Source: an optimization exercise on an open RTL-to-GDS flow (aim: small area). Production flows keep margins and buffers that such runs may drop.
RTL that was checked went through simulation tests only; none was proved equivalent to the original.
Some runs may be left out. An edit can pass the tests and still lose a function that they never use.
No functional check of the RTL was part of run 2.
No driver is modelled on the clock port, so clock power and skew are understated where the tree is cut down; a real chip needs a root buffer or a tree.
Power is estimated from default activity; no workload was simulated.

**config.mk**
```make
export PLATFORM = sky130hd
export DESIGN_NAME = lab4_2
export DESIGN_NICKNAME = lab4_2
export VERILOG_FILES = /design/flow/design.v
export SDC_FILE = /design/flow/constraint.sdc
export NUM_CORES = 4
export LEC_CHECK = 0
export CAP_MARGIN = 20
export CORE_MARGIN = 2
export CORE_UTILIZATION = 40
export SLEW_MARGIN = 20
```
**constraint.sdc**
```tcl
create_clock -name core_clock -period 15.0 [get_ports {CLK}]
set_input_delay 3.0000 -clock core_clock [delete_from_list [all_inputs] [get_ports {CLK}]]
set_output_delay 3.0000 -clock core_clock [all_outputs]
set_load 0.01 [all_outputs]
```
**design.v**
```verilog
`timescale 1ns / 1ps
module lab4_2(
	input [3:0] userID,
	input CLK,
	input rst,
	input team,
	input [1:0] mode,
	output reg [7:0] numPlyLP,
	output reg [7:0] numPlyCF,
	output reg teamWng,
	output reg capWngLP,
	output reg capWngCF,
	output reg findRes,
	output reg [3:0] listOut,
	output reg listMode
    );
reg [2:0] a [0:4];	 
reg [3:0] b [0:4];	 
reg [2:0] pos;		 
reg [2:0] cntA, cntB;	 
wire logout = (mode == 2'd0);
wire login  = (mode == 2'd1);
wire find   = (mode == 2'd2);
wire list   = (mode == 2'd3);
integer i;
reg [4:0] fullA, fullB, eqA, eqB, wrA, wrB;
reg [2:0] popA, popB;
reg anyA, anyB, freeA, freeB;
always @* begin
	for (i = 0; i < 5; i = i + 1) begin
		fullA[i] = |a[i];
		fullB[i] = b[i][3];
		eqA[i] = (a[i] == userID[2:0]) & ~userID[3];
		eqB[i] = (b[i] == userID);
	end
	anyA = |eqA;
	anyB = |eqB;
	freeA = ~&fullA;
	freeB = ~&fullB;
	popA = fullA[0] + fullA[1] + fullA[2] + fullA[3] + fullA[4];
	popB = fullB[0] + fullB[1] + fullB[2] + fullB[3] + fullB[4];
	wrA = ~fullA & {&fullA[3:0], &fullA[2:0], &fullA[1:0], fullA[0], 1'b1};
	wrB = ~fullB & {&fullB[3:0], &fullB[2:0], &fullB[1:0], fullB[0], 1'b1};
end
wire tOK   = (team == userID[3]);
wire addA  = login & tOK & ~team & ~anyA & freeA;
wire addB  = login & tOK &  team & ~anyB & freeB;
wire delA  = logout & ~team & (userID != 4'd0);
wire delB  = logout &  team & (userID != 4'd0);
reg [3:0] sel;
always @* begin
	sel = team ? b[0] : {1'b0, a[0]};
	case (pos)
		3'd1: sel = team ? b[1] : {1'b0, a[1]};
		3'd2: sel = team ? b[2] : {1'b0, a[2]};
		3'd3: sel = team ? b[3] : {1'b0, a[3]};
		3'd4: sel = team ? b[4] : {1'b0, a[4]};
		default: ;
	endcase
end
always @(posedge CLK) begin
	if (rst) begin
		for (i = 0; i < 5; i = i + 1) begin
			a[i] <= 3'd0;
			b[i] <= 4'd0;
		end
		pos <= 3'd0;
		cntA <= 3'd0;
		cntB <= 3'd0;
		capWngLP <= 1'b1;
		capWngCF <= 1'b1;
		listOut <= 4'd0;
		teamWng <= 1'b0;
		findRes <= 1'b0;
		listMode <= 1'b0;
	end else begin
		cntA <= popA;
		cntB <= popB;
		teamWng <= login & ~tOK;
		findRes <= find & (team ? anyB : anyA);
		listMode <= list;
		pos <= (list && pos != 3'd4) ? pos + 3'd1 : 3'd0;
		if (list)
			listOut <= sel;
		for (i = 0; i < 5; i = i + 1) begin
			if (addA & wrA[i])
				a[i] <= userID[2:0];
			else if (delA & eqA[i])
				a[i] <= 3'd0;
			if (addB & wrB[i])
				b[i] <= userID;
			else if (delB & eqB[i])
				b[i] <= 4'd0;
		end
		if (addA)
			capWngLP <= (popA == 3'd4);
		else if (delA & anyA & (popA == 3'd1))
			capWngLP <= 1'b1;
		if (addB)
			capWngCF <= (popB == 3'd4);
		else if (delB & anyB & (popB == 3'd1))
			capWngCF <= 1'b1;
	end
end
always @* begin
	numPlyLP = {5'd0, cntA};
	numPlyCF = {5'd0, cntB};
end
endmodule
```
**run.sh**
```bash
#!/bin/bash
# synth_recipe.tcl (not shown) runs the flow's synth.tcl, then flattens the netlist and writes it again
# the make line also repeats each setting of config.mk as NAME=value (left out here)
make -C /OpenROAD-flow-scripts/flow DESIGN_CONFIG=/design/flow/config.mk WORK_HOME=/design/flow/orfs CLKGATE_MAP_FILE= SYNTH_SCRIPT=/design/flow/synth_recipe.tcl finish
```
Figure 1. Pin map (run 1).
Drawn at 4 px/um. Pins as bars across the die edge, other pins in grey.
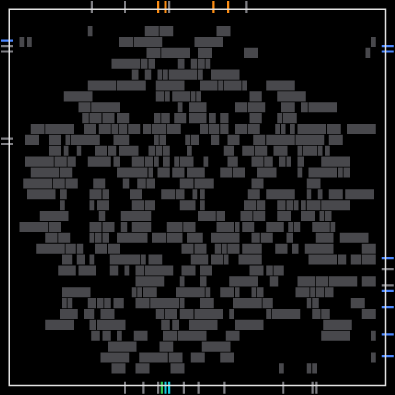
- cyan: mode (pins 2; direction input; edge south)
- orange: listOut (pins 4; direction output; edge north)
- green: team (pins 1; direction input; edge south)
- blue: numPlyCF (pins 8; direction output; edge 7 east, 1 west)

Figure 2. Wires at chosen ports, followed through buffers (run 1).
Drawn at 6 px/um.
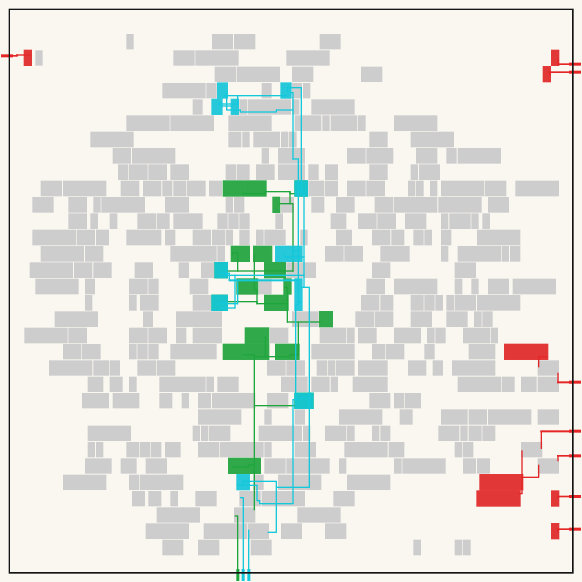
- red: numPlyCF (bits 8; direction output; end cells 8; wire 44.6 um)
- cyan: mode (bits 2; direction input; end cells 12; wire 278 um)
- green: team (bits 1; direction input; end cells 20; wire 142 um)

==> metrics.cfg, run 1 <==
[layout]
largest_register=b
fillers=769
n_all_buffers=24
layout_commonest_cell=dfxtp_1
final_layout_size_suffix_gt1_share_pct=7.78
multi_input_area_share_pct=56.4
largestClassByArea=multi-input combinational cells
multi_input_gates=267
final_cells=462
largest_reg_flops=20
sh_seq_area_pct=30.1
clkbuf_count=5
syn_to_final_growth_pct=9.65
n_antenna_cell=0
bufAreaShareNonClock_pct=6.74
ff_latch_area_um2=1060
final_nets=385
multi_input_area_um2=1990
n_all_inverters=10
fin_util_pct=45.4
layout_common_cells=dfxtp_1, nand2_1, xor2_1, mux2i_1, clkdlybuf4s50_1
clock_cell_area_share_pct=2.09
stdcell_area_um2=3530

[synthesis]
yosysMostFrequentCell=dfxtp_1
synth.top_cell.area_share_pct=33.0
syn_area_um2=3220
synth_top_family_by_area=simple AND/OR/NAND/NOR gates
synth_fa_ha_area_share_pct=6.77
synth-compound-area-share_pct=11.9
synthDistinctLibCells=54
synth_top_flop_cell=dfxtp_1
ys.warnings.count=3
synth_area_leaders=dfxtp_1, xor2_1, mux2i_1, ha_1, nand2_1
ys_ff_latch=53
synth_top_area_cell=dfxtp_1
yosys.area_share.simple_pct=23.1
ys_async_sr_fraction_pct=0
synth_edf_count=0
synth_xor_area_share_pct=10.0
syn_area_per_cell_um2=9.30
synth_mux_area_share_pct=8.87
synth_cells=346
seq_area_frac_synth_pct=33.0
synthTopCellsByCount=dfxtp_1, nand2_1, xor2_1, mux2i_1

[hold_path]
whs_path_depth=2
hp-class=reg2reg
min_to=listOut[3]
hold_start=listOut[3]

[setup_path]
r2r_end=capWngLP
cp-start-kind=primary input
rr_startpoint=a[0][0]
cp-startpoint=team
r2r_cells=11
cp.depth=6
critical_path.cell_chain=clkdlybuf4s50_1, inv_1, nor4_2, a21oi_1, nand2_1, mux2i_1
cp.required_ps=15180
path_max_fanout=20
end_kind=flop
cp_slowest_stage_delay_ps=1000
r2r_setup_slack_ps=12290
crit_end=b[2][0]
crit_slowest_cell=clkdlybuf4s50_1
arrival_ps=5650
critPathBufInv=2
critical_path.top_delay_family=buffers and inverters
crit_type=in2reg

[placement]
place_area_um2=3450
place_congestion=0.790
dp_slack_ps=9160
dp.final_hpwl_um=5800
port_buffers=23
place_inst=456

[grt]
antenna_found_initial=0
grt_pass1_wl_um=12800
grt_max_degree=36
grt.total_usage_pct=18.8
grt-ovfl-total=0
grt_use_met3_pct=3.13
grt-busiest-layer=met2
use_met2_pct=31.9
grt_pass1_vias=2456
use_met1_pct=25.1

[detailed_routing]
drt_pass1_iterations=4
drc=0
wl_per_cell_um=16.8
drtIter0Drc=149
met1_length_um=3540
viasPerCell=5.48
routed_wl_um=7780
routed.top_layer=met4
dr_wl_met3_um=335
ant_nets=0
vias=2531
wl_met2_um=3840

[sta]
clock_skew_ps=6.58
worst_pin_slew_ps=931
tns_ps=0
max_freq_mhz=183
period_needed_ps=5470
hold_viol=0
relSlewSlack_pct=37.4
period_share_pct=36.4
setup_slack_ps=9530
hold_slack_ps=465
rsz0062_at_grt=no
setup_viol=0
maxSlewViolCount=0

[power_and_ir_drop]
p_clk_share_pct=30.1
clock_power_uw=76.9
p_seq_uw=144
p_switching_uw=69.5
leakagePower_uw=0.00144
power_frac_seq_pct=56.3
comb-power_uw=34.7
internal_power_uw=186
vdd_drop_max_mv=0.0301
power_leader=registers
power_density_nw_per_um2=72.3
combinationalPowerShare_pct=13.6
finalPower_uw=255
power_switching_share_pct=27.2

[status]
outcome=timing/DRC/antenna clean

[cts]
cts_buffer_depth=2
cts_tree=done
clk_latency_ps=310
clkTransAtPathRegs_ps=90
cts_resized=0
hold_buffers=0
cts_setup_buffers=0

[floorplanning]
die_h_um=93.7
io-pin-count=34
start_util_pct=41.4
die_area_um2=8780
rows=32
die_w_um=93.7
n_tap_cell=102
core-area_um2=7770

[run]
drv_cap=0

Figure 3. The clock tree on the layout (run 1).
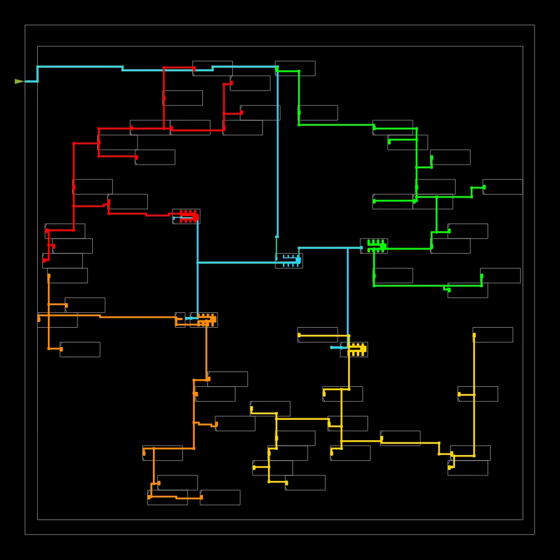
CTS buffer count: 5
clk sinks: 53
H-tree depth: 2
Root Driver: clkbuf_8
FF+latch count: 53

Figure 4. Sequential cells coloured by netlist name (run 1).
Drawn at 4 px/um. Other sequential cells in the stronger grey, the rest of the logic in the fainter grey.
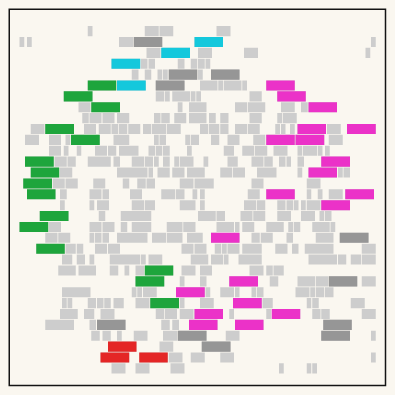
- green: a (sequential cells 15)
- cyan: listOut (sequential cells 4)
- red: cntA (sequential cells 3)
- magenta: b (sequential cells 20)

Figure 5. Layout detail (run 1).
Region (50, 3) to (90, 43) um. Cells in grey, sequential cells in the stronger grey; small squares are vias.
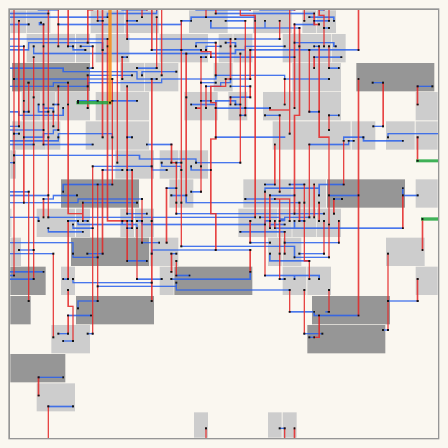

==> run 1 -> run 2 <==
==> design.v (replaced) <==
`timescale 1ns / 1ps
module lab4_2(
	input[3:0] userID, 
	input CLK, 
	input rst,
	input team,
	input [1:0] mode,
	output reg  [7:0] numPlyLP,
	output reg  [7:0] numPlyCF,
	output reg  teamWng,
	output reg capWngLP,
	output reg capWngCF,
	output reg findRes,
	output reg [3:0] listOut,
	output reg  listMode
    );
reg [3:0] logicPlayers [4:0]; 
reg [3:0] cengPlayers [4:0]; 
integer i; 
integer j;	 
integer flag;
integer index;
integer countLP;
integer countCF;
always@(posedge CLK)
begin
if(rst)
begin
	for(i=0;i<=4;i=i+1)
	begin
		logicPlayers[i]=4'b0000;
		cengPlayers[i]=4'b0000;
	end
	numPlyLP = 0;
	numPlyCF = 0;
	capWngLP = 1;
	capWngCF = 1;
	j = 0;
	listOut=0;
	countLP=0;
	countCF=0;
	findRes = 0;
	teamWng = 0;
	listMode = 0;
end
else
begin
index = -1;
flag = 0;
findRes = 0;	
teamWng = 0;
listMode=0;
numPlyLP=countLP;
numPlyCF=countCF;
	if(mode==2'b00)  
	begin
		j=0; 
		if(team == 0)  
		begin
			for(i = 0; i <= 4; i = i + 1) 
			begin
				if(logicPlayers[i] == userID && userID != 4'b0000) 
				begin
					logicPlayers[i] = 4'b0000;
					countLP = countLP- 1; 
					if(countLP == 0) 
					begin
						capWngLP = 1;
					end
				end
			end
		end
		else  
		begin
			for(i = 0; i <= 4; i = i + 1) 
			begin
				if(cengPlayers[i] == userID && userID != 4'b0000) 
				begin
					cengPlayers[i] = 4'b0000;
					countCF = countCF - 1; 
					if(countCF == 0) 
					begin
						capWngCF = 1;
					end
				end
			end
		end
	end
	else if(mode==2'b01)  
	begin
		j=0; 
		if(team != userID[3])  
		begin
			teamWng = 1;
		end
		else
		begin
			if(team == 0)  
			begin
				for(i = 0; i < 5; i = i + 1) 
				begin
					if(logicPlayers[i] == 4'b0000) 
					begin
						index = (index >= 0) ? index : i;
					end
				end
				for(i = 0; i < 5; i = i + 1) 
				begin
					if(logicPlayers[i] == userID)
					begin
						flag = 1;  
					end
				end
				if((flag == 0) && (index >= 0))  
				begin
					logicPlayers[index] = userID;
					countLP = countLP + 1;
					if((countLP == 5) || (countLP == 0))
					begin
						capWngLP = 1;
					end
					else if((countLP < 5) && (countLP > 0))
					begin
						capWngLP = 0;
					end
				end
			end
			else  
			begin
				for(i = 0; i <= 4; i = i + 1)
				begin
					if(cengPlayers[i] == 4'b0000)
					begin
						index = (index >= 0) ? index : i;
					end
				end
				for(i = 0; i <= 4; i = i + 1)
				begin
					if(cengPlayers[i] == userID)
					begin
						flag = 1;  
					end
				end
				if((flag == 0) && (index >= 0))  
				begin
					cengPlayers[index] = userID;
					countCF = countCF + 1;
					if((countCF == 5) || (countCF == 0))
					begin
						capWngCF = 1;
					end
					else if((countCF < 5) && (countCF > 0))
					begin
						capWngCF = 0;
					end
				end
			end
		end
	end
	else if(mode==2'b10)  
	begin
		j=0; 
		if(team==0)
		begin
			for(i=0;i<=4;i=i+1)
			begin
				if(logicPlayers[i]==userID)  
				begin
					findRes=1;
				end
			end
		end
		else
		begin
			for(i=0;i<=4;i=i+1)
			begin
				if(cengPlayers[i]==userID)  
				begin
					findRes=1;
				end
			end
		end
	end
	else if(mode == 2'b11)  
	begin
		listMode=1;
		if(team==0) 
		begin
			listOut = logicPlayers[j];
			j = (j == 4) ? 0: j + 1;
		end
		else 
		begin
			listOut = cengPlayers[j];
			j = (j == 4) ? 0: j + 1;
		end
	end
end
end
endmodule
Figure 6. Layout detail (run 2).
Region (167, 42) to (207, 82) um. Cells in grey, sequential cells in the stronger grey; small squares are vias.
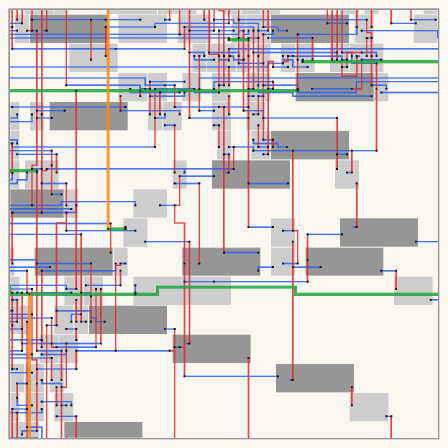
- blue: metal 1
- orange: metal 4
- red: metal 2
- green: metal 3
- netlist names of flops here include: countCF (6), countLP (5), numPlyCF (4)
- cells with their middle in the window: 68
- sequential cells in the window: 15
- most frequent: dfxtp_1 (15), nor2_1 (13), a21oi_1 (9)

Figure 7. Sequential cells coloured by netlist name (run 2).
Drawn at 1.5 px/um. Other sequential cells in the stronger grey, the rest of the logic in the fainter grey.
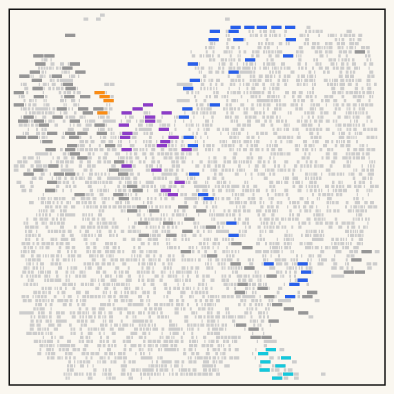
- cyan: numPlyLP (sequential cells 8)
- orange: listOut (sequential cells 4; where north-west)
- blue: countCF (sequential cells 32)
- purple: cengPlayers (sequential cells 20)
- not coloured: 97

==> run 2 against run 1 <==
Critical path depth up 18. Non-clock buffer count up 50. Setup slack worse by 5900 ps. Clock power rose to 5.9 times the previous value. Clock skew up 12 ps. Global-route usage up 9.9 points. Largest power group is now combinational cells. Sequential power rose to 3.1 times the previous value. Still clean on timing, DRC and antenna. Largest cell class unchanged. Via count rose to 11 times the previous value. First-iteration DRC count rose to 23 times the previous value. Clock-buffer cell count up 12.
==> metrics.cfg, run 2 <==
[status]
outcome=timing/DRC/antenna clean

[sta]
period_needed_ps=11340
max_freq_mhz=88.2
setup_slack_ps=3660
hold_slack_ps=511
relSlewSlack_pct=27.4
setup_viol=0
period_share_pct=75.6
tns_ps=0
rsz0062_at_grt=no
worst_pin_slew_ps=1080
clock_skew_ps=18.6
hold_viol=0
maxSlewViolCount=0

[synthesis]
synth_area_leaders=dfxtp_1, xnor2_1, nor2_1, xor2_1, nand2_1
ys_async_sr_fraction_pct=0
synth_edf_count=0
ys.warnings.count=3
synth_top_family_by_area=simple AND/OR/NAND/NOR gates
seq_area_frac_synth_pct=13.4
yosys.area_share.simple_pct=39.1
synth-compound-area-share_pct=22.8
synth.top_cell.area_share_pct=13.4
syn_area_per_cell_um2=6.79
ys_ff_latch=161
synth_xor_area_share_pct=16.2
synth_fa_ha_area_share_pct=1.76
synthDistinctLibCells=104
synth_top_area_cell=dfxtp_1
synth_cells=3552
yosysMostFrequentCell=nor2_1
syn_area_um2=24100
synth_mux_area_share_pct=2.00
synthTopCellsByCount=nor2_1, xnor2_1, nand2_1, clkbuf_1, nand3_1

[setup_path]
cp.depth=24
cp.required_ps=15400
critical_path.cell_chain=clkdlybuf4s50_1, buf_4, xnor2_1, and4_1, a21oi_1, nor2_1, ha_1, inv_1, nor3_1, o21ai_0, o32ai_1, nor2_1, o211ai_1, nand4_1, or3_1, or4_1, a211oi_2, nand3_1, xnor2_1, a2111oi_0, nand4_1, a2111oi_0, o2111ai_1, o31ai_1
cp_slowest_stage_delay_ps=850
critical_path.top_delay_family=simple AND/OR/NAND/NOR gates
r2r_setup_slack_ps=6510
cp-startpoint=userID[0]
crit_type=in2reg
end_kind=flop
arrival_ps=11740
r2r_cells=22
rr_startpoint=cengPlayers[0][0]
crit_end=capWngCF
critPathBufInv=3
path_max_fanout=19
r2r_end=capWngCF

[power_and_ir_drop]
p_seq_uw=450
power_leader=combinational cells
p_switching_uw=997
comb-power_uw=1130
vdd_drop_max_mv=0.0921
power_frac_seq_pct=22.1
clock_power_uw=455
combinationalPowerShare_pct=55.5
power_switching_share_pct=49.0
leakagePower_uw=0.00852
finalPower_uw=2030
internal_power_uw=1040
p_clk_share_pct=22.4
power_density_nw_per_um2=80.1

[layout]
clock_cell_area_share_pct=2.35
final_layout_size_suffix_gt1_share_pct=5.23
largestClassByArea=multi-input combinational cells
stdcell_area_um2=25400
bufAreaShareNonClock_pct=2.50
multi_input_area_share_pct=77.9
sh_seq_area_pct=12.7
n_all_buffers=74
layout_common_cells=nor2_1, xnor2_1, nand2_1, nand3_1, nor3_1
n_antenna_cell=0
fillers=6372
fin_util_pct=42.3
multi_input_area_um2=19800
clkbuf_count=17
layout_commonest_cell=nor2_1
multi_input_gates=3106
ff_latch_area_um2=3220
syn_to_final_growth_pct=5.36
final_cells=4204
n_all_inverters=49
final_nets=3452

[cts]
cts_setup_buffers=0
clkTransAtPathRegs_ps=80
clk_latency_ps=480
clock-root-buffer=clkbuf_16
cts_tree=done
htree_levels=4
hold_buffers=0
cts_buffer_depth=2
cts_resized=0
numCtsBuffers=17

[placement]
dp.final_hpwl_um=71900
dp_slack_ps=3330
place_congestion=0.998
port_buffers=33
place_area_um2=24800
place_inst=4172

[detailed_routing]
met1_length_um=41600
routed.top_layer=met4
ant_nets=0
drtIter0Drc=3491
viasPerCell=6.57
routed_wl_um=92500
wl_met2_um=39300
vias=27600
dr_wl_met3_um=8090
drc=0

[grt]
antenna_found_initial=0
grt_pass1_wl_um=144000
grt-busiest-layer=met2
grt_use_met3_pct=4.30
grt-ovfl-total=0
use_met1_pct=40.9
grt.total_usage_pct=28.7

[floorplanning]
die_h_um=250
n_tap_cell=782
core-area_um2=60000
start_util_pct=40.2
die_w_um=250
io-pin-count=34

[run]
drv_cap=0

[hold_path]
hold_start=j[15]
hp-class=reg2reg
whs_path_depth=2
min_to=j[15]

Figure 8. The clock tree on the layout (run 2).
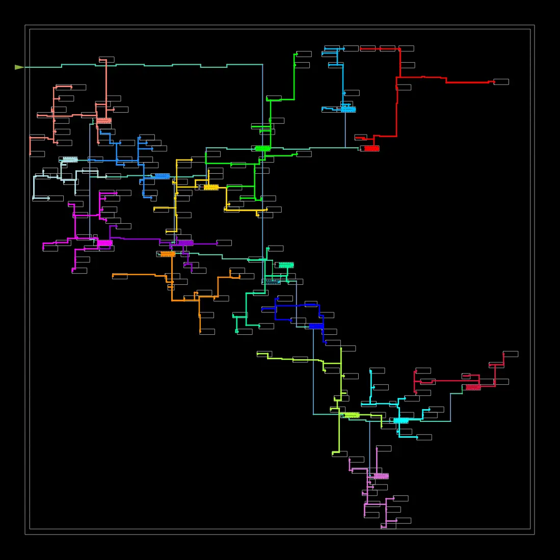

==> run 2 -> run 3 <==
==> design.v (replaced) <==
`timescale 1ns / 1ps
module lab4_2(
	input [3:0] userID,
	input CLK,
	input rst,
	input team,
	input [1:0] mode,
	output reg [7:0] numPlyLP,
	output reg [7:0] numPlyCF,
	output reg teamWng,
	output reg capWngLP,
	output reg capWngCF,
	output reg findRes,
	output reg [3:0] listOut,
	output reg listMode
    );
reg [2:0] a [0:4];	 
reg [3:0] b [0:4];	 
reg [2:0] pos;		 
reg [3:0] lst;		 
reg capA, capB;		 
reg [1:0] cmd_mode;	 
reg cmd_team;
reg [3:0] cmd_id;
wire logout = (cmd_mode == 2'd0);
wire login  = (cmd_mode == 2'd1);
wire find   = (cmd_mode == 2'd2);
wire list   = (cmd_mode == 2'd3);
wire tOK    = (cmd_team == cmd_id[3]);
wire nz     = |cmd_id[2:0];
function [2:0] pop5(input [4:0] x);
	reg s1, c1, s2, c2;
	begin
		s1 = x[0] ^ x[1] ^ x[2];
		c1 = (x[0] & x[1]) | (x[0] & x[2]) | (x[1] & x[2]);
		s2 = x[3] ^ x[4] ^ s1;
		c2 = (x[3] & x[4]) | (x[3] & s1) | (x[4] & s1);
		pop5 = {c1 & c2, c1 ^ c2, s2};
	end
endfunction
integer i;
reg [2:0] m [0:4];	 
reg [4:0] occA, occB, hit, feA, feB;
reg [2:0] popA, popB, sel;
always @* begin
	for (i = 0; i < 5; i = i + 1) begin
		occA[i] = |a[i];
		occB[i] = b[i][3];
		m[i] = cmd_team ? b[i][2:0] : a[i];
		hit[i] = (m[i] == cmd_id[2:0]) & (cmd_team ? b[i][3] : 1'b1);
	end
	popA = pop5(occA);
	popB = pop5(occB);
	feA = ~occA & {&occA[3:0], &occA[2:0], &occA[1:0], occA[0], 1'b1};
	feB = ~occB & {&occB[3:0], &occB[2:0], &occB[1:0], occB[0], 1'b1};
	case (pos)
		3'd1: sel = m[1];
		3'd2: sel = m[2];
		3'd3: sel = m[3];
		3'd4: sel = m[4];
		default: sel = m[0];
	endcase
end
wire anyHit = tOK & |hit;		 
wire freeA  = ~&occA;
wire freeB  = ~&occB;
wire addA   = login & tOK & ~cmd_team & nz & ~anyHit & freeA;
wire addB   = login & tOK &  cmd_team & ~anyHit & freeB;
wire delA   = logout & tOK & ~cmd_team & nz;
wire delB   = logout & tOK &  cmd_team;
wire bit3   = cmd_team & b[pos][3];
wire [4:0] wrA   = {5{addA & ~rst}} & feA;
wire [4:0] wrB   = {5{addB & ~rst}} & feB;
wire [4:0] keepA = ~({5{delA}} & hit | {5{rst}});
wire [4:0] keepB = ~({5{delB}} & hit | {5{rst}});
always @* begin
	numPlyLP = {5'd0, popA};
	numPlyCF = {5'd0, popB};
	teamWng  = login & ~tOK;
	findRes  = find & (anyHit | (~tOK & cmd_team & ~nz & freeB));
	listMode = list;
	listOut  = list ? {bit3, sel} : lst;
	capWngLP = addA ? (popA == 3'd4) : (capA | (delA & anyHit & (popA == 3'd1)));
	capWngCF = addB ? (popB == 3'd4) : (capB | (delB & anyHit & (popB == 3'd1)));
end
always @(posedge CLK) begin
	cmd_team <= team;
	cmd_id <= userID;
	for (i = 0; i < 5; i = i + 1) begin
		a[i] <= ({3{wrA[i]}} & cmd_id[2:0]) | ({3{keepA[i]}} & a[i]);
		b[i] <= ({4{wrB[i]}} & cmd_id) | ({4{keepB[i]}} & b[i]);
	end
	if (rst) begin
		pos <= 3'd0;
		lst <= 4'd0;
		capA <= 1'b1;
		capB <= 1'b1;
		cmd_mode <= 2'd0;
	end else begin
		cmd_mode <= mode;
		pos <= (list && pos != 3'd4) ? pos + 3'd1 : 3'd0;
		lst <= listOut;
		capA <= capWngLP;
		capB <= capWngCF;
	end
end
endmodule
==> flow/run.sh (new file) <==
#!/bin/bash
# The standard layout (standard.sh, whole), with the port buffers
# that ORFS inserts made the smallest buffer cell instead of the one the
# resizer picks by default. The make output goes to flow_make.log here.
set -euo pipefail
cd "$(dirname "$0")/.."
bash standard.sh "BUFFER_PORTS_ARGS=-buffer_cell sky130_fd_sc_hd__buf_1" finish > flow_make.log 2>&1
==> standard.sh (new file) <==
#!/bin/bash
# synth_recipe.tcl (not shown) runs the flow's synth.tcl, then flattens the netlist and writes it again
# the make line also repeats each setting of config.mk as NAME=value (left out here)
make -C /OpenROAD-flow-scripts/flow DESIGN_CONFIG=/design/flow/config.mk WORK_HOME=/design/flow/orfs CLKGATE_MAP_FILE= SYNTH_SCRIPT=/design/flow/synth_recipe.tcl "${@:-finish}"
removed: run.sh
Figure 9. The clock tree on the layout (run 3).
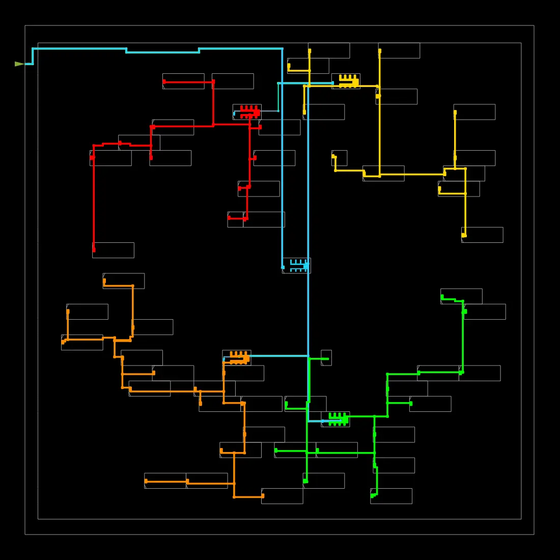
FF+latch count: 51
clk sinks: 51

==> run 3 against run 2 <==
Synthesized area down 88%. First-iteration DRC count is 95% lower. Non-clock buffer count is 47 lower. Flip-flop and latch count fell by 110. Setup slack improved by 5300 ps. Total power down 88%. Sequential share of layout area grew 20 points. Combinational power decreased by 98%. Routed wire length decreased by 92%. Cell area shrank 88%.
==> metrics.cfg, run 3 <==
[status]
outcome=timing/DRC/antenna clean

[synthesis]
synth_top_area_cell=dfxtp_1
synth.top_cell.area_share_pct=34.4
synthTopCellsByCount=nand2_1, dfxtp_1, o21ai_0, mux2i_1, inv_1
ys.warnings.count=4
syn_area_per_cell_um2=8.45
synth_area_leaders=dfxtp_1, nand2_1, mux2i_1, ha_1, xor2_1
synth_cells=351
synth-compound-area-share_pct=17.8
yosys.area_share.simple_pct=20.6
synth_edf_count=0
synth_fa_ha_area_share_pct=7.76
ys_async_sr_fraction_pct=0

[floorplanning]
start_util_pct=41.1
die_h_um=90.1
n_tap_cell=99
core-area_um2=7210
rows=31

[layout]
final_cells=467
n_all_inverters=17
clock_cell_area_share_pct=2.81
fin_util_pct=43.9
n_antenna_cell=0
final_nets=392
multi_input_area_share_pct=55.4
bufAreaShareNonClock_pct=3.67
final_layout_size_suffix_gt1_share_pct=5.43
clkbuf_count=5
stdcell_area_um2=3170
layout_common_cells=nand2_1, dfxtp_1, buf_1, o21ai_0, mux2i_1
layout_commonest_cell=nand2_1
multi_input_gates=265

[setup_path]
end_kind=primary output
crit_slowest_cell=fa_1
r2r_end=b[4][3]
critical_path.top_delay_family=adder cells
rr_startpoint=cmd_team
crit_end=capWngLP
path_max_fanout=6
cp-startpoint=a[0][2]

[grt]
use_met1_pct=26.2
grt.total_usage_pct=19.0
use_met2_pct=29.6
grt_max_degree=33
antenna_found_initial=0
grt_use_met3_pct=2.85

[placement]
place_inst=459
dp.final_hpwl_um=5500
place_area_um2=3080

[sta]
max_freq_mhz=165
worst_pin_slew_ps=873
period_needed_ps=6080
clock_skew_ps=5.85
period_share_pct=40.5
setup_slack_ps=8920
relSlewSlack_pct=41.7
hold_viol=0
rsz0062_at_grt=no

[power_and_ir_drop]
combinationalPowerShare_pct=10.0
finalPower_uw=245
p_clk_share_pct=32.6
p_seq_uw=141
clock_power_uw=80.0
power_leader=registers
internal_power_uw=177

[hold_path]
whs_path_depth=2
hold_start=lst[0]

[detailed_routing]
routed_wl_um=7430
met1_length_um=3600
routed.top_layer=met4
drtIter0Drc=188
drc=0
ant_nets=0
viasPerCell=5.38
drt_pass1_iterations=4
wl_met2_um=3290
vias=2513

[cts]
clock-root-buffer=clkbuf_8
htree_levels=2
hold_buffers=0
clkTransAtPathRegs_ps=90
cts_setup_buffers=0

Figure 10. Wires at chosen ports, followed through buffers (run 3).
Drawn at 6 px/um.
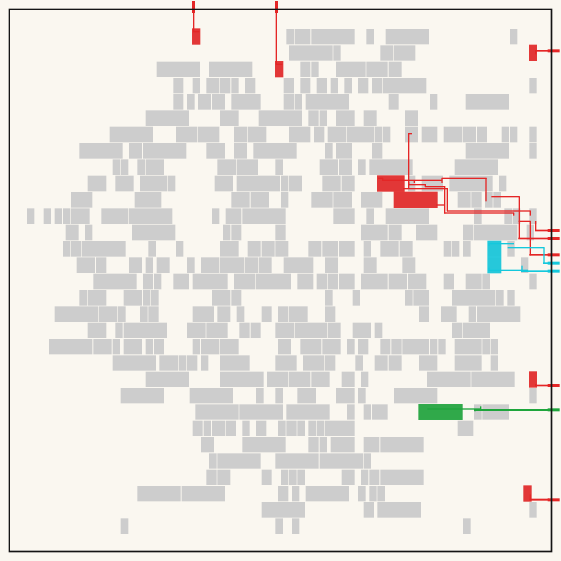
- cyan: mode (bits 2; direction input; end cells 2; wire 25.7 um)
- green: team (bits 1; direction input; end cells 1; wire 21.5 um)
- red: numPlyCF (bits 8; direction output; end cells 7; wire 136 um)

Figure 11. Pin map (run 3).
Drawn at 4 px/um. Pins as bars across the die edge, other pins in grey.
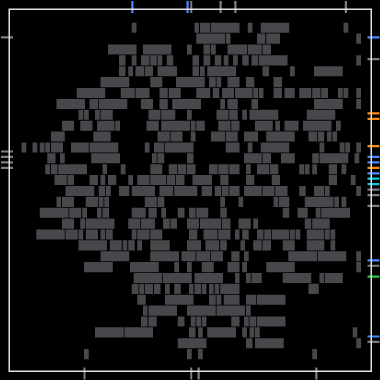

==> run 3 -> run 4 <==
==> run.sh (new file) <==
#!/bin/bash
# synth_recipe.tcl (not shown) runs the flow's synth.tcl, then flattens the netlist and writes it again
# the make line also repeats each setting of config.mk as NAME=value (left out here)
make -C /OpenROAD-flow-scripts/flow DESIGN_CONFIG=/design/flow/config.mk WORK_HOME=/design/flow/orfs CLKGATE_MAP_FILE= SYNTH_SCRIPT=/design/flow/synth_recipe.tcl finish
removed: flow/run.sh
removed: standard.sh
Figure 12. Pin map (run 4).
Drawn at 4 px/um. Pins as bars across the die edge, other pins in grey.
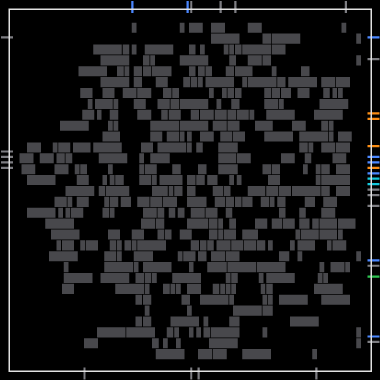
- blue: numPlyCF (pins 8; direction output; edge 6 east, 2 north)
- green: team (pins 1; direction input; edge east)
- cyan: mode (pins 2; direction input; edge east)
- orange: listOut (pins 4; direction output; edge east)

Figure 13. The clock tree on the layout (run 4).
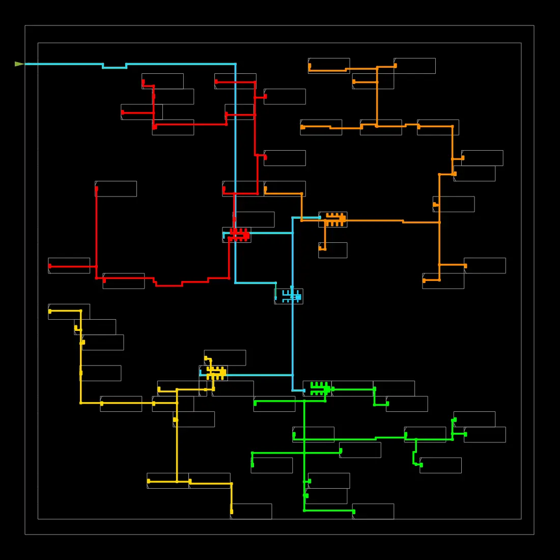

==> run 4 against run 3 <==
Clock skew up 7.3 ps. Combinational power up 11%. Via count up 1.7%. Routed wire length up 4.3%. Clock-buffer cell count up 3. Maximum frequency down 6.4%. Synthesized area unchanged. Critical path depth unchanged. Largest cell class unchanged.
==> metrics.cfg, run 4 <==
[status]
outcome=timing/DRC/antenna clean

[layout]
layout_commonest_cell=nand2_1
n_all_buffers=26
final_nets=391
sh_seq_area_pct=30.8
multi_input_gates=265
layout_common_cells=nand2_1, dfxtp_1, clkdlybuf4s50_1, o21ai_0, mux2i_1
ff_latch_area_um2=1020
seq_cell_count=51
syn_to_final_growth_pct=11.7
largest_register=b
n_all_inverters=17
multi_input_area_um2=1750
fin_util_pct=45.9
fillers=717
final_layout_size_suffix_gt1_share_pct=4.90
clkbuf_count=8
bufAreaShareNonClock_pct=7.63
largest_reg_flops=20
final_cells=466
multi_input_area_share_pct=52.9
largestClassByArea=multi-input combinational cells

[hold_path]
hold_start=lst[0]
whs_path_depth=2
hp-class=reg2reg
min_to=lst[0]

[sta]
hold_slack_ps=465
period_share_pct=43.3
setup_viol=0
worst_pin_slew_ps=845
maxSlewViolCount=0
period_needed_ps=6490
relSlewSlack_pct=43.5
tns_ps=0
clock_skew_ps=13.2
rsz0062_at_grt=no
max_freq_mhz=154
hold_viol=0

[detailed_routing]
vias=2555
drt_pass1_iterations=5
met1_length_um=3690
dr_wl_met3_um=413
routed_wl_um=7750
ant_nets=0
wl_met2_um=3490
drc=0
viasPerCell=5.48
routed.top_layer=met4
drtIter0Drc=192

[cts]
clkSinkCount=51
cts_tree=done
clkTransAtPathRegs_ps=90
cts_resized=0
cts_setup_buffers=0
clock-root-buffer=clkbuf_8
numCtsBuffers=5
htree_levels=2
clk_latency_ps=300
hold_buffers=0
cts_buffer_depth=2

[synthesis]
ys.warnings.count=4
syn_area_um2=2970
synth.top_cell.area_share_pct=34.4
synth_edf_count=0
synth_top_family_by_area=simple AND/OR/NAND/NOR gates
ys_ff_latch=51
yosys.area_share.simple_pct=20.6
synth_mux_area_share_pct=6.07
synthTopCellsByCount=nand2_1, dfxtp_1, o21ai_0, mux2i_1, inv_1
synth_area_leaders=dfxtp_1, nand2_1, mux2i_1, ha_1, xor2_1
synthDistinctLibCells=53
synth-compound-area-share_pct=17.8
synth_top_area_cell=dfxtp_1
synth_top_flop_cell=dfxtp_1
synth_fa_ha_area_share_pct=7.76
seq_area_frac_synth_pct=34.4
synth_cells=351
syn_area_per_cell_um2=8.45
ys_async_sr_fraction_pct=0
synth_xor_area_share_pct=5.31
yosysMostFrequentCell=nand2_1

[floorplanning]
core-area_um2=7210
start_util_pct=41.1
die_h_um=90.1
io-pin-count=34
die_w_um=90.1
rows=31
n_tap_cell=99

[power_and_ir_drop]
power_switching_share_pct=25.8
clock_power_uw=87.0
power_frac_seq_pct=55.2
leakagePower_uw=0.00127
internal_power_uw=189
p_switching_uw=65.7
comb-power_uw=27.1
finalPower_uw=255
power_leader=registers
vdd_drop_max_mv=0.0332
combinationalPowerShare_pct=10.6
p_clk_share_pct=34.1

[grt]
grt-busiest-layer=met2
grt_pass1_vias=2480
grt.total_usage_pct=19.3
grt_max_degree=33
grt_pass1_wl_um=12600
grt-ovfl-total=0
use_met1_pct=25.8
use_met2_pct=31.6
grt_use_met3_pct=3.52
antenna_found_initial=0

[setup_path]
critPathBufInv=1
r2r_end=b[4][3]
crit_type=reg2out
r2r_setup_slack_ps=12140
critical_path.top_delay_family=adder cells
crit_slowest_cell=clkdlybuf4s50_1
cp.required_ps=12000
cp_slowest_stage_delay_ps=560
cp-start-kind=flop
critical_path.cell_chain=or3_1, fa_1, fa_1, ha_1, nor4b_1, a21oi_1, mux2i_1, clkdlybuf4s50_1
crit_end=capWngLP
end_kind=primary output
cp-startpoint=a[0][2]
r2r_cells=6
rr_startpoint=cmd_id[3]
path_max_fanout=6

[placement]
port_buffers=23
dp_slack_ps=8840
place_congestion=0.809
dp.final_hpwl_um=5710
place_area_um2=3210
place_inst=458

[run]
drv_cap=0

Figure 14. Sequential cells coloured by netlist name (run 4).
Drawn at 4 px/um. Other sequential cells in the stronger grey, the rest of the logic in the fainter grey.
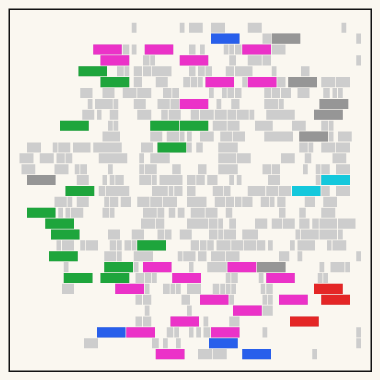

==> run 4 -> run 5 <==
==> flow/run.sh (new file) <==
#!/bin/bash
# Own layout flow: the standard flow, with two changes.
#  1. After the standard synthesis (standard.sh, unchanged), the combinational
#     logic of its netlist is mapped again by ABC with an area-oriented script
#     (flow/area.abc); the registers (and their names), the full-adder cells
#     and the tie cell are kept as the standard synthesis made them.
#  2. The port buffers that ORFS inserts use the smallest buffer cell.
# Each tool's output goes to a log file of its own in the work folder.
set -euo pipefail
cd "$(dirname "$0")/.."
W=$PWD
R=$W/orfs/results/sky130hd/lab4_2/base
LIB=$FLOW_HOME/platforms/sky130hd/lib/sky130_fd_sc_hd__tt_025C_1v80.lib
YOSYS=$FLOW_HOME/../tools/install/yosys/bin/yosys
[ -x "$YOSYS" ] || YOSYS=yosys

bash standard.sh synth > make_synth.log 2>&1
cp $R/1_2_yosys.v $W/standard_synth.v

cat > $W/remap.ys <<EOS
read_liberty -ignore_miss_func $LIB
blackbox sky130_fd_sc_hd__dfxtp_1 sky130_fd_sc_hd__fa_1 sky130_fd_sc_hd__conb_1
read_verilog $W/standard_synth.v
hierarchy -top $FLOW_TOP
flatten
rename -hide w:*.*
opt_clean -purge
abc -script $W/flow/area.abc -liberty $LIB -dont_use *probe* -dont_use *lpflow*
opt_clean -purge
stat -liberty $LIB
write_verilog -noattr -nohex -nodec $W/remapped.v
EOS
$YOSYS -l $W/remap_yosys.log -s $W/remap.ys > /dev/null 2>&1

# the remapped netlist replaces the synthesis result; make then rebuilds
# 1_synth.odb from it and runs the rest of the flow
cp $W/remapped.v $R/1_2_yosys.v
touch $R/1_2_yosys.v
bash standard.sh "BUFFER_PORTS_ARGS=-buffer_cell sky130_fd_sc_hd__buf_1" finish > make_finish.log 2>&1
==> flow/area.abc (new file) <==
strash
dch
amap
strash
dch
amap
strash
dch
amap
==> standard.sh (new file) <==
#!/bin/bash
# synth_recipe.tcl (not shown) runs the flow's synth.tcl, then flattens the netlist and writes it again
# the make line also repeats each setting of config.mk as NAME=value (left out here)
make -C /OpenROAD-flow-scripts/flow DESIGN_CONFIG=/design/flow/config.mk WORK_HOME=/design/flow/orfs CLKGATE_MAP_FILE= SYNTH_SCRIPT=/design/flow/synth_recipe.tcl "${@:-finish}"
removed: run.sh
Figure 15. Sequential cells coloured by netlist name (run 5).
Drawn at 4 px/um. Other sequential cells in the stronger grey, the rest of the logic in the fainter grey.
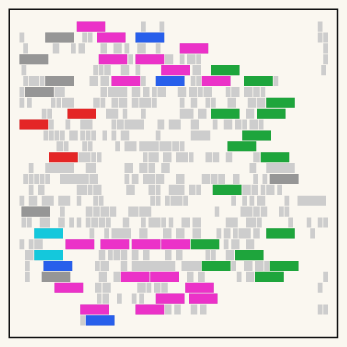
- magenta: b (sequential cells 20)
- blue: cmd_id (sequential cells 4)
- green: a (sequential cells 15)
- red: pos (sequential cells 3)
- cyan: cmd_mode (sequential cells 2)
- not coloured: 7

Figure 16. Wires at chosen ports, followed through buffers (run 5).
Drawn at 6 px/um.
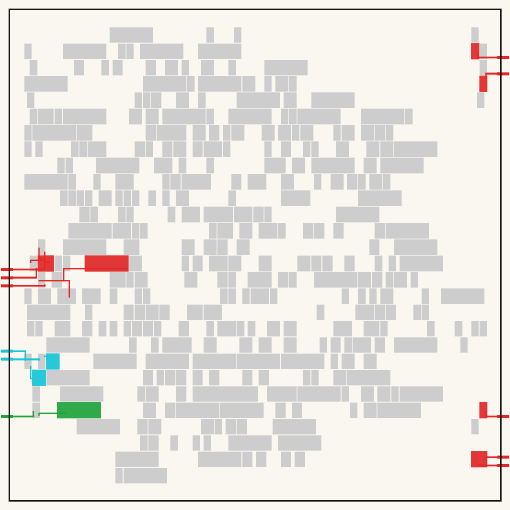
- red: numPlyCF (bits 8; direction output; end cells 8; wire 61.9 um)
- green: team (bits 1; direction input; end cells 1; wire 9.10 um)
- cyan: mode (bits 2; direction input; end cells 2; wire 11.4 um)

==> run 5 against run 4 <==
Utilization grew 0.83 points. Cell area shrank 17%. Total power grew 5.0%. Sequential power is essentially flat. Clock skew shrank 2.5 ps. Synthesized cell count shrank 11%. Sequential share of layout area grew 6.3 points. Synthesized area shrank 19%. Via count shrank 5.8%. Non-clock buffer count shrank 2. Largest cell class unchanged.
==> metrics.cfg, run 5 <==
[layout]
n_antenna_cell=0
ff_latch_area_um2=1020
n_all_inverters=49
multi_input_area_share_pct=45.1
largest_register=b
bufAreaShareNonClock_pct=3.41
final_nets=364
largest_reg_flops=20
stdcell_area_um2=2750
final_cells=427
clkbuf_count=6
sh_seq_area_pct=37.1
layout_commonest_cell=dfxtp_1
final_layout_size_suffix_gt1_share_pct=2.56
fin_util_pct=46.8
multi_input_gates=220
layout_common_cells=dfxtp_1, clkinv_1, nor2_1, o22ai_1, o21ai_0
largestClassByArea=multi-input combinational cells
syn_to_final_growth_pct=14.0
n_all_buffers=24
seq_cell_count=51
multi_input_area_um2=1240
clock_cell_area_share_pct=4.27
fillers=626

[synthesis]
syn_area_per_cell_um2=7.76
synth_cells=311
ys.warnings.count=4
syn_area_um2=2410

[setup_path]
arrival_ps=4470
critical_path.top_delay_family=simple AND/OR/NAND/NOR gates
r2r_end=a[3][0]
cp-startpoint=cmd_team
end_kind=primary output
critical_path.cell_chain=clkinv_1, o22ai_1, a22oi_1, o21ai_0, a2111oi_0, nor3_1, nand2_1, nor4_1, clkinv_1, nor3_1, a41oi_1, o21ai_0, buf_1
crit_type=reg2out
r2r_setup_slack_ps=10830
cp_slowest_stage_delay_ps=820
rr_startpoint=cmd_team
cp.required_ps=12000
crit_end=capWngLP
crit_slowest_cell=dfxtp_1
critPathBufInv=3
cp-start-kind=flop
r2r_cells=11
cp.depth=13
path_max_fanout=22

[power_and_ir_drop]
vdd_drop_max_mv=0.0622
internal_power_uw=200
combinationalPowerShare_pct=10.0
clock_power_uw=99.9
power_leader=registers
finalPower_uw=267
power_switching_share_pct=25.4
p_seq_uw=141
p_switching_uw=67.8
leakagePower_uw=0.000924
power_density_nw_per_um2=97.2
comb-power_uw=26.8
p_clk_share_pct=37.4
power_frac_seq_pct=52.6

[run]
drv_cap=0

[grt]
grt_use_met3_pct=4.51
grt_pass1_vias=2151
grt_max_degree=23
grt-busiest-layer=met2
use_met2_pct=33.3
grt-ovfl-total=0
antenna_found_initial=0
grt.total_usage_pct=21.3
grt_pass1_wl_um=10700
use_met1_pct=29.2

[detailed_routing]
routed.top_layer=met4
dr_wl_met3_um=461
wl_met2_um=2970
drt_pass1_iterations=4
viasPerCell=5.64
drc=0
wl_per_cell_um=15.7
ant_nets=0
routed_wl_um=6720
met1_length_um=3160
vias=2407
drtIter0Drc=182

[placement]
place_area_um2=2640
dp_slack_ps=7980
place_inst=419
port_buffers=23
dp.final_hpwl_um=5090
place_congestion=0.928

[sta]
relSlewSlack_pct=41.5
tns_ps=0
setup_viol=0
clock_skew_ps=10.6
max_freq_mhz=134
maxSlewViolCount=0
rsz0062_at_grt=no
hold_slack_ps=469
hold_viol=0
worst_pin_slew_ps=875
setup_slack_ps=7530
period_share_pct=49.8
period_needed_ps=7470

[floorplanning]
n_tap_cell=75
start_util_pct=41.0
die_h_um=81.7
rows=28
core-area_um2=5890
die_area_um2=6670
die_w_um=81.7
io-pin-count=34

[cts]
htree_levels=2
clkSinkCount=51
hold_buffers=0
cts_buffer_depth=2
clk_latency_ps=310
cts_setup_buffers=0
numCtsBuffers=5
cts_tree=done
clkTransAtPathRegs_ps=100
cts_resized=0
clock-root-buffer=clkbuf_8

[hold_path]
hold_start=b[0][1]
whs_path_depth=2
min_to=b[0][1]
hp-class=reg2reg

[status]
outcome=timing/DRC/antenna clean

Figure 17. The clock tree on the layout (run 5).
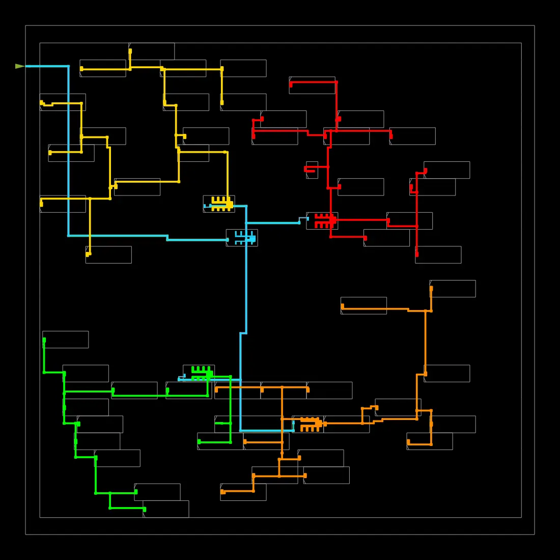

==> run 5 -> run 6 <==
--- a/design.v
+++ b/design.v
@@ -16,7 +16,7 @@
     );
 reg [2:0] a [0:4];	 
 reg [3:0] b [0:4];	 
-reg [2:0] pos;		 
+reg [4:1] pos;		 
 reg [3:0] lst;		 
 reg capA, capB;		 
 reg [1:0] cmd_mode;	 
@@ -42,6 +42,7 @@
 reg [2:0] m [0:4];	 
 reg [4:0] occA, occB, hit, feA, feB;
 reg [2:0] popA, popB, sel;
+wire pos0 = ~|pos;
 always @* begin
 	for (i = 0; i < 5; i = i + 1) begin
 		occA[i] = |a[i];
@@ -53,13 +54,9 @@
 	popB = pop5(occB);
 	feA = ~occA & {&occA[3:0], &occA[2:0], &occA[1:0], occA[0], 1'b1};
 	feB = ~occB & {&occB[3:0], &occB[2:0], &occB[1:0], occB[0], 1'b1};
-	case (pos)
-		3'd1: sel = m[1];
-		3'd2: sel = m[2];
-		3'd3: sel = m[3];
-		3'd4: sel = m[4];
-		default: sel = m[0];
-	endcase
+	sel = {3{pos0}} & m[0];
+	for (i = 1; i < 5; i = i + 1)
+		sel = sel | ({3{pos[i]}} & m[i]);
 end
 wire anyHit = tOK & |hit;		 
 wire freeA  = ~&occA;
@@ -68,7 +65,7 @@
 wire addB   = login & tOK &  cmd_team & ~anyHit & freeB;
 wire delA   = logout & tOK & ~cmd_team & nz;
 wire delB   = logout & tOK &  cmd_team;
-wire bit3   = cmd_team & b[pos][3];
+wire bit3   = cmd_team & |({pos, pos0} & occB);
 wire [4:0] wrA   = {5{addA & ~rst}} & feA;
 wire [4:0] wrB   = {5{addB & ~rst}} & feB;
 wire [4:0] keepA = ~({5{delA}} & hit | {5{rst}});
@@ -91,14 +88,14 @@
 		b[i] <= ({4{wrB[i]}} & cmd_id) | ({4{keepB[i]}} & b[i]);
 	end
 	if (rst) begin
-		pos <= 3'd0;
+		pos <= 4'd0;
 		lst <= 4'd0;
 		capA <= 1'b1;
 		capB <= 1'b1;
 		cmd_mode <= 2'd0;
 	end else begin
 		cmd_mode <= mode;
-		pos <= (list && pos != 3'd4) ? pos + 3'd1 : 3'd0;
+		pos <= list ? {pos[3:1], pos0} : 4'd0;
 		lst <= listOut;
 		capA <= capWngLP;
 		capB <= capWngCF;
--- a/flow/run.sh
+++ b/flow/run.sh
@@ -5,6 +5,8 @@
 #     (flow/area.abc); the registers (and their names), the full-adder cells
 #     and the tie cell are kept as the standard synthesis made them.
 #  2. The port buffers that ORFS inserts use the smallest buffer cell.
+#  3. Clock tree synthesis uses clkbuf_8 cells and no dummy loads.
+#  4. The constant outputs share one tie cell.
 # Each tool's output goes to a log file of its own in the work folder.
 set -euo pipefail
 cd "$(dirname "$0")/.."
@@ -36,4 +38,6 @@
 # 1_synth.odb from it and runs the rest of the flow
 cp $W/remapped.v $R/1_2_yosys.v
 touch $R/1_2_yosys.v
-bash standard.sh "BUFFER_PORTS_ARGS=-buffer_cell sky130_fd_sc_hd__buf_1" finish > make_finish.log 2>&1
+bash standard.sh "BUFFER_PORTS_ARGS=-buffer_cell sky130_fd_sc_hd__buf_1" \
+  "CTS_ARGS=-sink_clustering_enable -repair_clock_nets -dont_use_dummy_load -buf_list sky130_fd_sc_hd__clkbuf_8" \
+  SKIP_REPAIR_TIE_FANOUT=1 finish > make_finish.log 2>&1
==> flow/area.abc (replaced) <==
strash
dch
amap
strash
dch
amap
strash
dch
amap
strash
dch
amap
strash
dch
amap
strash
dch
amap
Figure 18. The clock tree on the layout (run 6).
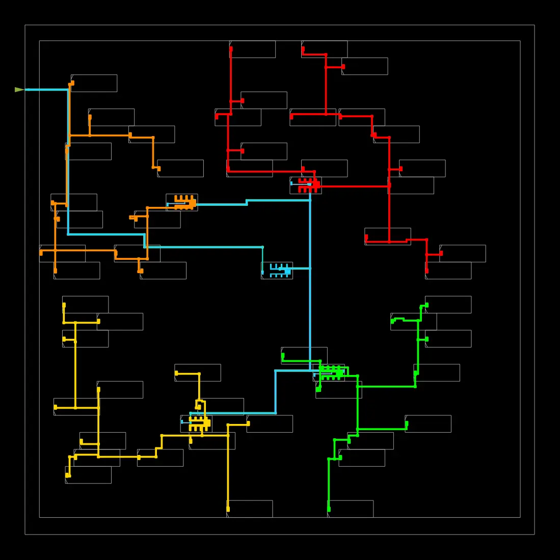
clk sinks: 52
FF+latch count: 52

Figure 19. Wires at chosen ports, followed through buffers (run 6).
Drawn at 8 px/um.
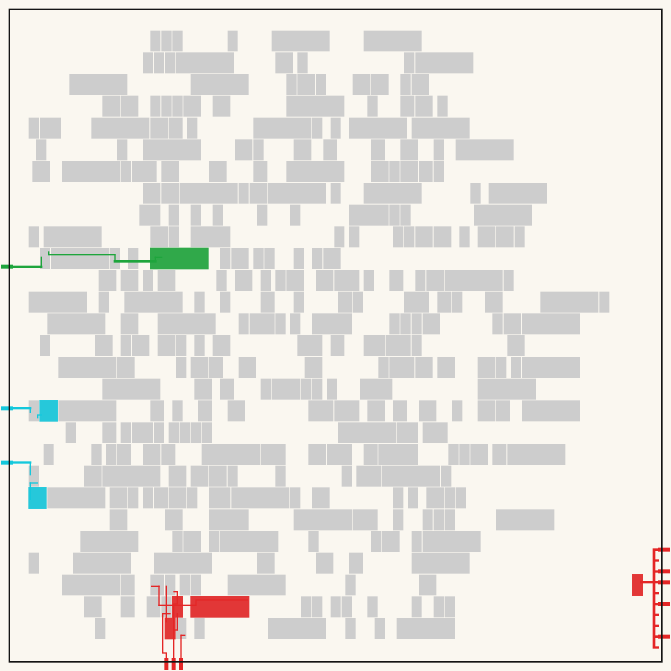
- green: team (bits 1; direction input; end cells 1; wire 20.5 um)
- cyan: mode (bits 2; direction input; end cells 2; wire 9.90 um)
- red: numPlyCF (bits 8; direction output; end cells 4; wire 60.5 um)

==> run 6 against run 5 <==
Die area shrank 0.70%. Clock power shrank 28%. Routed wire length shrank 2.3%. Highest routed layer unchanged. Critical endpoint is now capWngCF. Still clean on timing, DRC and antenna. Combinational power is essentially flat.
==> metrics.cfg, run 6 <==
[sta]
hold_viol=0
period_needed_ps=7150
hold_slack_ps=473
clock_skew_ps=21.2
period_share_pct=47.6
worst_pin_slew_ps=753
setup_viol=0
setup_slack_ps=7850
relSlewSlack_pct=48.5
rsz0062_at_grt=no
max_freq_mhz=140

[detailed_routing]
dr_wl_met3_um=297
drt_pass1_iterations=4
routed_wl_um=6560
wl_per_cell_um=16.0
drtIter0Drc=164
drc=0
ant_nets=0
viasPerCell=5.59
wl_met2_um=3070
routed.top_layer=met4
vias=2296
met1_length_um=3020

[cts]
clock-root-buffer=clkbuf_8
clkTransAtPathRegs_ps=100
htree_levels=2
cts_setup_buffers=0
cts_buffer_depth=2
numCtsBuffers=5
hold_buffers=0
cts_resized=0

[grt]
grt-ovfl-total=0
grt_max_degree=25
grt_pass1_wl_um=10700
grt_use_met3_pct=4.33
use_met2_pct=34.9
grt.total_usage_pct=21.8
antenna_found_initial=0
use_met1_pct=28.5
grt_pass1_vias=2181

[power_and_ir_drop]
p_switching_uw=64.2
p_seq_uw=144
comb-power_uw=27.0
power_switching_share_pct=26.4
p_clk_share_pct=29.8
power_frac_seq_pct=59.1
internal_power_uw=179
vdd_drop_max_mv=0.0474
power_leader=registers
power_density_nw_per_um2=91.6

[placement]
place_inst=406
dp.final_hpwl_um=5080
port_buffers=23
place_area_um2=2580
place_congestion=0.924

[floorplanning]
io-pin-count=34
die_area_um2=6630
die_h_um=81.4
rows=28
core-area_um2=5850
n_tap_cell=75
start_util_pct=41.0
die_w_um=81.4

[setup_path]
critical_path.top_delay_family=buffers and inverters
r2r_cells=12
cp-startpoint=cmd_team
rr_startpoint=cmd_team
cp.depth=13
crit_slowest_cell=dfxtp_1
r2r_end=b[3][0]
cp_slowest_stage_delay_ps=740
cp.required_ps=12000
path_max_fanout=24
arrival_ps=4150
critPathBufInv=4
critical_path.cell_chain=clkinv_1, o22ai_1, clkinv_1, o22ai_1, a2111oi_0, nor3_1, nand2_1, nor4_1, clkinv_1, nor3_1, a21oi_1, o21ai_0, buf_1
crit_type=reg2out

[layout]
final_nets=351
clock_cell_area_share_pct=2.59
clkbuf_count=5
n_all_inverters=59
final_cells=411
n_antenna_cell=0
sh_seq_area_pct=39.2
ff_latch_area_um2=1040
largest_reg_flops=20
multi_input_area_share_pct=42.7
syn_to_final_growth_pct=10.7
fin_util_pct=45.3
multi_input_area_um2=1130
fillers=599
largest_register=b
largestClassByArea=multi-input combinational cells
n_all_buffers=24
final_layout_size_suffix_gt1_share_pct=1.79
bufAreaShareNonClock_pct=3.54

[hold_path]
hold_start=b[3][0]
hp-class=reg2reg
min_to=b[3][0]

[synthesis]
synth_cells=307
ys.warnings.count=4

[status]
outcome=timing/DRC/antenna clean

[run]
drv_cap=0

Figure 20. Pin map (run 6).
Drawn at 6 px/um. Pins as bars across the die edge, other pins in grey.
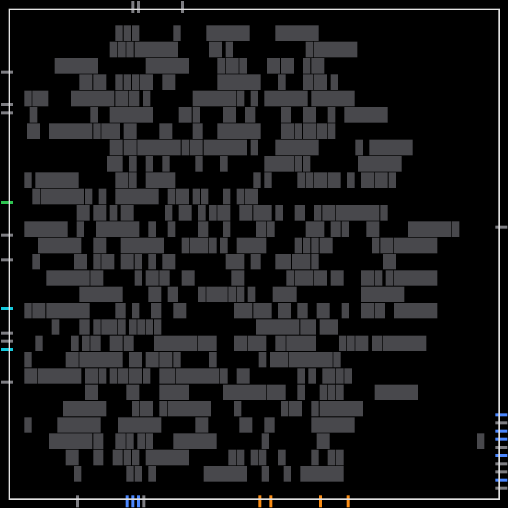

## Run 7: files that changed since run 6, shown whole
removed: flow/area.abc
==> design.v <==
`timescale 1ns / 1ps
module lab4_2(
	input [3:0] userID,
	input CLK,
	input rst,
	input team,
	input [1:0] mode,
	output reg [7:0] numPlyLP,
	output reg [7:0] numPlyCF,
	output reg teamWng,
	output reg capWngLP,
	output reg capWngCF,
	output reg findRes,
	output reg [3:0] listOut,
	output reg listMode
    );
reg [2:0] a [0:4];	 
reg [3:0] b [0:4];	 
reg [3:0] rp;		 
reg capA, capB;		 
reg [1:0] cmd_mode;	 
reg cmd_team;
reg [3:0] cmd_id;
wire logout = (cmd_mode == 2'd0);
wire login  = (cmd_mode == 2'd1);
wire find   = (cmd_mode == 2'd2);
wire list   = (cmd_mode == 2'd3);
wire tOK    = (cmd_team == cmd_id[3]);
wire nz     = |cmd_id[2:0];
function [2:0] pop5(input [4:0] x);
	reg s1, c1, s2, c2;
	begin
		s1 = x[0] ^ x[1] ^ x[2];
		c1 = (x[0] & x[1]) | (x[0] & x[2]) | (x[1] & x[2]);
		s2 = x[3] ^ x[4] ^ s1;
		c2 = (x[3] & x[4]) | (x[3] & s1) | (x[4] & s1);
		pop5 = {c1 & c2, c1 ^ c2, s2};
	end
endfunction
integer i;
reg [2:0] m [0:4];	 
reg [4:0] occA, occB, hit, feA, feB;
reg [2:0] popA, popB, sel;
wire pos0 = ~|rp;
wire [4:0] pdec = {rp, pos0};	 
always @* begin
	for (i = 0; i < 5; i = i + 1) begin
		occA[i] = |a[i];
		occB[i] = b[i][3];
		m[i] = cmd_team ? b[i][2:0] : a[i];
		hit[i] = (m[i] == cmd_id[2:0]) & (cmd_team ? b[i][3] : 1'b1);
	end
	popA = pop5(occA);
	popB = pop5(occB);
	feA = ~occA & {&occA[3:0], &occA[2:0], &occA[1:0], occA[0], 1'b1};
	feB = ~occB & {&occB[3:0], &occB[2:0], &occB[1:0], occB[0], 1'b1};
	sel = 3'd0;
	for (i = 0; i < 5; i = i + 1)
		sel = sel | ({3{pdec[i]}} & m[i]);
end
wire anyHit = tOK & |hit;		 
wire freeA  = ~&occA;
wire freeB  = ~&occB;
wire addA   = login & tOK & ~cmd_team & nz & ~anyHit & freeA;
wire addB   = login & tOK &  cmd_team & ~anyHit & freeB;
wire delA   = logout & tOK & ~cmd_team & nz;
wire delB   = logout & tOK &  cmd_team;
wire bit3   = cmd_team & |(pdec & occB);
wire [4:0] wrA   = {5{addA & ~rst}} & feA;
wire [4:0] wrB   = {5{addB & ~rst}} & feB;
wire [4:0] keepA = ~({5{delA}} & hit | {5{rst}});
wire [4:0] keepB = ~({5{delB}} & hit | {5{rst}});
always @* begin
	numPlyLP = {5'd0, popA};
	numPlyCF = {5'd0, popB};
	teamWng  = login & ~tOK;
	findRes  = find & (anyHit | (~tOK & cmd_team & ~nz & freeB));
	listMode = list;
	listOut  = list ? {bit3, sel} : rp;
	capWngLP = addA ? (popA == 3'd4) : (capA | (delA & anyHit & (popA == 3'd1)));
	capWngCF = addB ? (popB == 3'd4) : (capB | (delB & anyHit & (popB == 3'd1)));
end
always @(posedge CLK) begin
	cmd_team <= team;
	cmd_id <= userID;
	for (i = 0; i < 5; i = i + 1) begin
		a[i] <= ({3{wrA[i]}} & cmd_id[2:0]) | ({3{keepA[i]}} & a[i]);
		b[i] <= ({4{wrB[i]}} & cmd_id) | ({4{keepB[i]}} & b[i]);
	end
	if (rst) begin
		rp <= 4'd0;
		capA <= 1'b1;
		capB <= 1'b1;
		cmd_mode <= 2'd0;
	end else begin
		cmd_mode <= mode;
		rp <= (mode == 2'd3) ? ({4{list}} & {rp[2:0], pos0}) : listOut;
		capA <= capWngLP;
		capB <= capWngCF;
	end
end
endmodule
==> flow/run.sh <==
#!/bin/bash
# Own layout flow: the standard flow, with these changes.
#  1. After the standard synthesis (standard.sh synth, unchanged), the
#     combinational logic of its netlist is mapped again by ABC with several
#     area-oriented scripts (flow/abc_*.script), and the smallest result is
#     used; the registers (and their names), the full-adder cells and the tie
#     cell stay as the standard synthesis made them.
#  2. The port buffers that ORFS inserts use the smallest buffer cell.
#  3. Clock tree synthesis uses clkbuf_8 cells and no dummy loads.
#  4. The constant outputs share one tie cell.
# Each tool's output goes to a log file of its own in the work folder.
set -euo pipefail
cd "$(dirname "$0")/.."
W=$PWD
R=$W/orfs/results/sky130hd/lab4_2/base
LIB=$FLOW_HOME/platforms/sky130hd/lib/sky130_fd_sc_hd__tt_025C_1v80.lib
YOSYS=$FLOW_HOME/../tools/install/yosys/bin/yosys
[ -x "$YOSYS" ] || YOSYS=yosys

bash standard.sh synth > make_synth.log 2>&1
cp $R/1_2_yosys.v $W/standard_synth.v

best=""
bestarea=""
for s in $W/flow/abc_*.script; do
  k=$(basename $s .script)
  cat > $W/remap_$k.ys <<EOS
read_liberty -ignore_miss_func $LIB
blackbox sky130_fd_sc_hd__dfxtp_1 sky130_fd_sc_hd__fa_1 sky130_fd_sc_hd__conb_1
read_verilog $W/standard_synth.v
hierarchy -top $FLOW_TOP
flatten
rename -hide w:*.*
opt_clean -purge
abc -script $s -liberty $LIB -dont_use *probe* -dont_use *lpflow*
opt_clean -purge
stat -liberty $LIB
write_verilog -noattr -nohex -nodec $W/remapped_$k.v
EOS
  if $YOSYS -l $W/remap_$k.log -s $W/remap_$k.ys > /dev/null 2>&1; then
    area=$(grep "Chip area" $W/remap_$k.log | tail -1 | awk '{print $NF}')
    echo "$k $area" >> $W/remap_areas.txt
    if [ -z "$bestarea" ] || awk "BEGIN{exit !($area < $bestarea)}"; then
      best=$k; bestarea=$area
    fi
  fi
done
echo "chosen $best $bestarea" >> $W/remap_areas.txt

# the remapped netlist replaces the synthesis result; make then rebuilds
# 1_synth.odb from it and runs the rest of the flow
if [ -n "$best" ]; then
  cp $W/remapped_$best.v $R/1_2_yosys.v
  touch $R/1_2_yosys.v
fi
bash standard.sh "BUFFER_PORTS_ARGS=-buffer_cell sky130_fd_sc_hd__buf_1" \
  "CTS_ARGS=-sink_clustering_enable -repair_clock_nets -dont_use_dummy_load -buf_list sky130_fd_sc_hd__clkbuf_8" \
  SKIP_REPAIR_TIE_FANOUT=1 finish > make_finish.log 2>&1
==> flow/abc_a4.script <==
strash
dch
amap
strash
dch
amap
strash
dch
amap
strash
dch
amap
strash
dch
amap
strash
dch
amap
==> flow/abc_a8.script <==
strash
dch
amap
strash
dch
amap
strash
dch
amap
strash
dch
amap
strash
dch
amap
strash
dch
amap
strash
dch
amap
strash
dch
amap
strash
dch
amap
strash
dch
amap
==> flow/abc_df.script <==
strash
dch -f
amap
strash
dch -f
amap
strash
dch -f
amap
strash
dch -f
amap
==> flow/abc_g3.script <==
strash
dch
amap
strash
dch
amap
strash
dch
amap
==> flow/abc_m1.script <==
strash
dch
amap
strash
dch
map -a
strash
dch
amap
strash
dch
amap
Figure 21. Pin map (run 7).
Drawn at 6 px/um. Pins as bars across the die edge, other pins in grey.
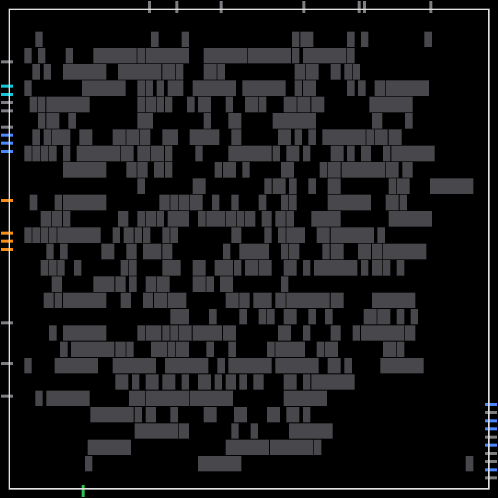
- green: team (pins 1; direction input; edge south)
- orange: listOut (pins 4; direction output; edge west)
- cyan: mode (pins 2; direction input; edge west)
- blue: numPlyCF (pins 8; direction output; edge 5 east, 3 west)
- all pins by edge: 16 west, 10 east, 7 north, 1 south

Figure 22. Sequential cells coloured by netlist name (run 7).
Drawn at 4 px/um. Other sequential cells in the stronger grey, the rest of the logic in the fainter grey.
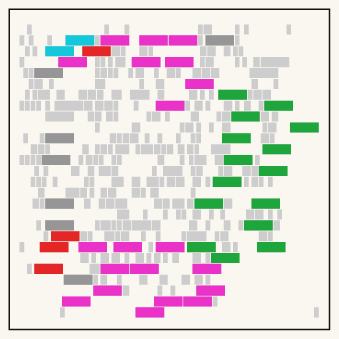
- red: cmd_id (sequential cells 4)
- magenta: b (sequential cells 20)
- cyan: cmd_mode (sequential cells 2)
- green: a (sequential cells 15; where east)

==> run 7 against run 6 <==
Flip-flop and latch count shrank 4. Still clean on timing, DRC and antenna. Cell count decreased by 1.5%. Synthesized cell count fell by 0.65%. Critical path type unchanged. Synthesized area down 4.4%. Critical path depth is 2 lower. Global-route usage rose by 0.17 points. Largest power group unchanged. Critical endpoint unchanged.
==> metrics.cfg, run 7 <==
[status]
outcome=timing/DRC/antenna clean

[power_and_ir_drop]
leakagePower_uw=0.000831
combinationalPowerShare_pct=10.1
p_clk_share_pct=30.7
p_seq_uw=133
comb-power_uw=22.7
power_frac_seq_pct=59.2
vdd_drop_max_mv=0.0447
power_density_nw_per_um2=88.3
finalPower_uw=224
power_leader=registers
power_switching_share_pct=25.8

[layout]
largestClassByArea=multi-input combinational cells
multi_input_area_um2=1120
seq_cell_count=48
sh_seq_area_pct=37.9
clkbuf_count=5
n_antenna_cell=0
fin_util_pct=46.1
clock_cell_area_share_pct=2.71
layout_commonest_cell=clkinv_1
bufAreaShareNonClock_pct=3.40
stdcell_area_um2=2540
layout_common_cells=clkinv_1, nor2_1, o22ai_1, dfxtp_1, buf_1
largest_register=b
syn_to_final_growth_pct=10.7
n_all_inverters=56
n_all_buffers=23
final_cells=405
multi_input_area_share_pct=44.2

[setup_path]
crit_slowest_cell=dfxtp_1
cp.depth=11
critical_path.top_delay_family=compound AO/OA/AOI/OAI gates
r2r_cells=12
cp-start-kind=flop
end_kind=primary output
cp.required_ps=12000
r2r_setup_slack_ps=10630
crit_end=capWngCF
cp-startpoint=cmd_team
rr_startpoint=cmd_team
critPathBufInv=2
crit_type=reg2out

[cts]
clkTransAtPathRegs_ps=80
clock-root-buffer=clkbuf_8
htree_levels=2
cts_tree=done
cts_setup_buffers=0
numCtsBuffers=5
cts_buffer_depth=2
clkSinkCount=48

[floorplanning]
die_h_um=79.7
die_w_um=79.7
die_area_um2=6350
n_tap_cell=72
core-area_um2=5510
rows=27
start_util_pct=41.6
io-pin-count=34

[detailed_routing]
ant_nets=0
dr_wl_met3_um=386
drtIter0Drc=145
met1_length_um=2980
routed_wl_um=6300
drc=0
wl_met2_um=2820
viasPerCell=5.62

[grt]
use_met1_pct=29.0
antenna_found_initial=0
grt_use_met3_pct=3.96
grt-busiest-layer=met2
grt_pass1_wl_um=10700
grt_max_degree=25
grt-ovfl-total=0
use_met2_pct=35.8

[placement]
place_area_um2=2470
place_inst=400
dp.final_hpwl_um=4850

[synthesis]
syn_area_per_cell_um2=7.51
ys.warnings.count=4
syn_area_um2=2290

[sta]
rsz0062_at_grt=no
setup_slack_ps=7870
hold_viol=0
hold_slack_ps=471
clock_skew_ps=8.95
tns_ps=0
maxSlewViolCount=0
worst_pin_slew_ps=854

[hold_path]
hp-class=reg2reg
min_to=b[3][1]

Figure 23. Layout detail (run 7).
Region (40, 0) to (80, 40) um. Cells in grey, sequential cells in the stronger grey; small squares are vias.
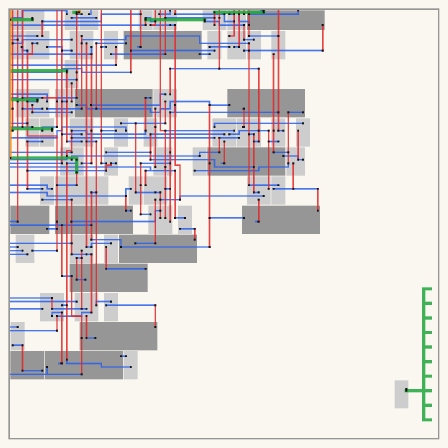

==> run 7 -> run 8 <==
--- a/flow/run.sh
+++ b/flow/run.sh
@@ -8,6 +8,7 @@
 #  2. The port buffers that ORFS inserts use the smallest buffer cell.
 #  3. Clock tree synthesis uses clkbuf_8 cells and no dummy loads.
 #  4. The constant outputs share one tie cell.
+#  5. After CTS the clock root buffer is made clkbuf_2 (flow/post_cts.tcl).
 # Each tool's output goes to a log file of its own in the work folder.
 set -euo pipefail
 cd "$(dirname "$0")/.."
@@ -55,4 +56,4 @@
 fi
 bash standard.sh "BUFFER_PORTS_ARGS=-buffer_cell sky130_fd_sc_hd__buf_1" \
   "CTS_ARGS=-sink_clustering_enable -repair_clock_nets -dont_use_dummy_load -buf_list sky130_fd_sc_hd__clkbuf_8" \
-  SKIP_REPAIR_TIE_FANOUT=1 finish > make_finish.log 2>&1
+  SKIP_REPAIR_TIE_FANOUT=1 "POST_CTS_TCL=$W/flow/post_cts.tcl" finish > make_finish.log 2>&1
==> flow/abc_DGGGGG.script (new file) <==
strash
dc2
dch
amap
strash
dch
amap
strash
dch
amap
strash
dch
amap
strash
dch
amap
strash
dch
amap
==> flow/abc_FAGGAAA.script (new file) <==
strash
dch -f
amap
strash
dch
amap -m
strash
dch
amap
strash
dch
amap
strash
dch
amap -m
strash
dch
amap -m
strash
dch
amap -m
==> flow/abc_GGDMA.script (new file) <==
strash
dch
amap
strash
dch
amap
strash
dc2
dch
amap
strash
dch
map -a
strash
dch
amap -m
==> flow/abc_GGMAMD.script (new file) <==
strash
dch
amap
strash
dch
amap
strash
dch
map -a
strash
dch
amap -m
strash
dch
map -a
strash
dc2
dch
amap
==> flow/abc_GGMDGMF.script (new file) <==
strash
dch
amap
strash
dch
amap
strash
dch
map -a
strash
dc2
dch
amap
strash
dch
amap
strash
dch
map -a
strash
dch -f
amap
==> flow/abc_GMGDGG.script (new file) <==
strash
dch
amap
strash
dch
map -a
strash
dch
amap
strash
dc2
dch
amap
strash
dch
amap
strash
dch
amap
==> flow/abc_x2.script (new file) <==
strash
dch
amap
strash
dch
map -a
strash
dch
amap
strash
dch
map -a
strash
dch
amap
==> flow/abc_x3.script (new file) <==
strash
dch
amap
strash
dch
amap
strash
dch
map -a
strash
dch
amap
strash
dch
amap
==> flow/post_cts.tcl (new file) <==
# The clock root buffer drives only the few leaf buffers of the tree, so the
# smallest clock buffer serves; the leaves keep the buffers CTS chose.
set root [[ord::get_db_block] findInst clkbuf_0_CLK]
if { $root != "NULL" } {
  replace_cell clkbuf_0_CLK sky130_fd_sc_hd__clkbuf_2
  detailed_placement
  estimate_parasitics -placement
}
removed: flow/abc_g3.script
Figure 24. Layout detail (run 8).
Region (39, 0) to (79, 40) um. Cells in grey, sequential cells in the stronger grey; small squares are vias.
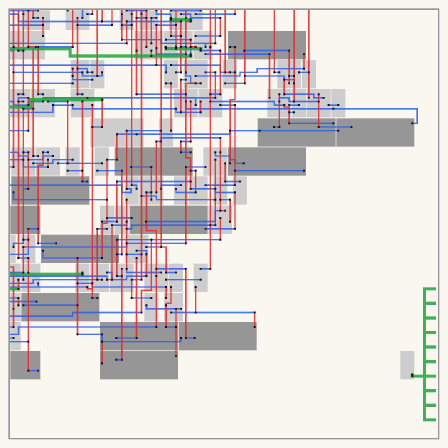
- red: metal 2
- blue: metal 1
- green: metal 3
- netlist names of flops here include: a (7), b (5)
- cells with their middle in the window: 68
- most frequent: o22ai_1 (18), clkinv_1 (16), dfxtp_1 (12)
- sequential cells in the window: 12

Figure 25. Sequential cells coloured by netlist name (run 8).
Drawn at 4 px/um. Other sequential cells in the stronger grey, the rest of the logic in the fainter grey.
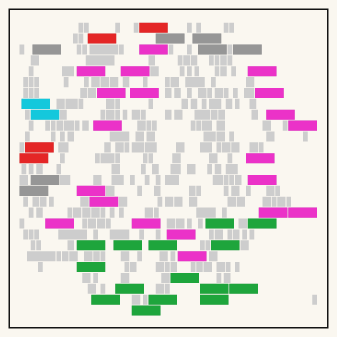
- magenta: b (sequential cells 20)
- red: cmd_id (sequential cells 4)
- cyan: cmd_mode (sequential cells 2)
- green: a (sequential cells 15)

==> run 8 against run 7 <==
Highest routed layer unchanged. Setup slack worse by 82 ps. Clock-buffer cell count unchanged. Total power down 1.3%. Via count down 2.5%. Hold slack better by 4.2 ps. Synthesized area down 1.2%. Cell count down 2.7%. Largest power group unchanged. Clock skew up 5.2 ps.
==> metrics.cfg, run 8 <==
[status]
outcome=timing/DRC/antenna clean

[grt]
grt-ovfl-total=0
grt_use_met3_pct=3.75
grt_max_degree=23
grt.total_usage_pct=21.4
grt_pass1_vias=2078
use_met1_pct=28.8
grt_pass1_wl_um=10300
antenna_found_initial=0
grt-busiest-layer=met2
use_met2_pct=34.7

[layout]
multi_input_area_share_pct=43.5
multi_input_gates=189
clkbuf_count=5
n_all_buffers=23
final_cells=394
fin_util_pct=45.7
seq_cell_count=48
multi_input_area_um2=1090
fillers=591
sh_seq_area_pct=38.4
largestClassByArea=multi-input combinational cells
final_nets=337
n_antenna_cell=0
bufAreaShareNonClock_pct=3.45
largest_register=b
n_all_inverters=57
layout_commonest_cell=clkinv_1
stdcell_area_um2=2500
largest_reg_flops=20
final_layout_size_suffix_gt1_share_pct=1.55
layout_common_cells=clkinv_1, o22ai_1, dfxtp_1, nor2_1, buf_1
syn_to_final_growth_pct=10.4
ff_latch_area_um2=961
clock_cell_area_share_pct=2.40

[power_and_ir_drop]
power_frac_seq_pct=59.8
finalPower_uw=221
power_leader=registers
leakagePower_uw=0.000807
clock_power_uw=64.8
power_density_nw_per_um2=88.5
internal_power_uw=162
power_switching_share_pct=26.7
p_seq_uw=132
vdd_drop_max_mv=0.0343
comb-power_uw=24.1
combinationalPowerShare_pct=10.9
p_clk_share_pct=29.3
p_switching_uw=59.1

[setup_path]
critical_path.top_delay_family=simple AND/OR/NAND/NOR gates
critical_path.cell_chain=clkinv_1, o22ai_1, clkinv_1, o22ai_1, a2111oi_0, nor3_1, nand2_1, or4_1, nor3_1, a21oi_1, o21ai_0, buf_1
r2r_cells=12
cp-startpoint=cmd_team
cp.depth=12
path_max_fanout=22
cp-start-kind=flop
rr_startpoint=cmd_team
r2r_end=b[2][1]
cp_slowest_stage_delay_ps=810
crit_end=capWngLP
crit_slowest_cell=dfxtp_1
crit_type=reg2out
r2r_setup_slack_ps=10700
cp.required_ps=12000
end_kind=primary output
critPathBufInv=3
arrival_ps=4210

[detailed_routing]
routed_wl_um=6230
wl_met2_um=2920
vias=2219
dr_wl_met3_um=453
drt_pass1_iterations=4
routed.top_layer=met4
ant_nets=0
met1_length_um=2750
drtIter0Drc=158
drc=0
viasPerCell=5.63
wl_per_cell_um=15.8

[run]
drv_cap=0

[sta]
clock_skew_ps=14.2
maxSlewViolCount=0
rsz0062_at_grt=no
setup_slack_ps=7790
relSlewSlack_pct=41.5
max_freq_mhz=139
setup_viol=0
period_needed_ps=7210
period_share_pct=48.1
hold_viol=0
hold_slack_ps=475
tns_ps=0
worst_pin_slew_ps=878

[placement]
place_inst=389
place_congestion=0.870
dp.final_hpwl_um=4780
place_area_um2=2440
port_buffers=23
dp_slack_ps=8300

[cts]
clkSinkCount=48
cts_tree=done
clk_latency_ps=390
clkTransAtPathRegs_ps=90

[synthesis]
synth_cells=294
ys.warnings.count=4
syn_area_per_cell_um2=7.70
syn_area_um2=2260

[floorplanning]
die_h_um=79.2
io-pin-count=34
die_area_um2=6280
core-area_um2=5470
rows=27
start_util_pct=41.4
die_w_um=79.2
n_tap_cell=72

[hold_path]
hold_start=b[4][1]
whs_path_depth=2
min_to=b[4][1]
hp-class=reg2reg

Figure 26. Wires at chosen ports, followed through buffers (run 8).
Drawn at 8 px/um.
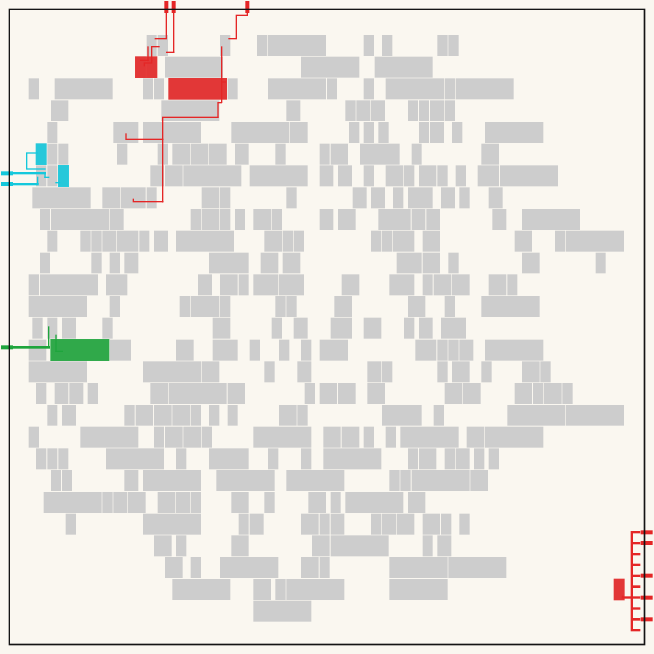

==> run 8 -> run 9 <==
==> flow/run.sh (replaced) <==
#!/bin/bash
# Own layout flow: the standard flow, with these changes.
#  2. The port buffers that ORFS inserts use the smallest buffer cell.
#  3. Clock tree synthesis uses clkbuf_8 cells and no dummy loads.
#  4. The constant outputs share one tie cell.
#  5. After CTS the clock root buffer is made clkbuf_2 (flow/post_cts.tcl).
# Each tool's output goes to a log file of its own in the work folder.
set -euo pipefail
cd "$(dirname "$0")/.."
W=$PWD
R=$W/orfs/results/sky130hd/lab4_2/base
LIB=$FLOW_HOME/platforms/sky130hd/lib/sky130_fd_sc_hd__tt_025C_1v80.lib
YOSYS=$FLOW_HOME/../tools/install/yosys/bin/yosys
[ -x "$YOSYS" ] || YOSYS=yosys

bash standard.sh synth > make_synth.log 2>&1
cp $R/1_2_yosys.v $W/standard_synth.v

mkdir -p $W/remap
remap_one() {
  local k=$1 s=$W/remap/$1.script
  : > $s
  for ((i = 0; i < ${#k}; i++)); do
    case ${k:i:1} in
      G) printf 'strash\ndch\namap\n' >> $s ;;
      M) printf 'strash\ndch\nmap -a\n' >> $s ;;
      F) printf 'strash\ndch -f\namap\n' >> $s ;;
      D) printf 'strash\ndc2\ndch\namap\n' >> $s ;;
      A) printf 'strash\ndch\namap -m\n' >> $s ;;
      N) printf 'strash\ndch -f\nmap -a\n' >> $s ;;
    esac
  done
  cat > $W/remap/$k.ys <<EOS
read_liberty -ignore_miss_func $LIB
blackbox sky130_fd_sc_hd__dfxtp_1 sky130_fd_sc_hd__fa_1 sky130_fd_sc_hd__conb_1
read_verilog $W/standard_synth.v
hierarchy -top $FLOW_TOP
flatten
rename -hide w:*.*
opt_clean -purge
abc -script $s -liberty $LIB -dont_use *probe* -dont_use *lpflow*
opt_clean -purge
stat -liberty $LIB
write_verilog -noattr -nohex -nodec $W/remap/$k.v
EOS
  if $YOSYS -l $W/remap/$k.log -s $W/remap/$k.ys > /dev/null 2>&1; then
    echo "$k $(grep 'Chip area' $W/remap/$k.log | tail -1 | awk '{print $NF}')" > $W/remap/$k.area
  fi
}
for k in $(cat $W/flow/abc_sequences.txt); do
  remap_one $k &
  while [ $(jobs -r | wc -l) -ge ${NUM_CORES:-4} ]; do sleep 0.2; done
done
wait
cat $W/remap/*.area | sort -k2 -g > $W/remap_areas.txt
best=$(head -1 $W/remap_areas.txt | awk '{print $1}')
echo "chosen $best" >> $W/remap_areas.txt

# the remapped netlist replaces the synthesis result; make then rebuilds
# 1_synth.odb from it and runs the rest of the flow
if [ -n "$best" ]; then
  cp $W/remap/$best.v $R/1_2_yosys.v
  touch $R/1_2_yosys.v
fi
bash standard.sh "BUFFER_PORTS_ARGS=-buffer_cell sky130_fd_sc_hd__buf_1" \
  "CTS_ARGS=-sink_clustering_enable -repair_clock_nets -dont_use_dummy_load -buf_list sky130_fd_sc_hd__clkbuf_8" \
  SKIP_REPAIR_TIE_FANOUT=1 "POST_CTS_TCL=$W/flow/post_cts.tcl" finish > make_finish.log 2>&1
==> flow/abc_sequences.txt (new file) <==
AAGGM
AANGFMG
ADDANM
ADNG
AFGGMAM
AGAAGM
AGAF
AGGADM
AGMMMA
AGN
AMGGD
AMGMMDMG
ANAMDM
ANGNGGDM
ANNGMM
DDM
DFAAFMM
DFF
DFGD
DGADGM
DGFGDNGN
DGGGGG
DMDF
DMG
DMGMMGNM
DNGNGA
FAFF
FAGGAAA
FFAD
FFFF
FFNGNGGG
FGAD
FGDDMG
FGG
FMFN
FMMMDMM
GADD
GAFGG
GAGM
GAMDAM
GDAGGMMM
GDG
GDGGG
GDGM
GDGMGDN
GDM
GFF
GFFGFFMG
GGDFF
GGDMA
GGF
GGGD
GGGDA
GGGGAM
GGGGGG
GGGGGGGGGG
GGM
GGMAMD
GGMDGMF
GGMF
GGMFGG
GGMGG
GGMMG
GGMMNM
GGNGF
GMD
GMDDMMF
GMFMFNDD
GMG
GMGDGG
GMGG
GMGGD
GMGMG
GMM
GMMG
GMMGMD
GNMMMG
MAG
MAGGGM
MFG
MFGGGMA
MFMAGA
MGAMFDNG
MGFGG
MGGDM
MGGGFM
MGGGGM
MGGGMM
MGGMMFGM
MGGNGDGM
MGM
MGMA
MGMFGFM
MGNMMF
MGNMMND
MMFMMFMN
MNDMGGMN
MNM
NDNG
NGDM
NGGFD
NGGMGDM
NMAMMD
NMGMG
NNGGGM
--- a/config.mk
+++ b/config.mk
@@ -5,6 +5,7 @@
 export SDC_FILE = /design/flow/constraint.sdc
 export NUM_CORES = 4
 export LEC_CHECK = 0
+export ABC_AREA = 1
 export CAP_MARGIN = 20
 export CORE_MARGIN = 2
 export CORE_UTILIZATION = 40
removed: flow/abc_DGGGGG.script
removed: flow/abc_FAGGAAA.script
removed: flow/abc_GGDMA.script
removed: flow/abc_GGMAMD.script
removed: flow/abc_GGMDGMF.script
removed: flow/abc_GMGDGG.script
removed: flow/abc_a4.script
removed: flow/abc_a8.script
removed: flow/abc_df.script
removed: flow/abc_m1.script
removed: flow/abc_x2.script
removed: flow/abc_x3.script
Figure 27. Wires at chosen ports, followed through buffers (run 9).
Drawn at 8 px/um.
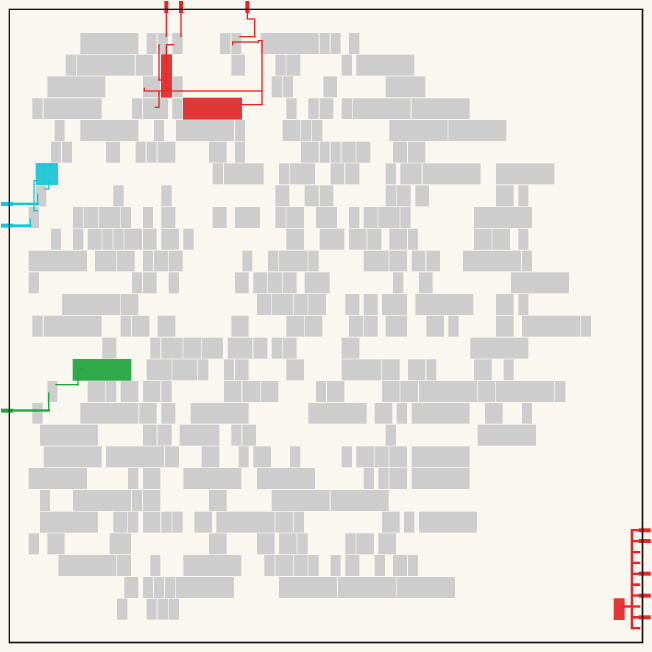
- red: numPlyCF (bits 8; direction output; end cells 4; wire 78.4 um)
- cyan: mode (bits 2; direction input; end cells 2; wire 13.2 um)
- green: team (bits 1; direction input; end cells 1; wire 12.2 um)

Figure 28. Layout detail (run 9).
Region (39, 0) to (79, 40) um. Cells in grey, sequential cells in the stronger grey; small squares are vias.
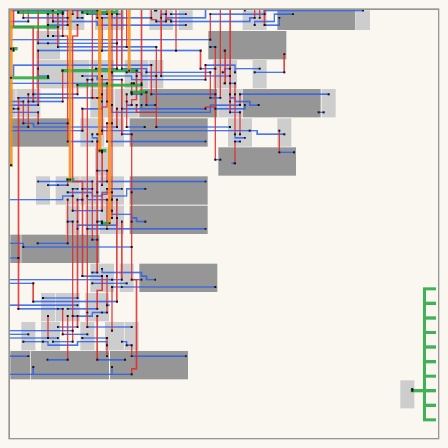
- green: metal 3
- blue: metal 1
- orange: metal 4
- red: metal 2
- netlist names of flops here include: b (7), a (6)
- sequential cells in the window: 13
- most frequent: o22ai_1 (18), clkinv_1 (15), dfxtp_1 (13)
- cells with their middle in the window: 55

==> run 9 against run 8 <==
Critical endpoint is now capWngCF. Cell count down 1.8%. Largest power group unchanged. Critical path type unchanged. Still clean. Register-to-register slack better by 50 ps. Setup slack got worse by 260 ps. Clock power decreased by 2%.
==> metrics.cfg, run 9 <==
[layout]
syn_to_final_growth_pct=10.5
largestClassByArea=multi-input combinational cells
n_all_inverters=59
final_cells=387
n_all_buffers=23
seq_cell_count=48
clkbuf_count=5
fillers=566
largest_register=b
multi_input_gates=180
multi_input_area_share_pct=42.9
stdcell_area_um2=2480
layout_commonest_cell=clkinv_1
n_antenna_cell=0
final_layout_size_suffix_gt1_share_pct=1.59
final_nets=330
layout_common_cells=clkinv_1, o22ai_1, dfxtp_1, o21ai_0, nor2_1
multi_input_area_um2=1070
ff_latch_area_um2=961
bufAreaShareNonClock_pct=3.47
clock_cell_area_share_pct=2.42
sh_seq_area_pct=38.7
largest_reg_flops=20
fin_util_pct=45.4

[setup_path]
crit_end=capWngCF
cp.depth=13
critical_path.top_delay_family=compound AO/OA/AOI/OAI gates
r2r_setup_slack_ps=10750
cp.required_ps=12000
cp_slowest_stage_delay_ps=820
critPathBufInv=3
path_max_fanout=22
crit_type=reg2out
cp-start-kind=flop
crit_top_cell=clkinv_1
crit_slowest_cell=dfxtp_1
r2r_end=b[2][3]
r2r_cells=13
cp-startpoint=cmd_team
end_kind=primary output
rr_startpoint=cmd_team
critical_path.cell_chain=clkinv_1, o22ai_1, a222oi_1, o211ai_1, a21oi_1, o21ai_0, nand2_1, nor2_1, nand4_1, nor3_1, clkinv_1, o32ai_1, buf_1
arrival_ps=4470

[floorplanning]
die_area_um2=6240
rows=27
die_w_um=79.0
start_util_pct=41.1
n_tap_cell=72
die_h_um=79.0
io-pin-count=34
core-area_um2=5470

[power_and_ir_drop]
leakagePower_uw=0.000781
finalPower_uw=215
internal_power_uw=160
clock_power_uw=63.3
p_switching_uw=54.7
power_leader=registers
vdd_drop_max_mv=0.0500
power_frac_seq_pct=61.3
combinationalPowerShare_pct=9.3
p_clk_share_pct=29.4
power_density_nw_per_um2=86.5
p_seq_uw=132
power_switching_share_pct=25.4
comb-power_uw=19.9

[placement]
place_congestion=0.947
place_area_um2=2420
port_buffers=23
dp.final_hpwl_um=4730
place_inst=382
dp_slack_ps=8080

[detailed_routing]
wl_per_cell_um=16.4
ant_nets=0
routed.top_layer=met4
met1_length_um=2840
drc=0
wl_met2_um=2850
drt_pass1_iterations=8
drtIter0Drc=275
vias=2276
dr_wl_met3_um=436
viasPerCell=5.88
routed_wl_um=6330

[grt]
grt_use_met3_pct=4.09
grt-ovfl-total=0
antenna_found_initial=0
use_met1_pct=29.2
grt.total_usage_pct=21.2
grt_pass1_vias=2089
use_met2_pct=32.5
grt_pass1_wl_um=10200
grt_max_degree=23
grt-busiest-layer=met2

[cts]
cts_tree=done
clk_latency_ps=390
clkTransAtPathRegs_ps=80
clkSinkCount=48

[run]
drv_cap=0

[hold_path]
hold_start=b[4][0]
whs_path_depth=2
min_to=b[4][0]
hp-class=reg2reg

[sta]
tns_ps=0
period_needed_ps=7470
relSlewSlack_pct=49.4
worst_pin_slew_ps=757
hold_slack_ps=475
max_freq_mhz=134
hold_viol=0
maxSlewViolCount=0
setup_slack_ps=7530
clock_skew_ps=21.7
setup_viol=0
period_share_pct=49.8
rsz0062_at_grt=no

[synthesis]
ys.warnings.count=4
syn_area_per_cell_um2=7.83
syn_area_um2=2250
synth_cells=287

[status]
outcome=timing/DRC/antenna clean

Figure 29. Sequential cells coloured by netlist name (run 9).
Drawn at 4 px/um. Other sequential cells in the stronger grey, the rest of the logic in the fainter grey.
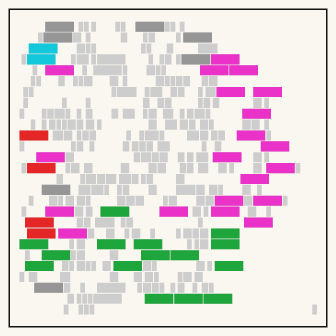

==> run 9 -> run 10 <==
--- a/flow/run.sh
+++ b/flow/run.sh
@@ -3,7 +3,8 @@
 #  2. The port buffers that ORFS inserts use the smallest buffer cell.
 #  3. Clock tree synthesis uses clkbuf_8 cells and no dummy loads.
 #  4. The constant outputs share one tie cell.
-#  5. After CTS the clock root buffer is made clkbuf_2 (flow/post_cts.tcl).
+#  5. After CTS the two smallest clock leaves are merged and the root buffer
+#     is made clkbuf_2 (flow/post_cts.tcl).
 # Each tool's output goes to a log file of its own in the work folder.
 set -euo pipefail
 cd "$(dirname "$0")/.."
==> flow/post_cts.tcl (replaced) <==
# Trim the small clock tree CTS built (a root buffer and four leaf buffers):
# the two leaves with the fewest registers are merged into one, and the root
# buffer, which then drives only three leaf buffers, is made clkbuf_2.
set block [ord::get_db_block]
set root [$block findInst clkbuf_0_CLK]
if { $root != "NULL" } {
  set leaves {}
  foreach inst [$block getInsts] {
    set name [$inst getName]
    if { [string match "clkbuf_*_CLK" $name] && $name != "clkbuf_0_CLK" } {
      set net [[$inst findITerm X] getNet]
      lappend leaves [list [expr {[llength [$net getITerms]] - 1}] $name]
    }
  }
  set leaves [lsort -integer -index 0 $leaves]
  if { [llength $leaves] >= 4 } {
    set gone [$block findInst [lindex [lindex $leaves 0] 1]]
    set keep [$block findInst [lindex [lindex $leaves 1] 1]]
    set gonenet [[$gone findITerm X] getNet]
    set keepnet [[$keep findITerm X] getNet]
    set sx 0; set sy 0; set n 0
    foreach it [concat [$gonenet getITerms] [$keepnet getITerms]] {
      set sink [$it getInst]
      if { $sink == $gone || $sink == $keep } { continue }
      set loc [$sink getLocation]
      set sx [expr {$sx + [lindex $loc 0]}]
      set sy [expr {$sy + [lindex $loc 1]}]
      incr n
    }
    foreach it [$gonenet getITerms] {
      if { [$it getInst] == $gone } { continue }
      $it disconnect
      $it connect $keepnet
    }
    [$gone findITerm A] disconnect
    [$gone findITerm X] disconnect
    odb::dbInst_destroy $gone
    odb::dbNet_destroy $gonenet
    $keep setLocation [expr {$sx / $n}] [expr {$sy / $n}]
    $keep setPlacementStatus PLACED
  }
  replace_cell clkbuf_0_CLK sky130_fd_sc_hd__clkbuf_2
  detailed_placement
  estimate_parasitics -placement
  report_clock_skew
}
Figure 30. Sequential cells coloured by netlist name (run 10).
Drawn at 4 px/um. Other sequential cells in the stronger grey, the rest of the logic in the fainter grey.
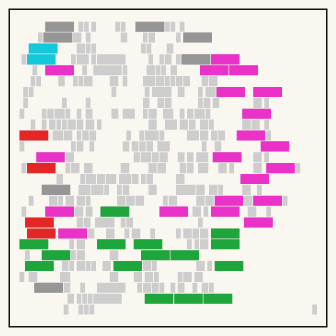
- magenta: b (sequential cells 20)
- green: a (sequential cells 15)
- red: cmd_id (sequential cells 4; where west)
- cyan: cmd_mode (sequential cells 2)

Figure 31. Layout detail (run 10).
Region (39, 0) to (79, 40) um. Cells in grey, sequential cells in the stronger grey; small squares are vias.
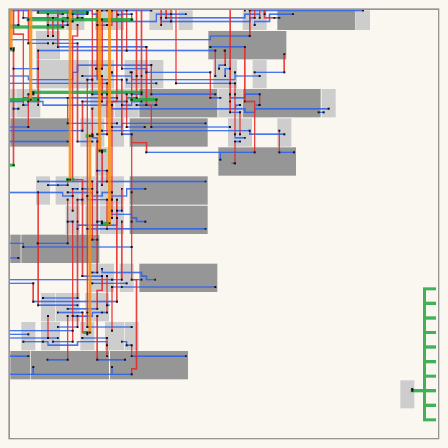
- green: metal 3
- blue: metal 1
- orange: metal 4
- red: metal 2
- netlist names of flops here include: b (7), a (6)
- cells with their middle in the window: 55
- most frequent: o22ai_1 (18), clkinv_1 (15), dfxtp_1 (13)
- sequential cells in the window: 13

==> run 10 against run 9 <==
Still clean on timing, DRC and antenna. Register-to-register slack gained 80 ps. Cell count shrank 0.26%. Total power shrank 3.4%. Setup slack gained 100 ps. Non-clock buffer count is the same. Clock skew grew 10 ps. Critical endpoint unchanged.
==> metrics.cfg, run 10 <==
[layout]
multi_input_area_share_pct=43.1
n_all_buffers=23
largestClassByArea=multi-input combinational cells
layout_commonest_cell=clkinv_1
largest_register=b
fillers=571
final_nets=329
syn_to_final_growth_pct=9.91
clock_cell_area_share_pct=1.87
final_layout_size_suffix_gt1_share_pct=1.27
seq_cell_count=48
final_cells=386
ff_latch_area_um2=961
sh_seq_area_pct=38.9

[power_and_ir_drop]
internal_power_uw=155
combinationalPowerShare_pct=9.6
clock_power_uw=56.0
p_seq_uw=132
comb-power_uw=19.8
p_clk_share_pct=27.0
p_switching_uw=52.8
finalPower_uw=207
power_frac_seq_pct=63.5
vdd_drop_max_mv=0.0502

[detailed_routing]
routed.top_layer=met4
ant_nets=0
vias=2263
drt_pass1_iterations=5
drtIter0Drc=307
met1_length_um=2710
wl_per_cell_um=16.1
routed_wl_um=6210
wl_met2_um=2850
dr_wl_met3_um=473

[grt]
grt_max_degree=23
grt_pass1_vias=2092
antenna_found_initial=0
grt_pass1_wl_um=10200
use_met1_pct=29.5
grt-busiest-layer=met2
use_met2_pct=32.5

[hold_path]
min_to=b[4][0]
hp-class=reg2reg

[synthesis]
synth_cells=287
ys.warnings.count=4
syn_area_per_cell_um2=7.83

[sta]
clock_skew_ps=32.1
hold_slack_ps=474
max_freq_mhz=136
tns_ps=0
rsz0062_at_grt=no
hold_viol=0

[setup_path]
critical_path.cell_chain=clkinv_1, o22ai_1, a222oi_1, o211ai_1, a21oi_1, o21ai_0, nand2_1, nor2_1, nand4_1, nor3_1, clkinv_1, o32ai_1, buf_1
arrival_ps=4370
cp.required_ps=12000
end_kind=primary output
cp-start-kind=flop
r2r_cells=13
r2r_setup_slack_ps=10830
path_max_fanout=22
rr_startpoint=cmd_team
crit_end=capWngCF
crit_type=reg2out
critical_path.top_delay_family=compound AO/OA/AOI/OAI gates
crit_slowest_cell=dfxtp_1

[placement]
dp.final_hpwl_um=4730
place_inst=382
place_congestion=0.947
dp_slack_ps=8080

[floorplanning]
core-area_um2=5470
die_h_um=79.0
die_area_um2=6240
rows=27

[cts]
clk_latency_ps=370
clkSinkCount=48

[status]
outcome=timing/DRC/antenna clean

Figure 32. Pin map (run 10).
Drawn at 6 px/um. Pins as bars across the die edge, other pins in grey.
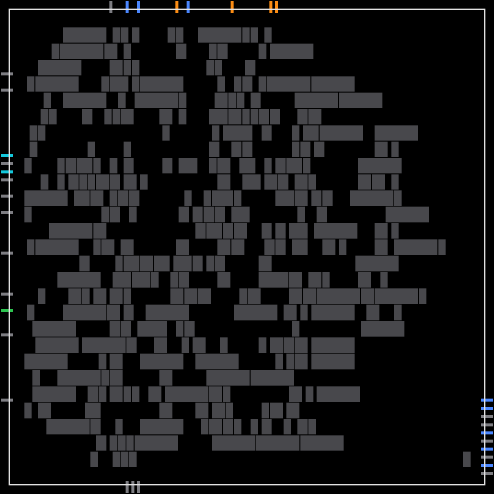

==> run 10 -> run 11 <==
--- a/design.v
+++ b/design.v
@@ -61,9 +61,9 @@
 wire anyHit = tOK & |hit;		 
 wire freeA  = ~&occA;
 wire freeB  = ~&occB;
-wire addA   = login & tOK & ~cmd_team & nz & ~anyHit & freeA;
+wire addA   = login & tOK & ~cmd_team & ~anyHit & freeA;	 
 wire addB   = login & tOK &  cmd_team & ~anyHit & freeB;
-wire delA   = logout & tOK & ~cmd_team & nz;
+wire delA   = logout & tOK & ~cmd_team;	 
 wire delB   = logout & tOK &  cmd_team;
 wire bit3   = cmd_team & |(pdec & occB);
 wire [4:0] wrA   = {5{addA & ~rst}} & feA;
@@ -77,7 +77,7 @@
 	findRes  = find & (anyHit | (~tOK & cmd_team & ~nz & freeB));
 	listMode = list;
 	listOut  = list ? {bit3, sel} : rp;
-	capWngLP = addA ? (popA == 3'd4) : (capA | (delA & anyHit & (popA == 3'd1)));
+	capWngLP = addA ? (popA == 3'd4) : (capA | (delA & nz & anyHit & (popA == 3'd1)));
 	capWngCF = addB ? (popB == 3'd4) : (capB | (delB & anyHit & (popB == 3'd1)));
 end
 always @(posedge CLK) begin
Figure 33. Pin map (run 11).
Drawn at 6 px/um. Pins as bars across the die edge, other pins in grey.
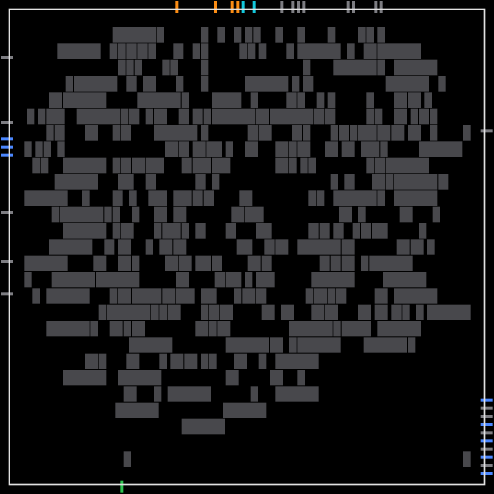
- cyan: mode (pins 2; direction input; edge north)
- green: team (pins 1; direction input; edge south)
- orange: listOut (pins 4; direction output; edge north)
- blue: numPlyCF (pins 8; direction output; edge 5 east, 3 west)

Figure 34. Layout detail (run 11).
Region (39, 0) to (79, 40) um. Cells in grey, sequential cells in the stronger grey; small squares are vias.
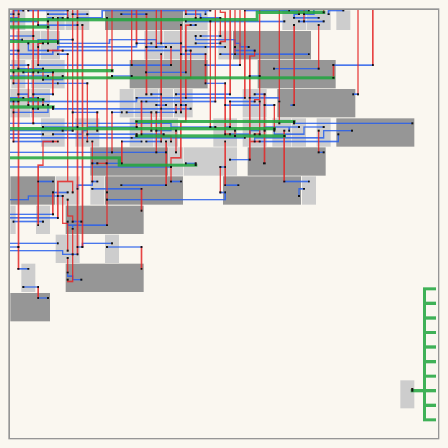
- green: metal 3
- red: metal 2
- blue: metal 1
- cells with their middle in the window: 55
- most frequent: o22ai_1 (17), dfxtp_1 (14), clkinv_1 (12)
- netlist names of flops here include: a (10), b (4)
- sequential cells in the window: 14

==> run 11 against run 10 <==
Still clean on timing, DRC and antenna. Setup slack improved by 400 ps. Synthesized area about the same. Highest routed layer unchanged. Sequential power about the same. Non-clock buffer count unchanged. Hold slack got worse by 0.98 ps. Cell area about the same. Global-route usage increased by 1.1 points. Via count decreased by 1.5%.
==> metrics.cfg, run 11 <==
[status]
outcome=timing/DRC/antenna clean

[layout]
syn_to_final_growth_pct=9.91
n_antenna_cell=0
multi_input_gates=180
sh_seq_area_pct=38.9
largest_reg_flops=20
final_nets=330
largestClassByArea=multi-input combinational cells
layout_common_cells=clkinv_1, o22ai_1, dfxtp_1, nor2_1, buf_1
ff_latch_area_um2=961
stdcell_area_um2=2470
multi_input_area_share_pct=43.0
clkbuf_count=4
fillers=585
layout_commonest_cell=clkinv_1
multi_input_area_um2=1060
n_all_inverters=60
clock_cell_area_share_pct=1.87
final_layout_size_suffix_gt1_share_pct=1.27
largest_register=b
final_cells=387
seq_cell_count=48
bufAreaShareNonClock_pct=3.50
fin_util_pct=45.1
n_all_buffers=23

[setup_path]
cp-startpoint=cmd_team
crit_type=reg2out
cp.required_ps=12000
critical_path.cell_chain=clkinv_1, o22ai_1, a22oi_1, o2111ai_1, nand3_1, nor2_1, clkinv_1, nor2_1, o311ai_0, o32ai_1, buf_1
r2r_end=a[2][2]
r2r_cells=13
end_kind=primary output
rr_startpoint=cmd_team
r2r_setup_slack_ps=10980
cp-start-kind=flop
path_max_fanout=21
crit_end=capWngLP
arrival_ps=3970
critical_path.top_delay_family=compound AO/OA/AOI/OAI gates
cp_slowest_stage_delay_ps=800
cp.depth=11
crit_slowest_cell=dfxtp_1
critPathBufInv=3

[detailed_routing]
routed_wl_um=6360
wl_per_cell_um=16.4
drc=0
routed.top_layer=met4
vias=2230
met1_length_um=2840
drtIter0Drc=206
viasPerCell=5.76
wl_met2_um=2820
ant_nets=0
drt_pass1_iterations=5
dr_wl_met3_um=601

[placement]
place_inst=383
place_congestion=0.934
place_area_um2=2420
port_buffers=23
dp.final_hpwl_um=4920
dp_slack_ps=8530

[grt]
use_met2_pct=33.6
grt-ovfl-total=0
grt-busiest-layer=met2
grt_use_met3_pct=7.95
use_met1_pct=29.7
antenna_found_initial=0
grt_max_degree=22
grt_pass1_wl_um=10500
grt_pass1_vias=2071
grt.total_usage_pct=22.2

[sta]
tns_ps=0
hold_slack_ps=473
max_freq_mhz=143
maxSlewViolCount=0
rsz0062_at_grt=no
worst_pin_slew_ps=727
period_share_pct=46.5
setup_slack_ps=8030
period_needed_ps=6970
clock_skew_ps=39.8
setup_viol=0
relSlewSlack_pct=51.5
hold_viol=0

[power_and_ir_drop]
vdd_drop_max_mv=0.0615
finalPower_uw=209
power_frac_seq_pct=63.1
power_leader=registers
clock_power_uw=56.8
internal_power_uw=155
combinationalPowerShare_pct=9.7
p_clk_share_pct=27.2
comb-power_uw=20.2
power_switching_share_pct=25.9
power_density_nw_per_um2=84.5
p_switching_uw=54.1
leakagePower_uw=0.000784
p_seq_uw=132

[synthesis]
syn_area_um2=2250
synth_cells=288
syn_area_per_cell_um2=7.80
ys.warnings.count=4

[floorplanning]
core-area_um2=5470
start_util_pct=41.1
n_tap_cell=72
die_area_um2=6230
rows=27
die_h_um=79.0
io-pin-count=34
die_w_um=79.0

[hold_path]
hold_start=b[2][1]
hp-class=reg2reg
min_to=b[2][1]
whs_path_depth=2

[cts]
clkSinkCount=48
clk_latency_ps=390
clkTransAtPathRegs_ps=90

[run]
drv_cap=0


==> screenshots <==
Sequential cells coloured by netlist name.
Drawn at 4 px/um. Other sequential cells in the stronger grey, the rest of the logic in the fainter grey.
picture 1
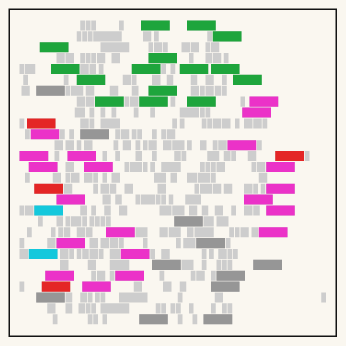
picture 2
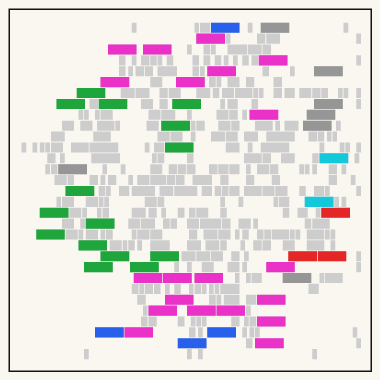
picture 3
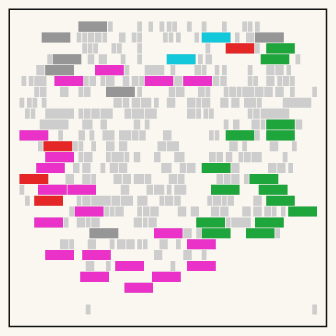
Picture 3 comes from run 11.
Picture 1 comes from run 6.
Picture 2 comes from run 3.
- largest die: picture 2

Key to picture 3:
- green: a (sequential cells 15)
- magenta: b (sequential cells 20)
- cyan: cmd_mode (sequential cells 2)
- red: cmd_id (sequential cells 4)


==> gallery <==
Wires at chosen ports, followed through buffers.
Plate I
Drawn at 8 px/um.
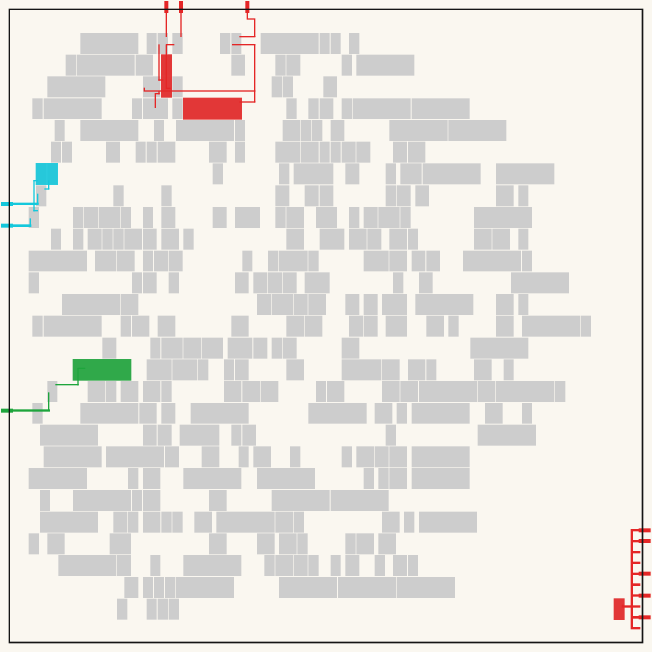
Plate II
Drawn at 8 px/um.
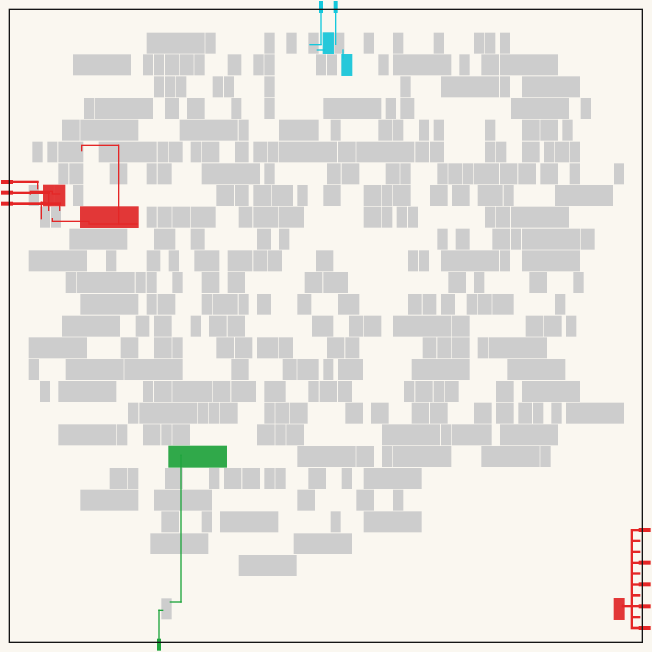
Plate III
Drawn at 6 px/um.
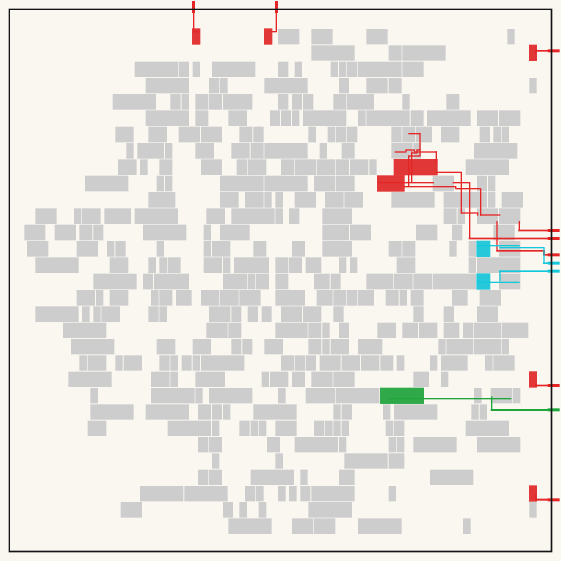
Plate IV
Drawn at 2 px/um.
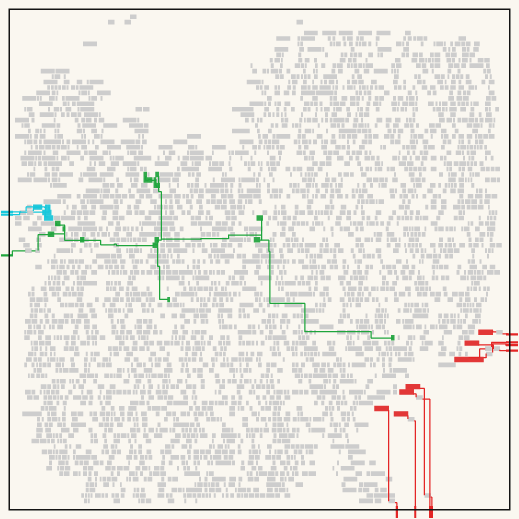
For run 10, see Plate I.
For run 11, see Plate II.
For run 4, see Plate III.
For run 2, see Plate IV.
Of these, largest die: Plate IV

## static timing again, ports no longer ideal
The results above use ideal ports. As a check the final layouts listed here were re-extracted and re-timed, cells and wires unchanged. Step 1: set_driving_cell puts a clkbuf_16 on CLK and a buf_2 on each other input, an assumption about the parent block. Step 2 times the ports against the registers' clock, not the clock port: input delays grow and output delays shrink by t, the midpoint of the rising clock arrivals with the driver on. Three values: no drivers, after step 1, after step 2; two values: the first two.
run | shift t [ns] | slack for setup (ns) | hold slack, ns | worst setup path at the end | pins driven straight from the clock port
run 1 | 0.336 | 9.533 / 9.539 / 9.203 | 0.465 / 0.465 / 0.465 | input to register | 1
run 2 | 0.522 | 3.661 / 3.691 / 3.169 | 0.511 / 0.511 / 0.511 | input to register | 1
run 3 | 0.341 | 8.922 / 8.891 / 9.232 | 0.467 / 0.467 / 0.467 | register to output | 1
run 4 | 0.329 | 8.510 / 8.478 / 8.807 | 0.465 / 0.465 / 0.465 | register to output | 1
run 5 | 0.328 | 7.526 / 7.499 / 7.827 | 0.469 / 0.469 / 0.469 | register to output | 1
run 6 | 0.333 | 7.855 / 7.826 / 8.159 | 0.473 / 0.473 / 0.473 | register to output | 1
run 7 | 0.320 | 7.869 / 7.839 / 8.158 | 0.471 / 0.471 / 0.471 | register to output | 1
run 8 | 0.414 | 7.787 / 7.760 / 8.174 | 0.475 / 0.475 / 0.475 | register to output | 1
run 9 | 0.407 | 7.527 / 7.501 / 7.908 | 0.475 / 0.475 / 0.475 | register to output | 1
run 10 | 0.378 | 7.628 / 7.601 / 7.979 | 0.474 / 0.474 / 0.474 | register to output | 1
run 11 | 0.398 | 8.026 / 8.001 / 8.399 | 0.473 / 0.473 / 0.473 | register to output | 1
After both steps every run listed still meets setup and hold. For run 2, which loses most, drivers alone change the setup slack by +0.030 ns; drivers and shift together by -0.492 ns.
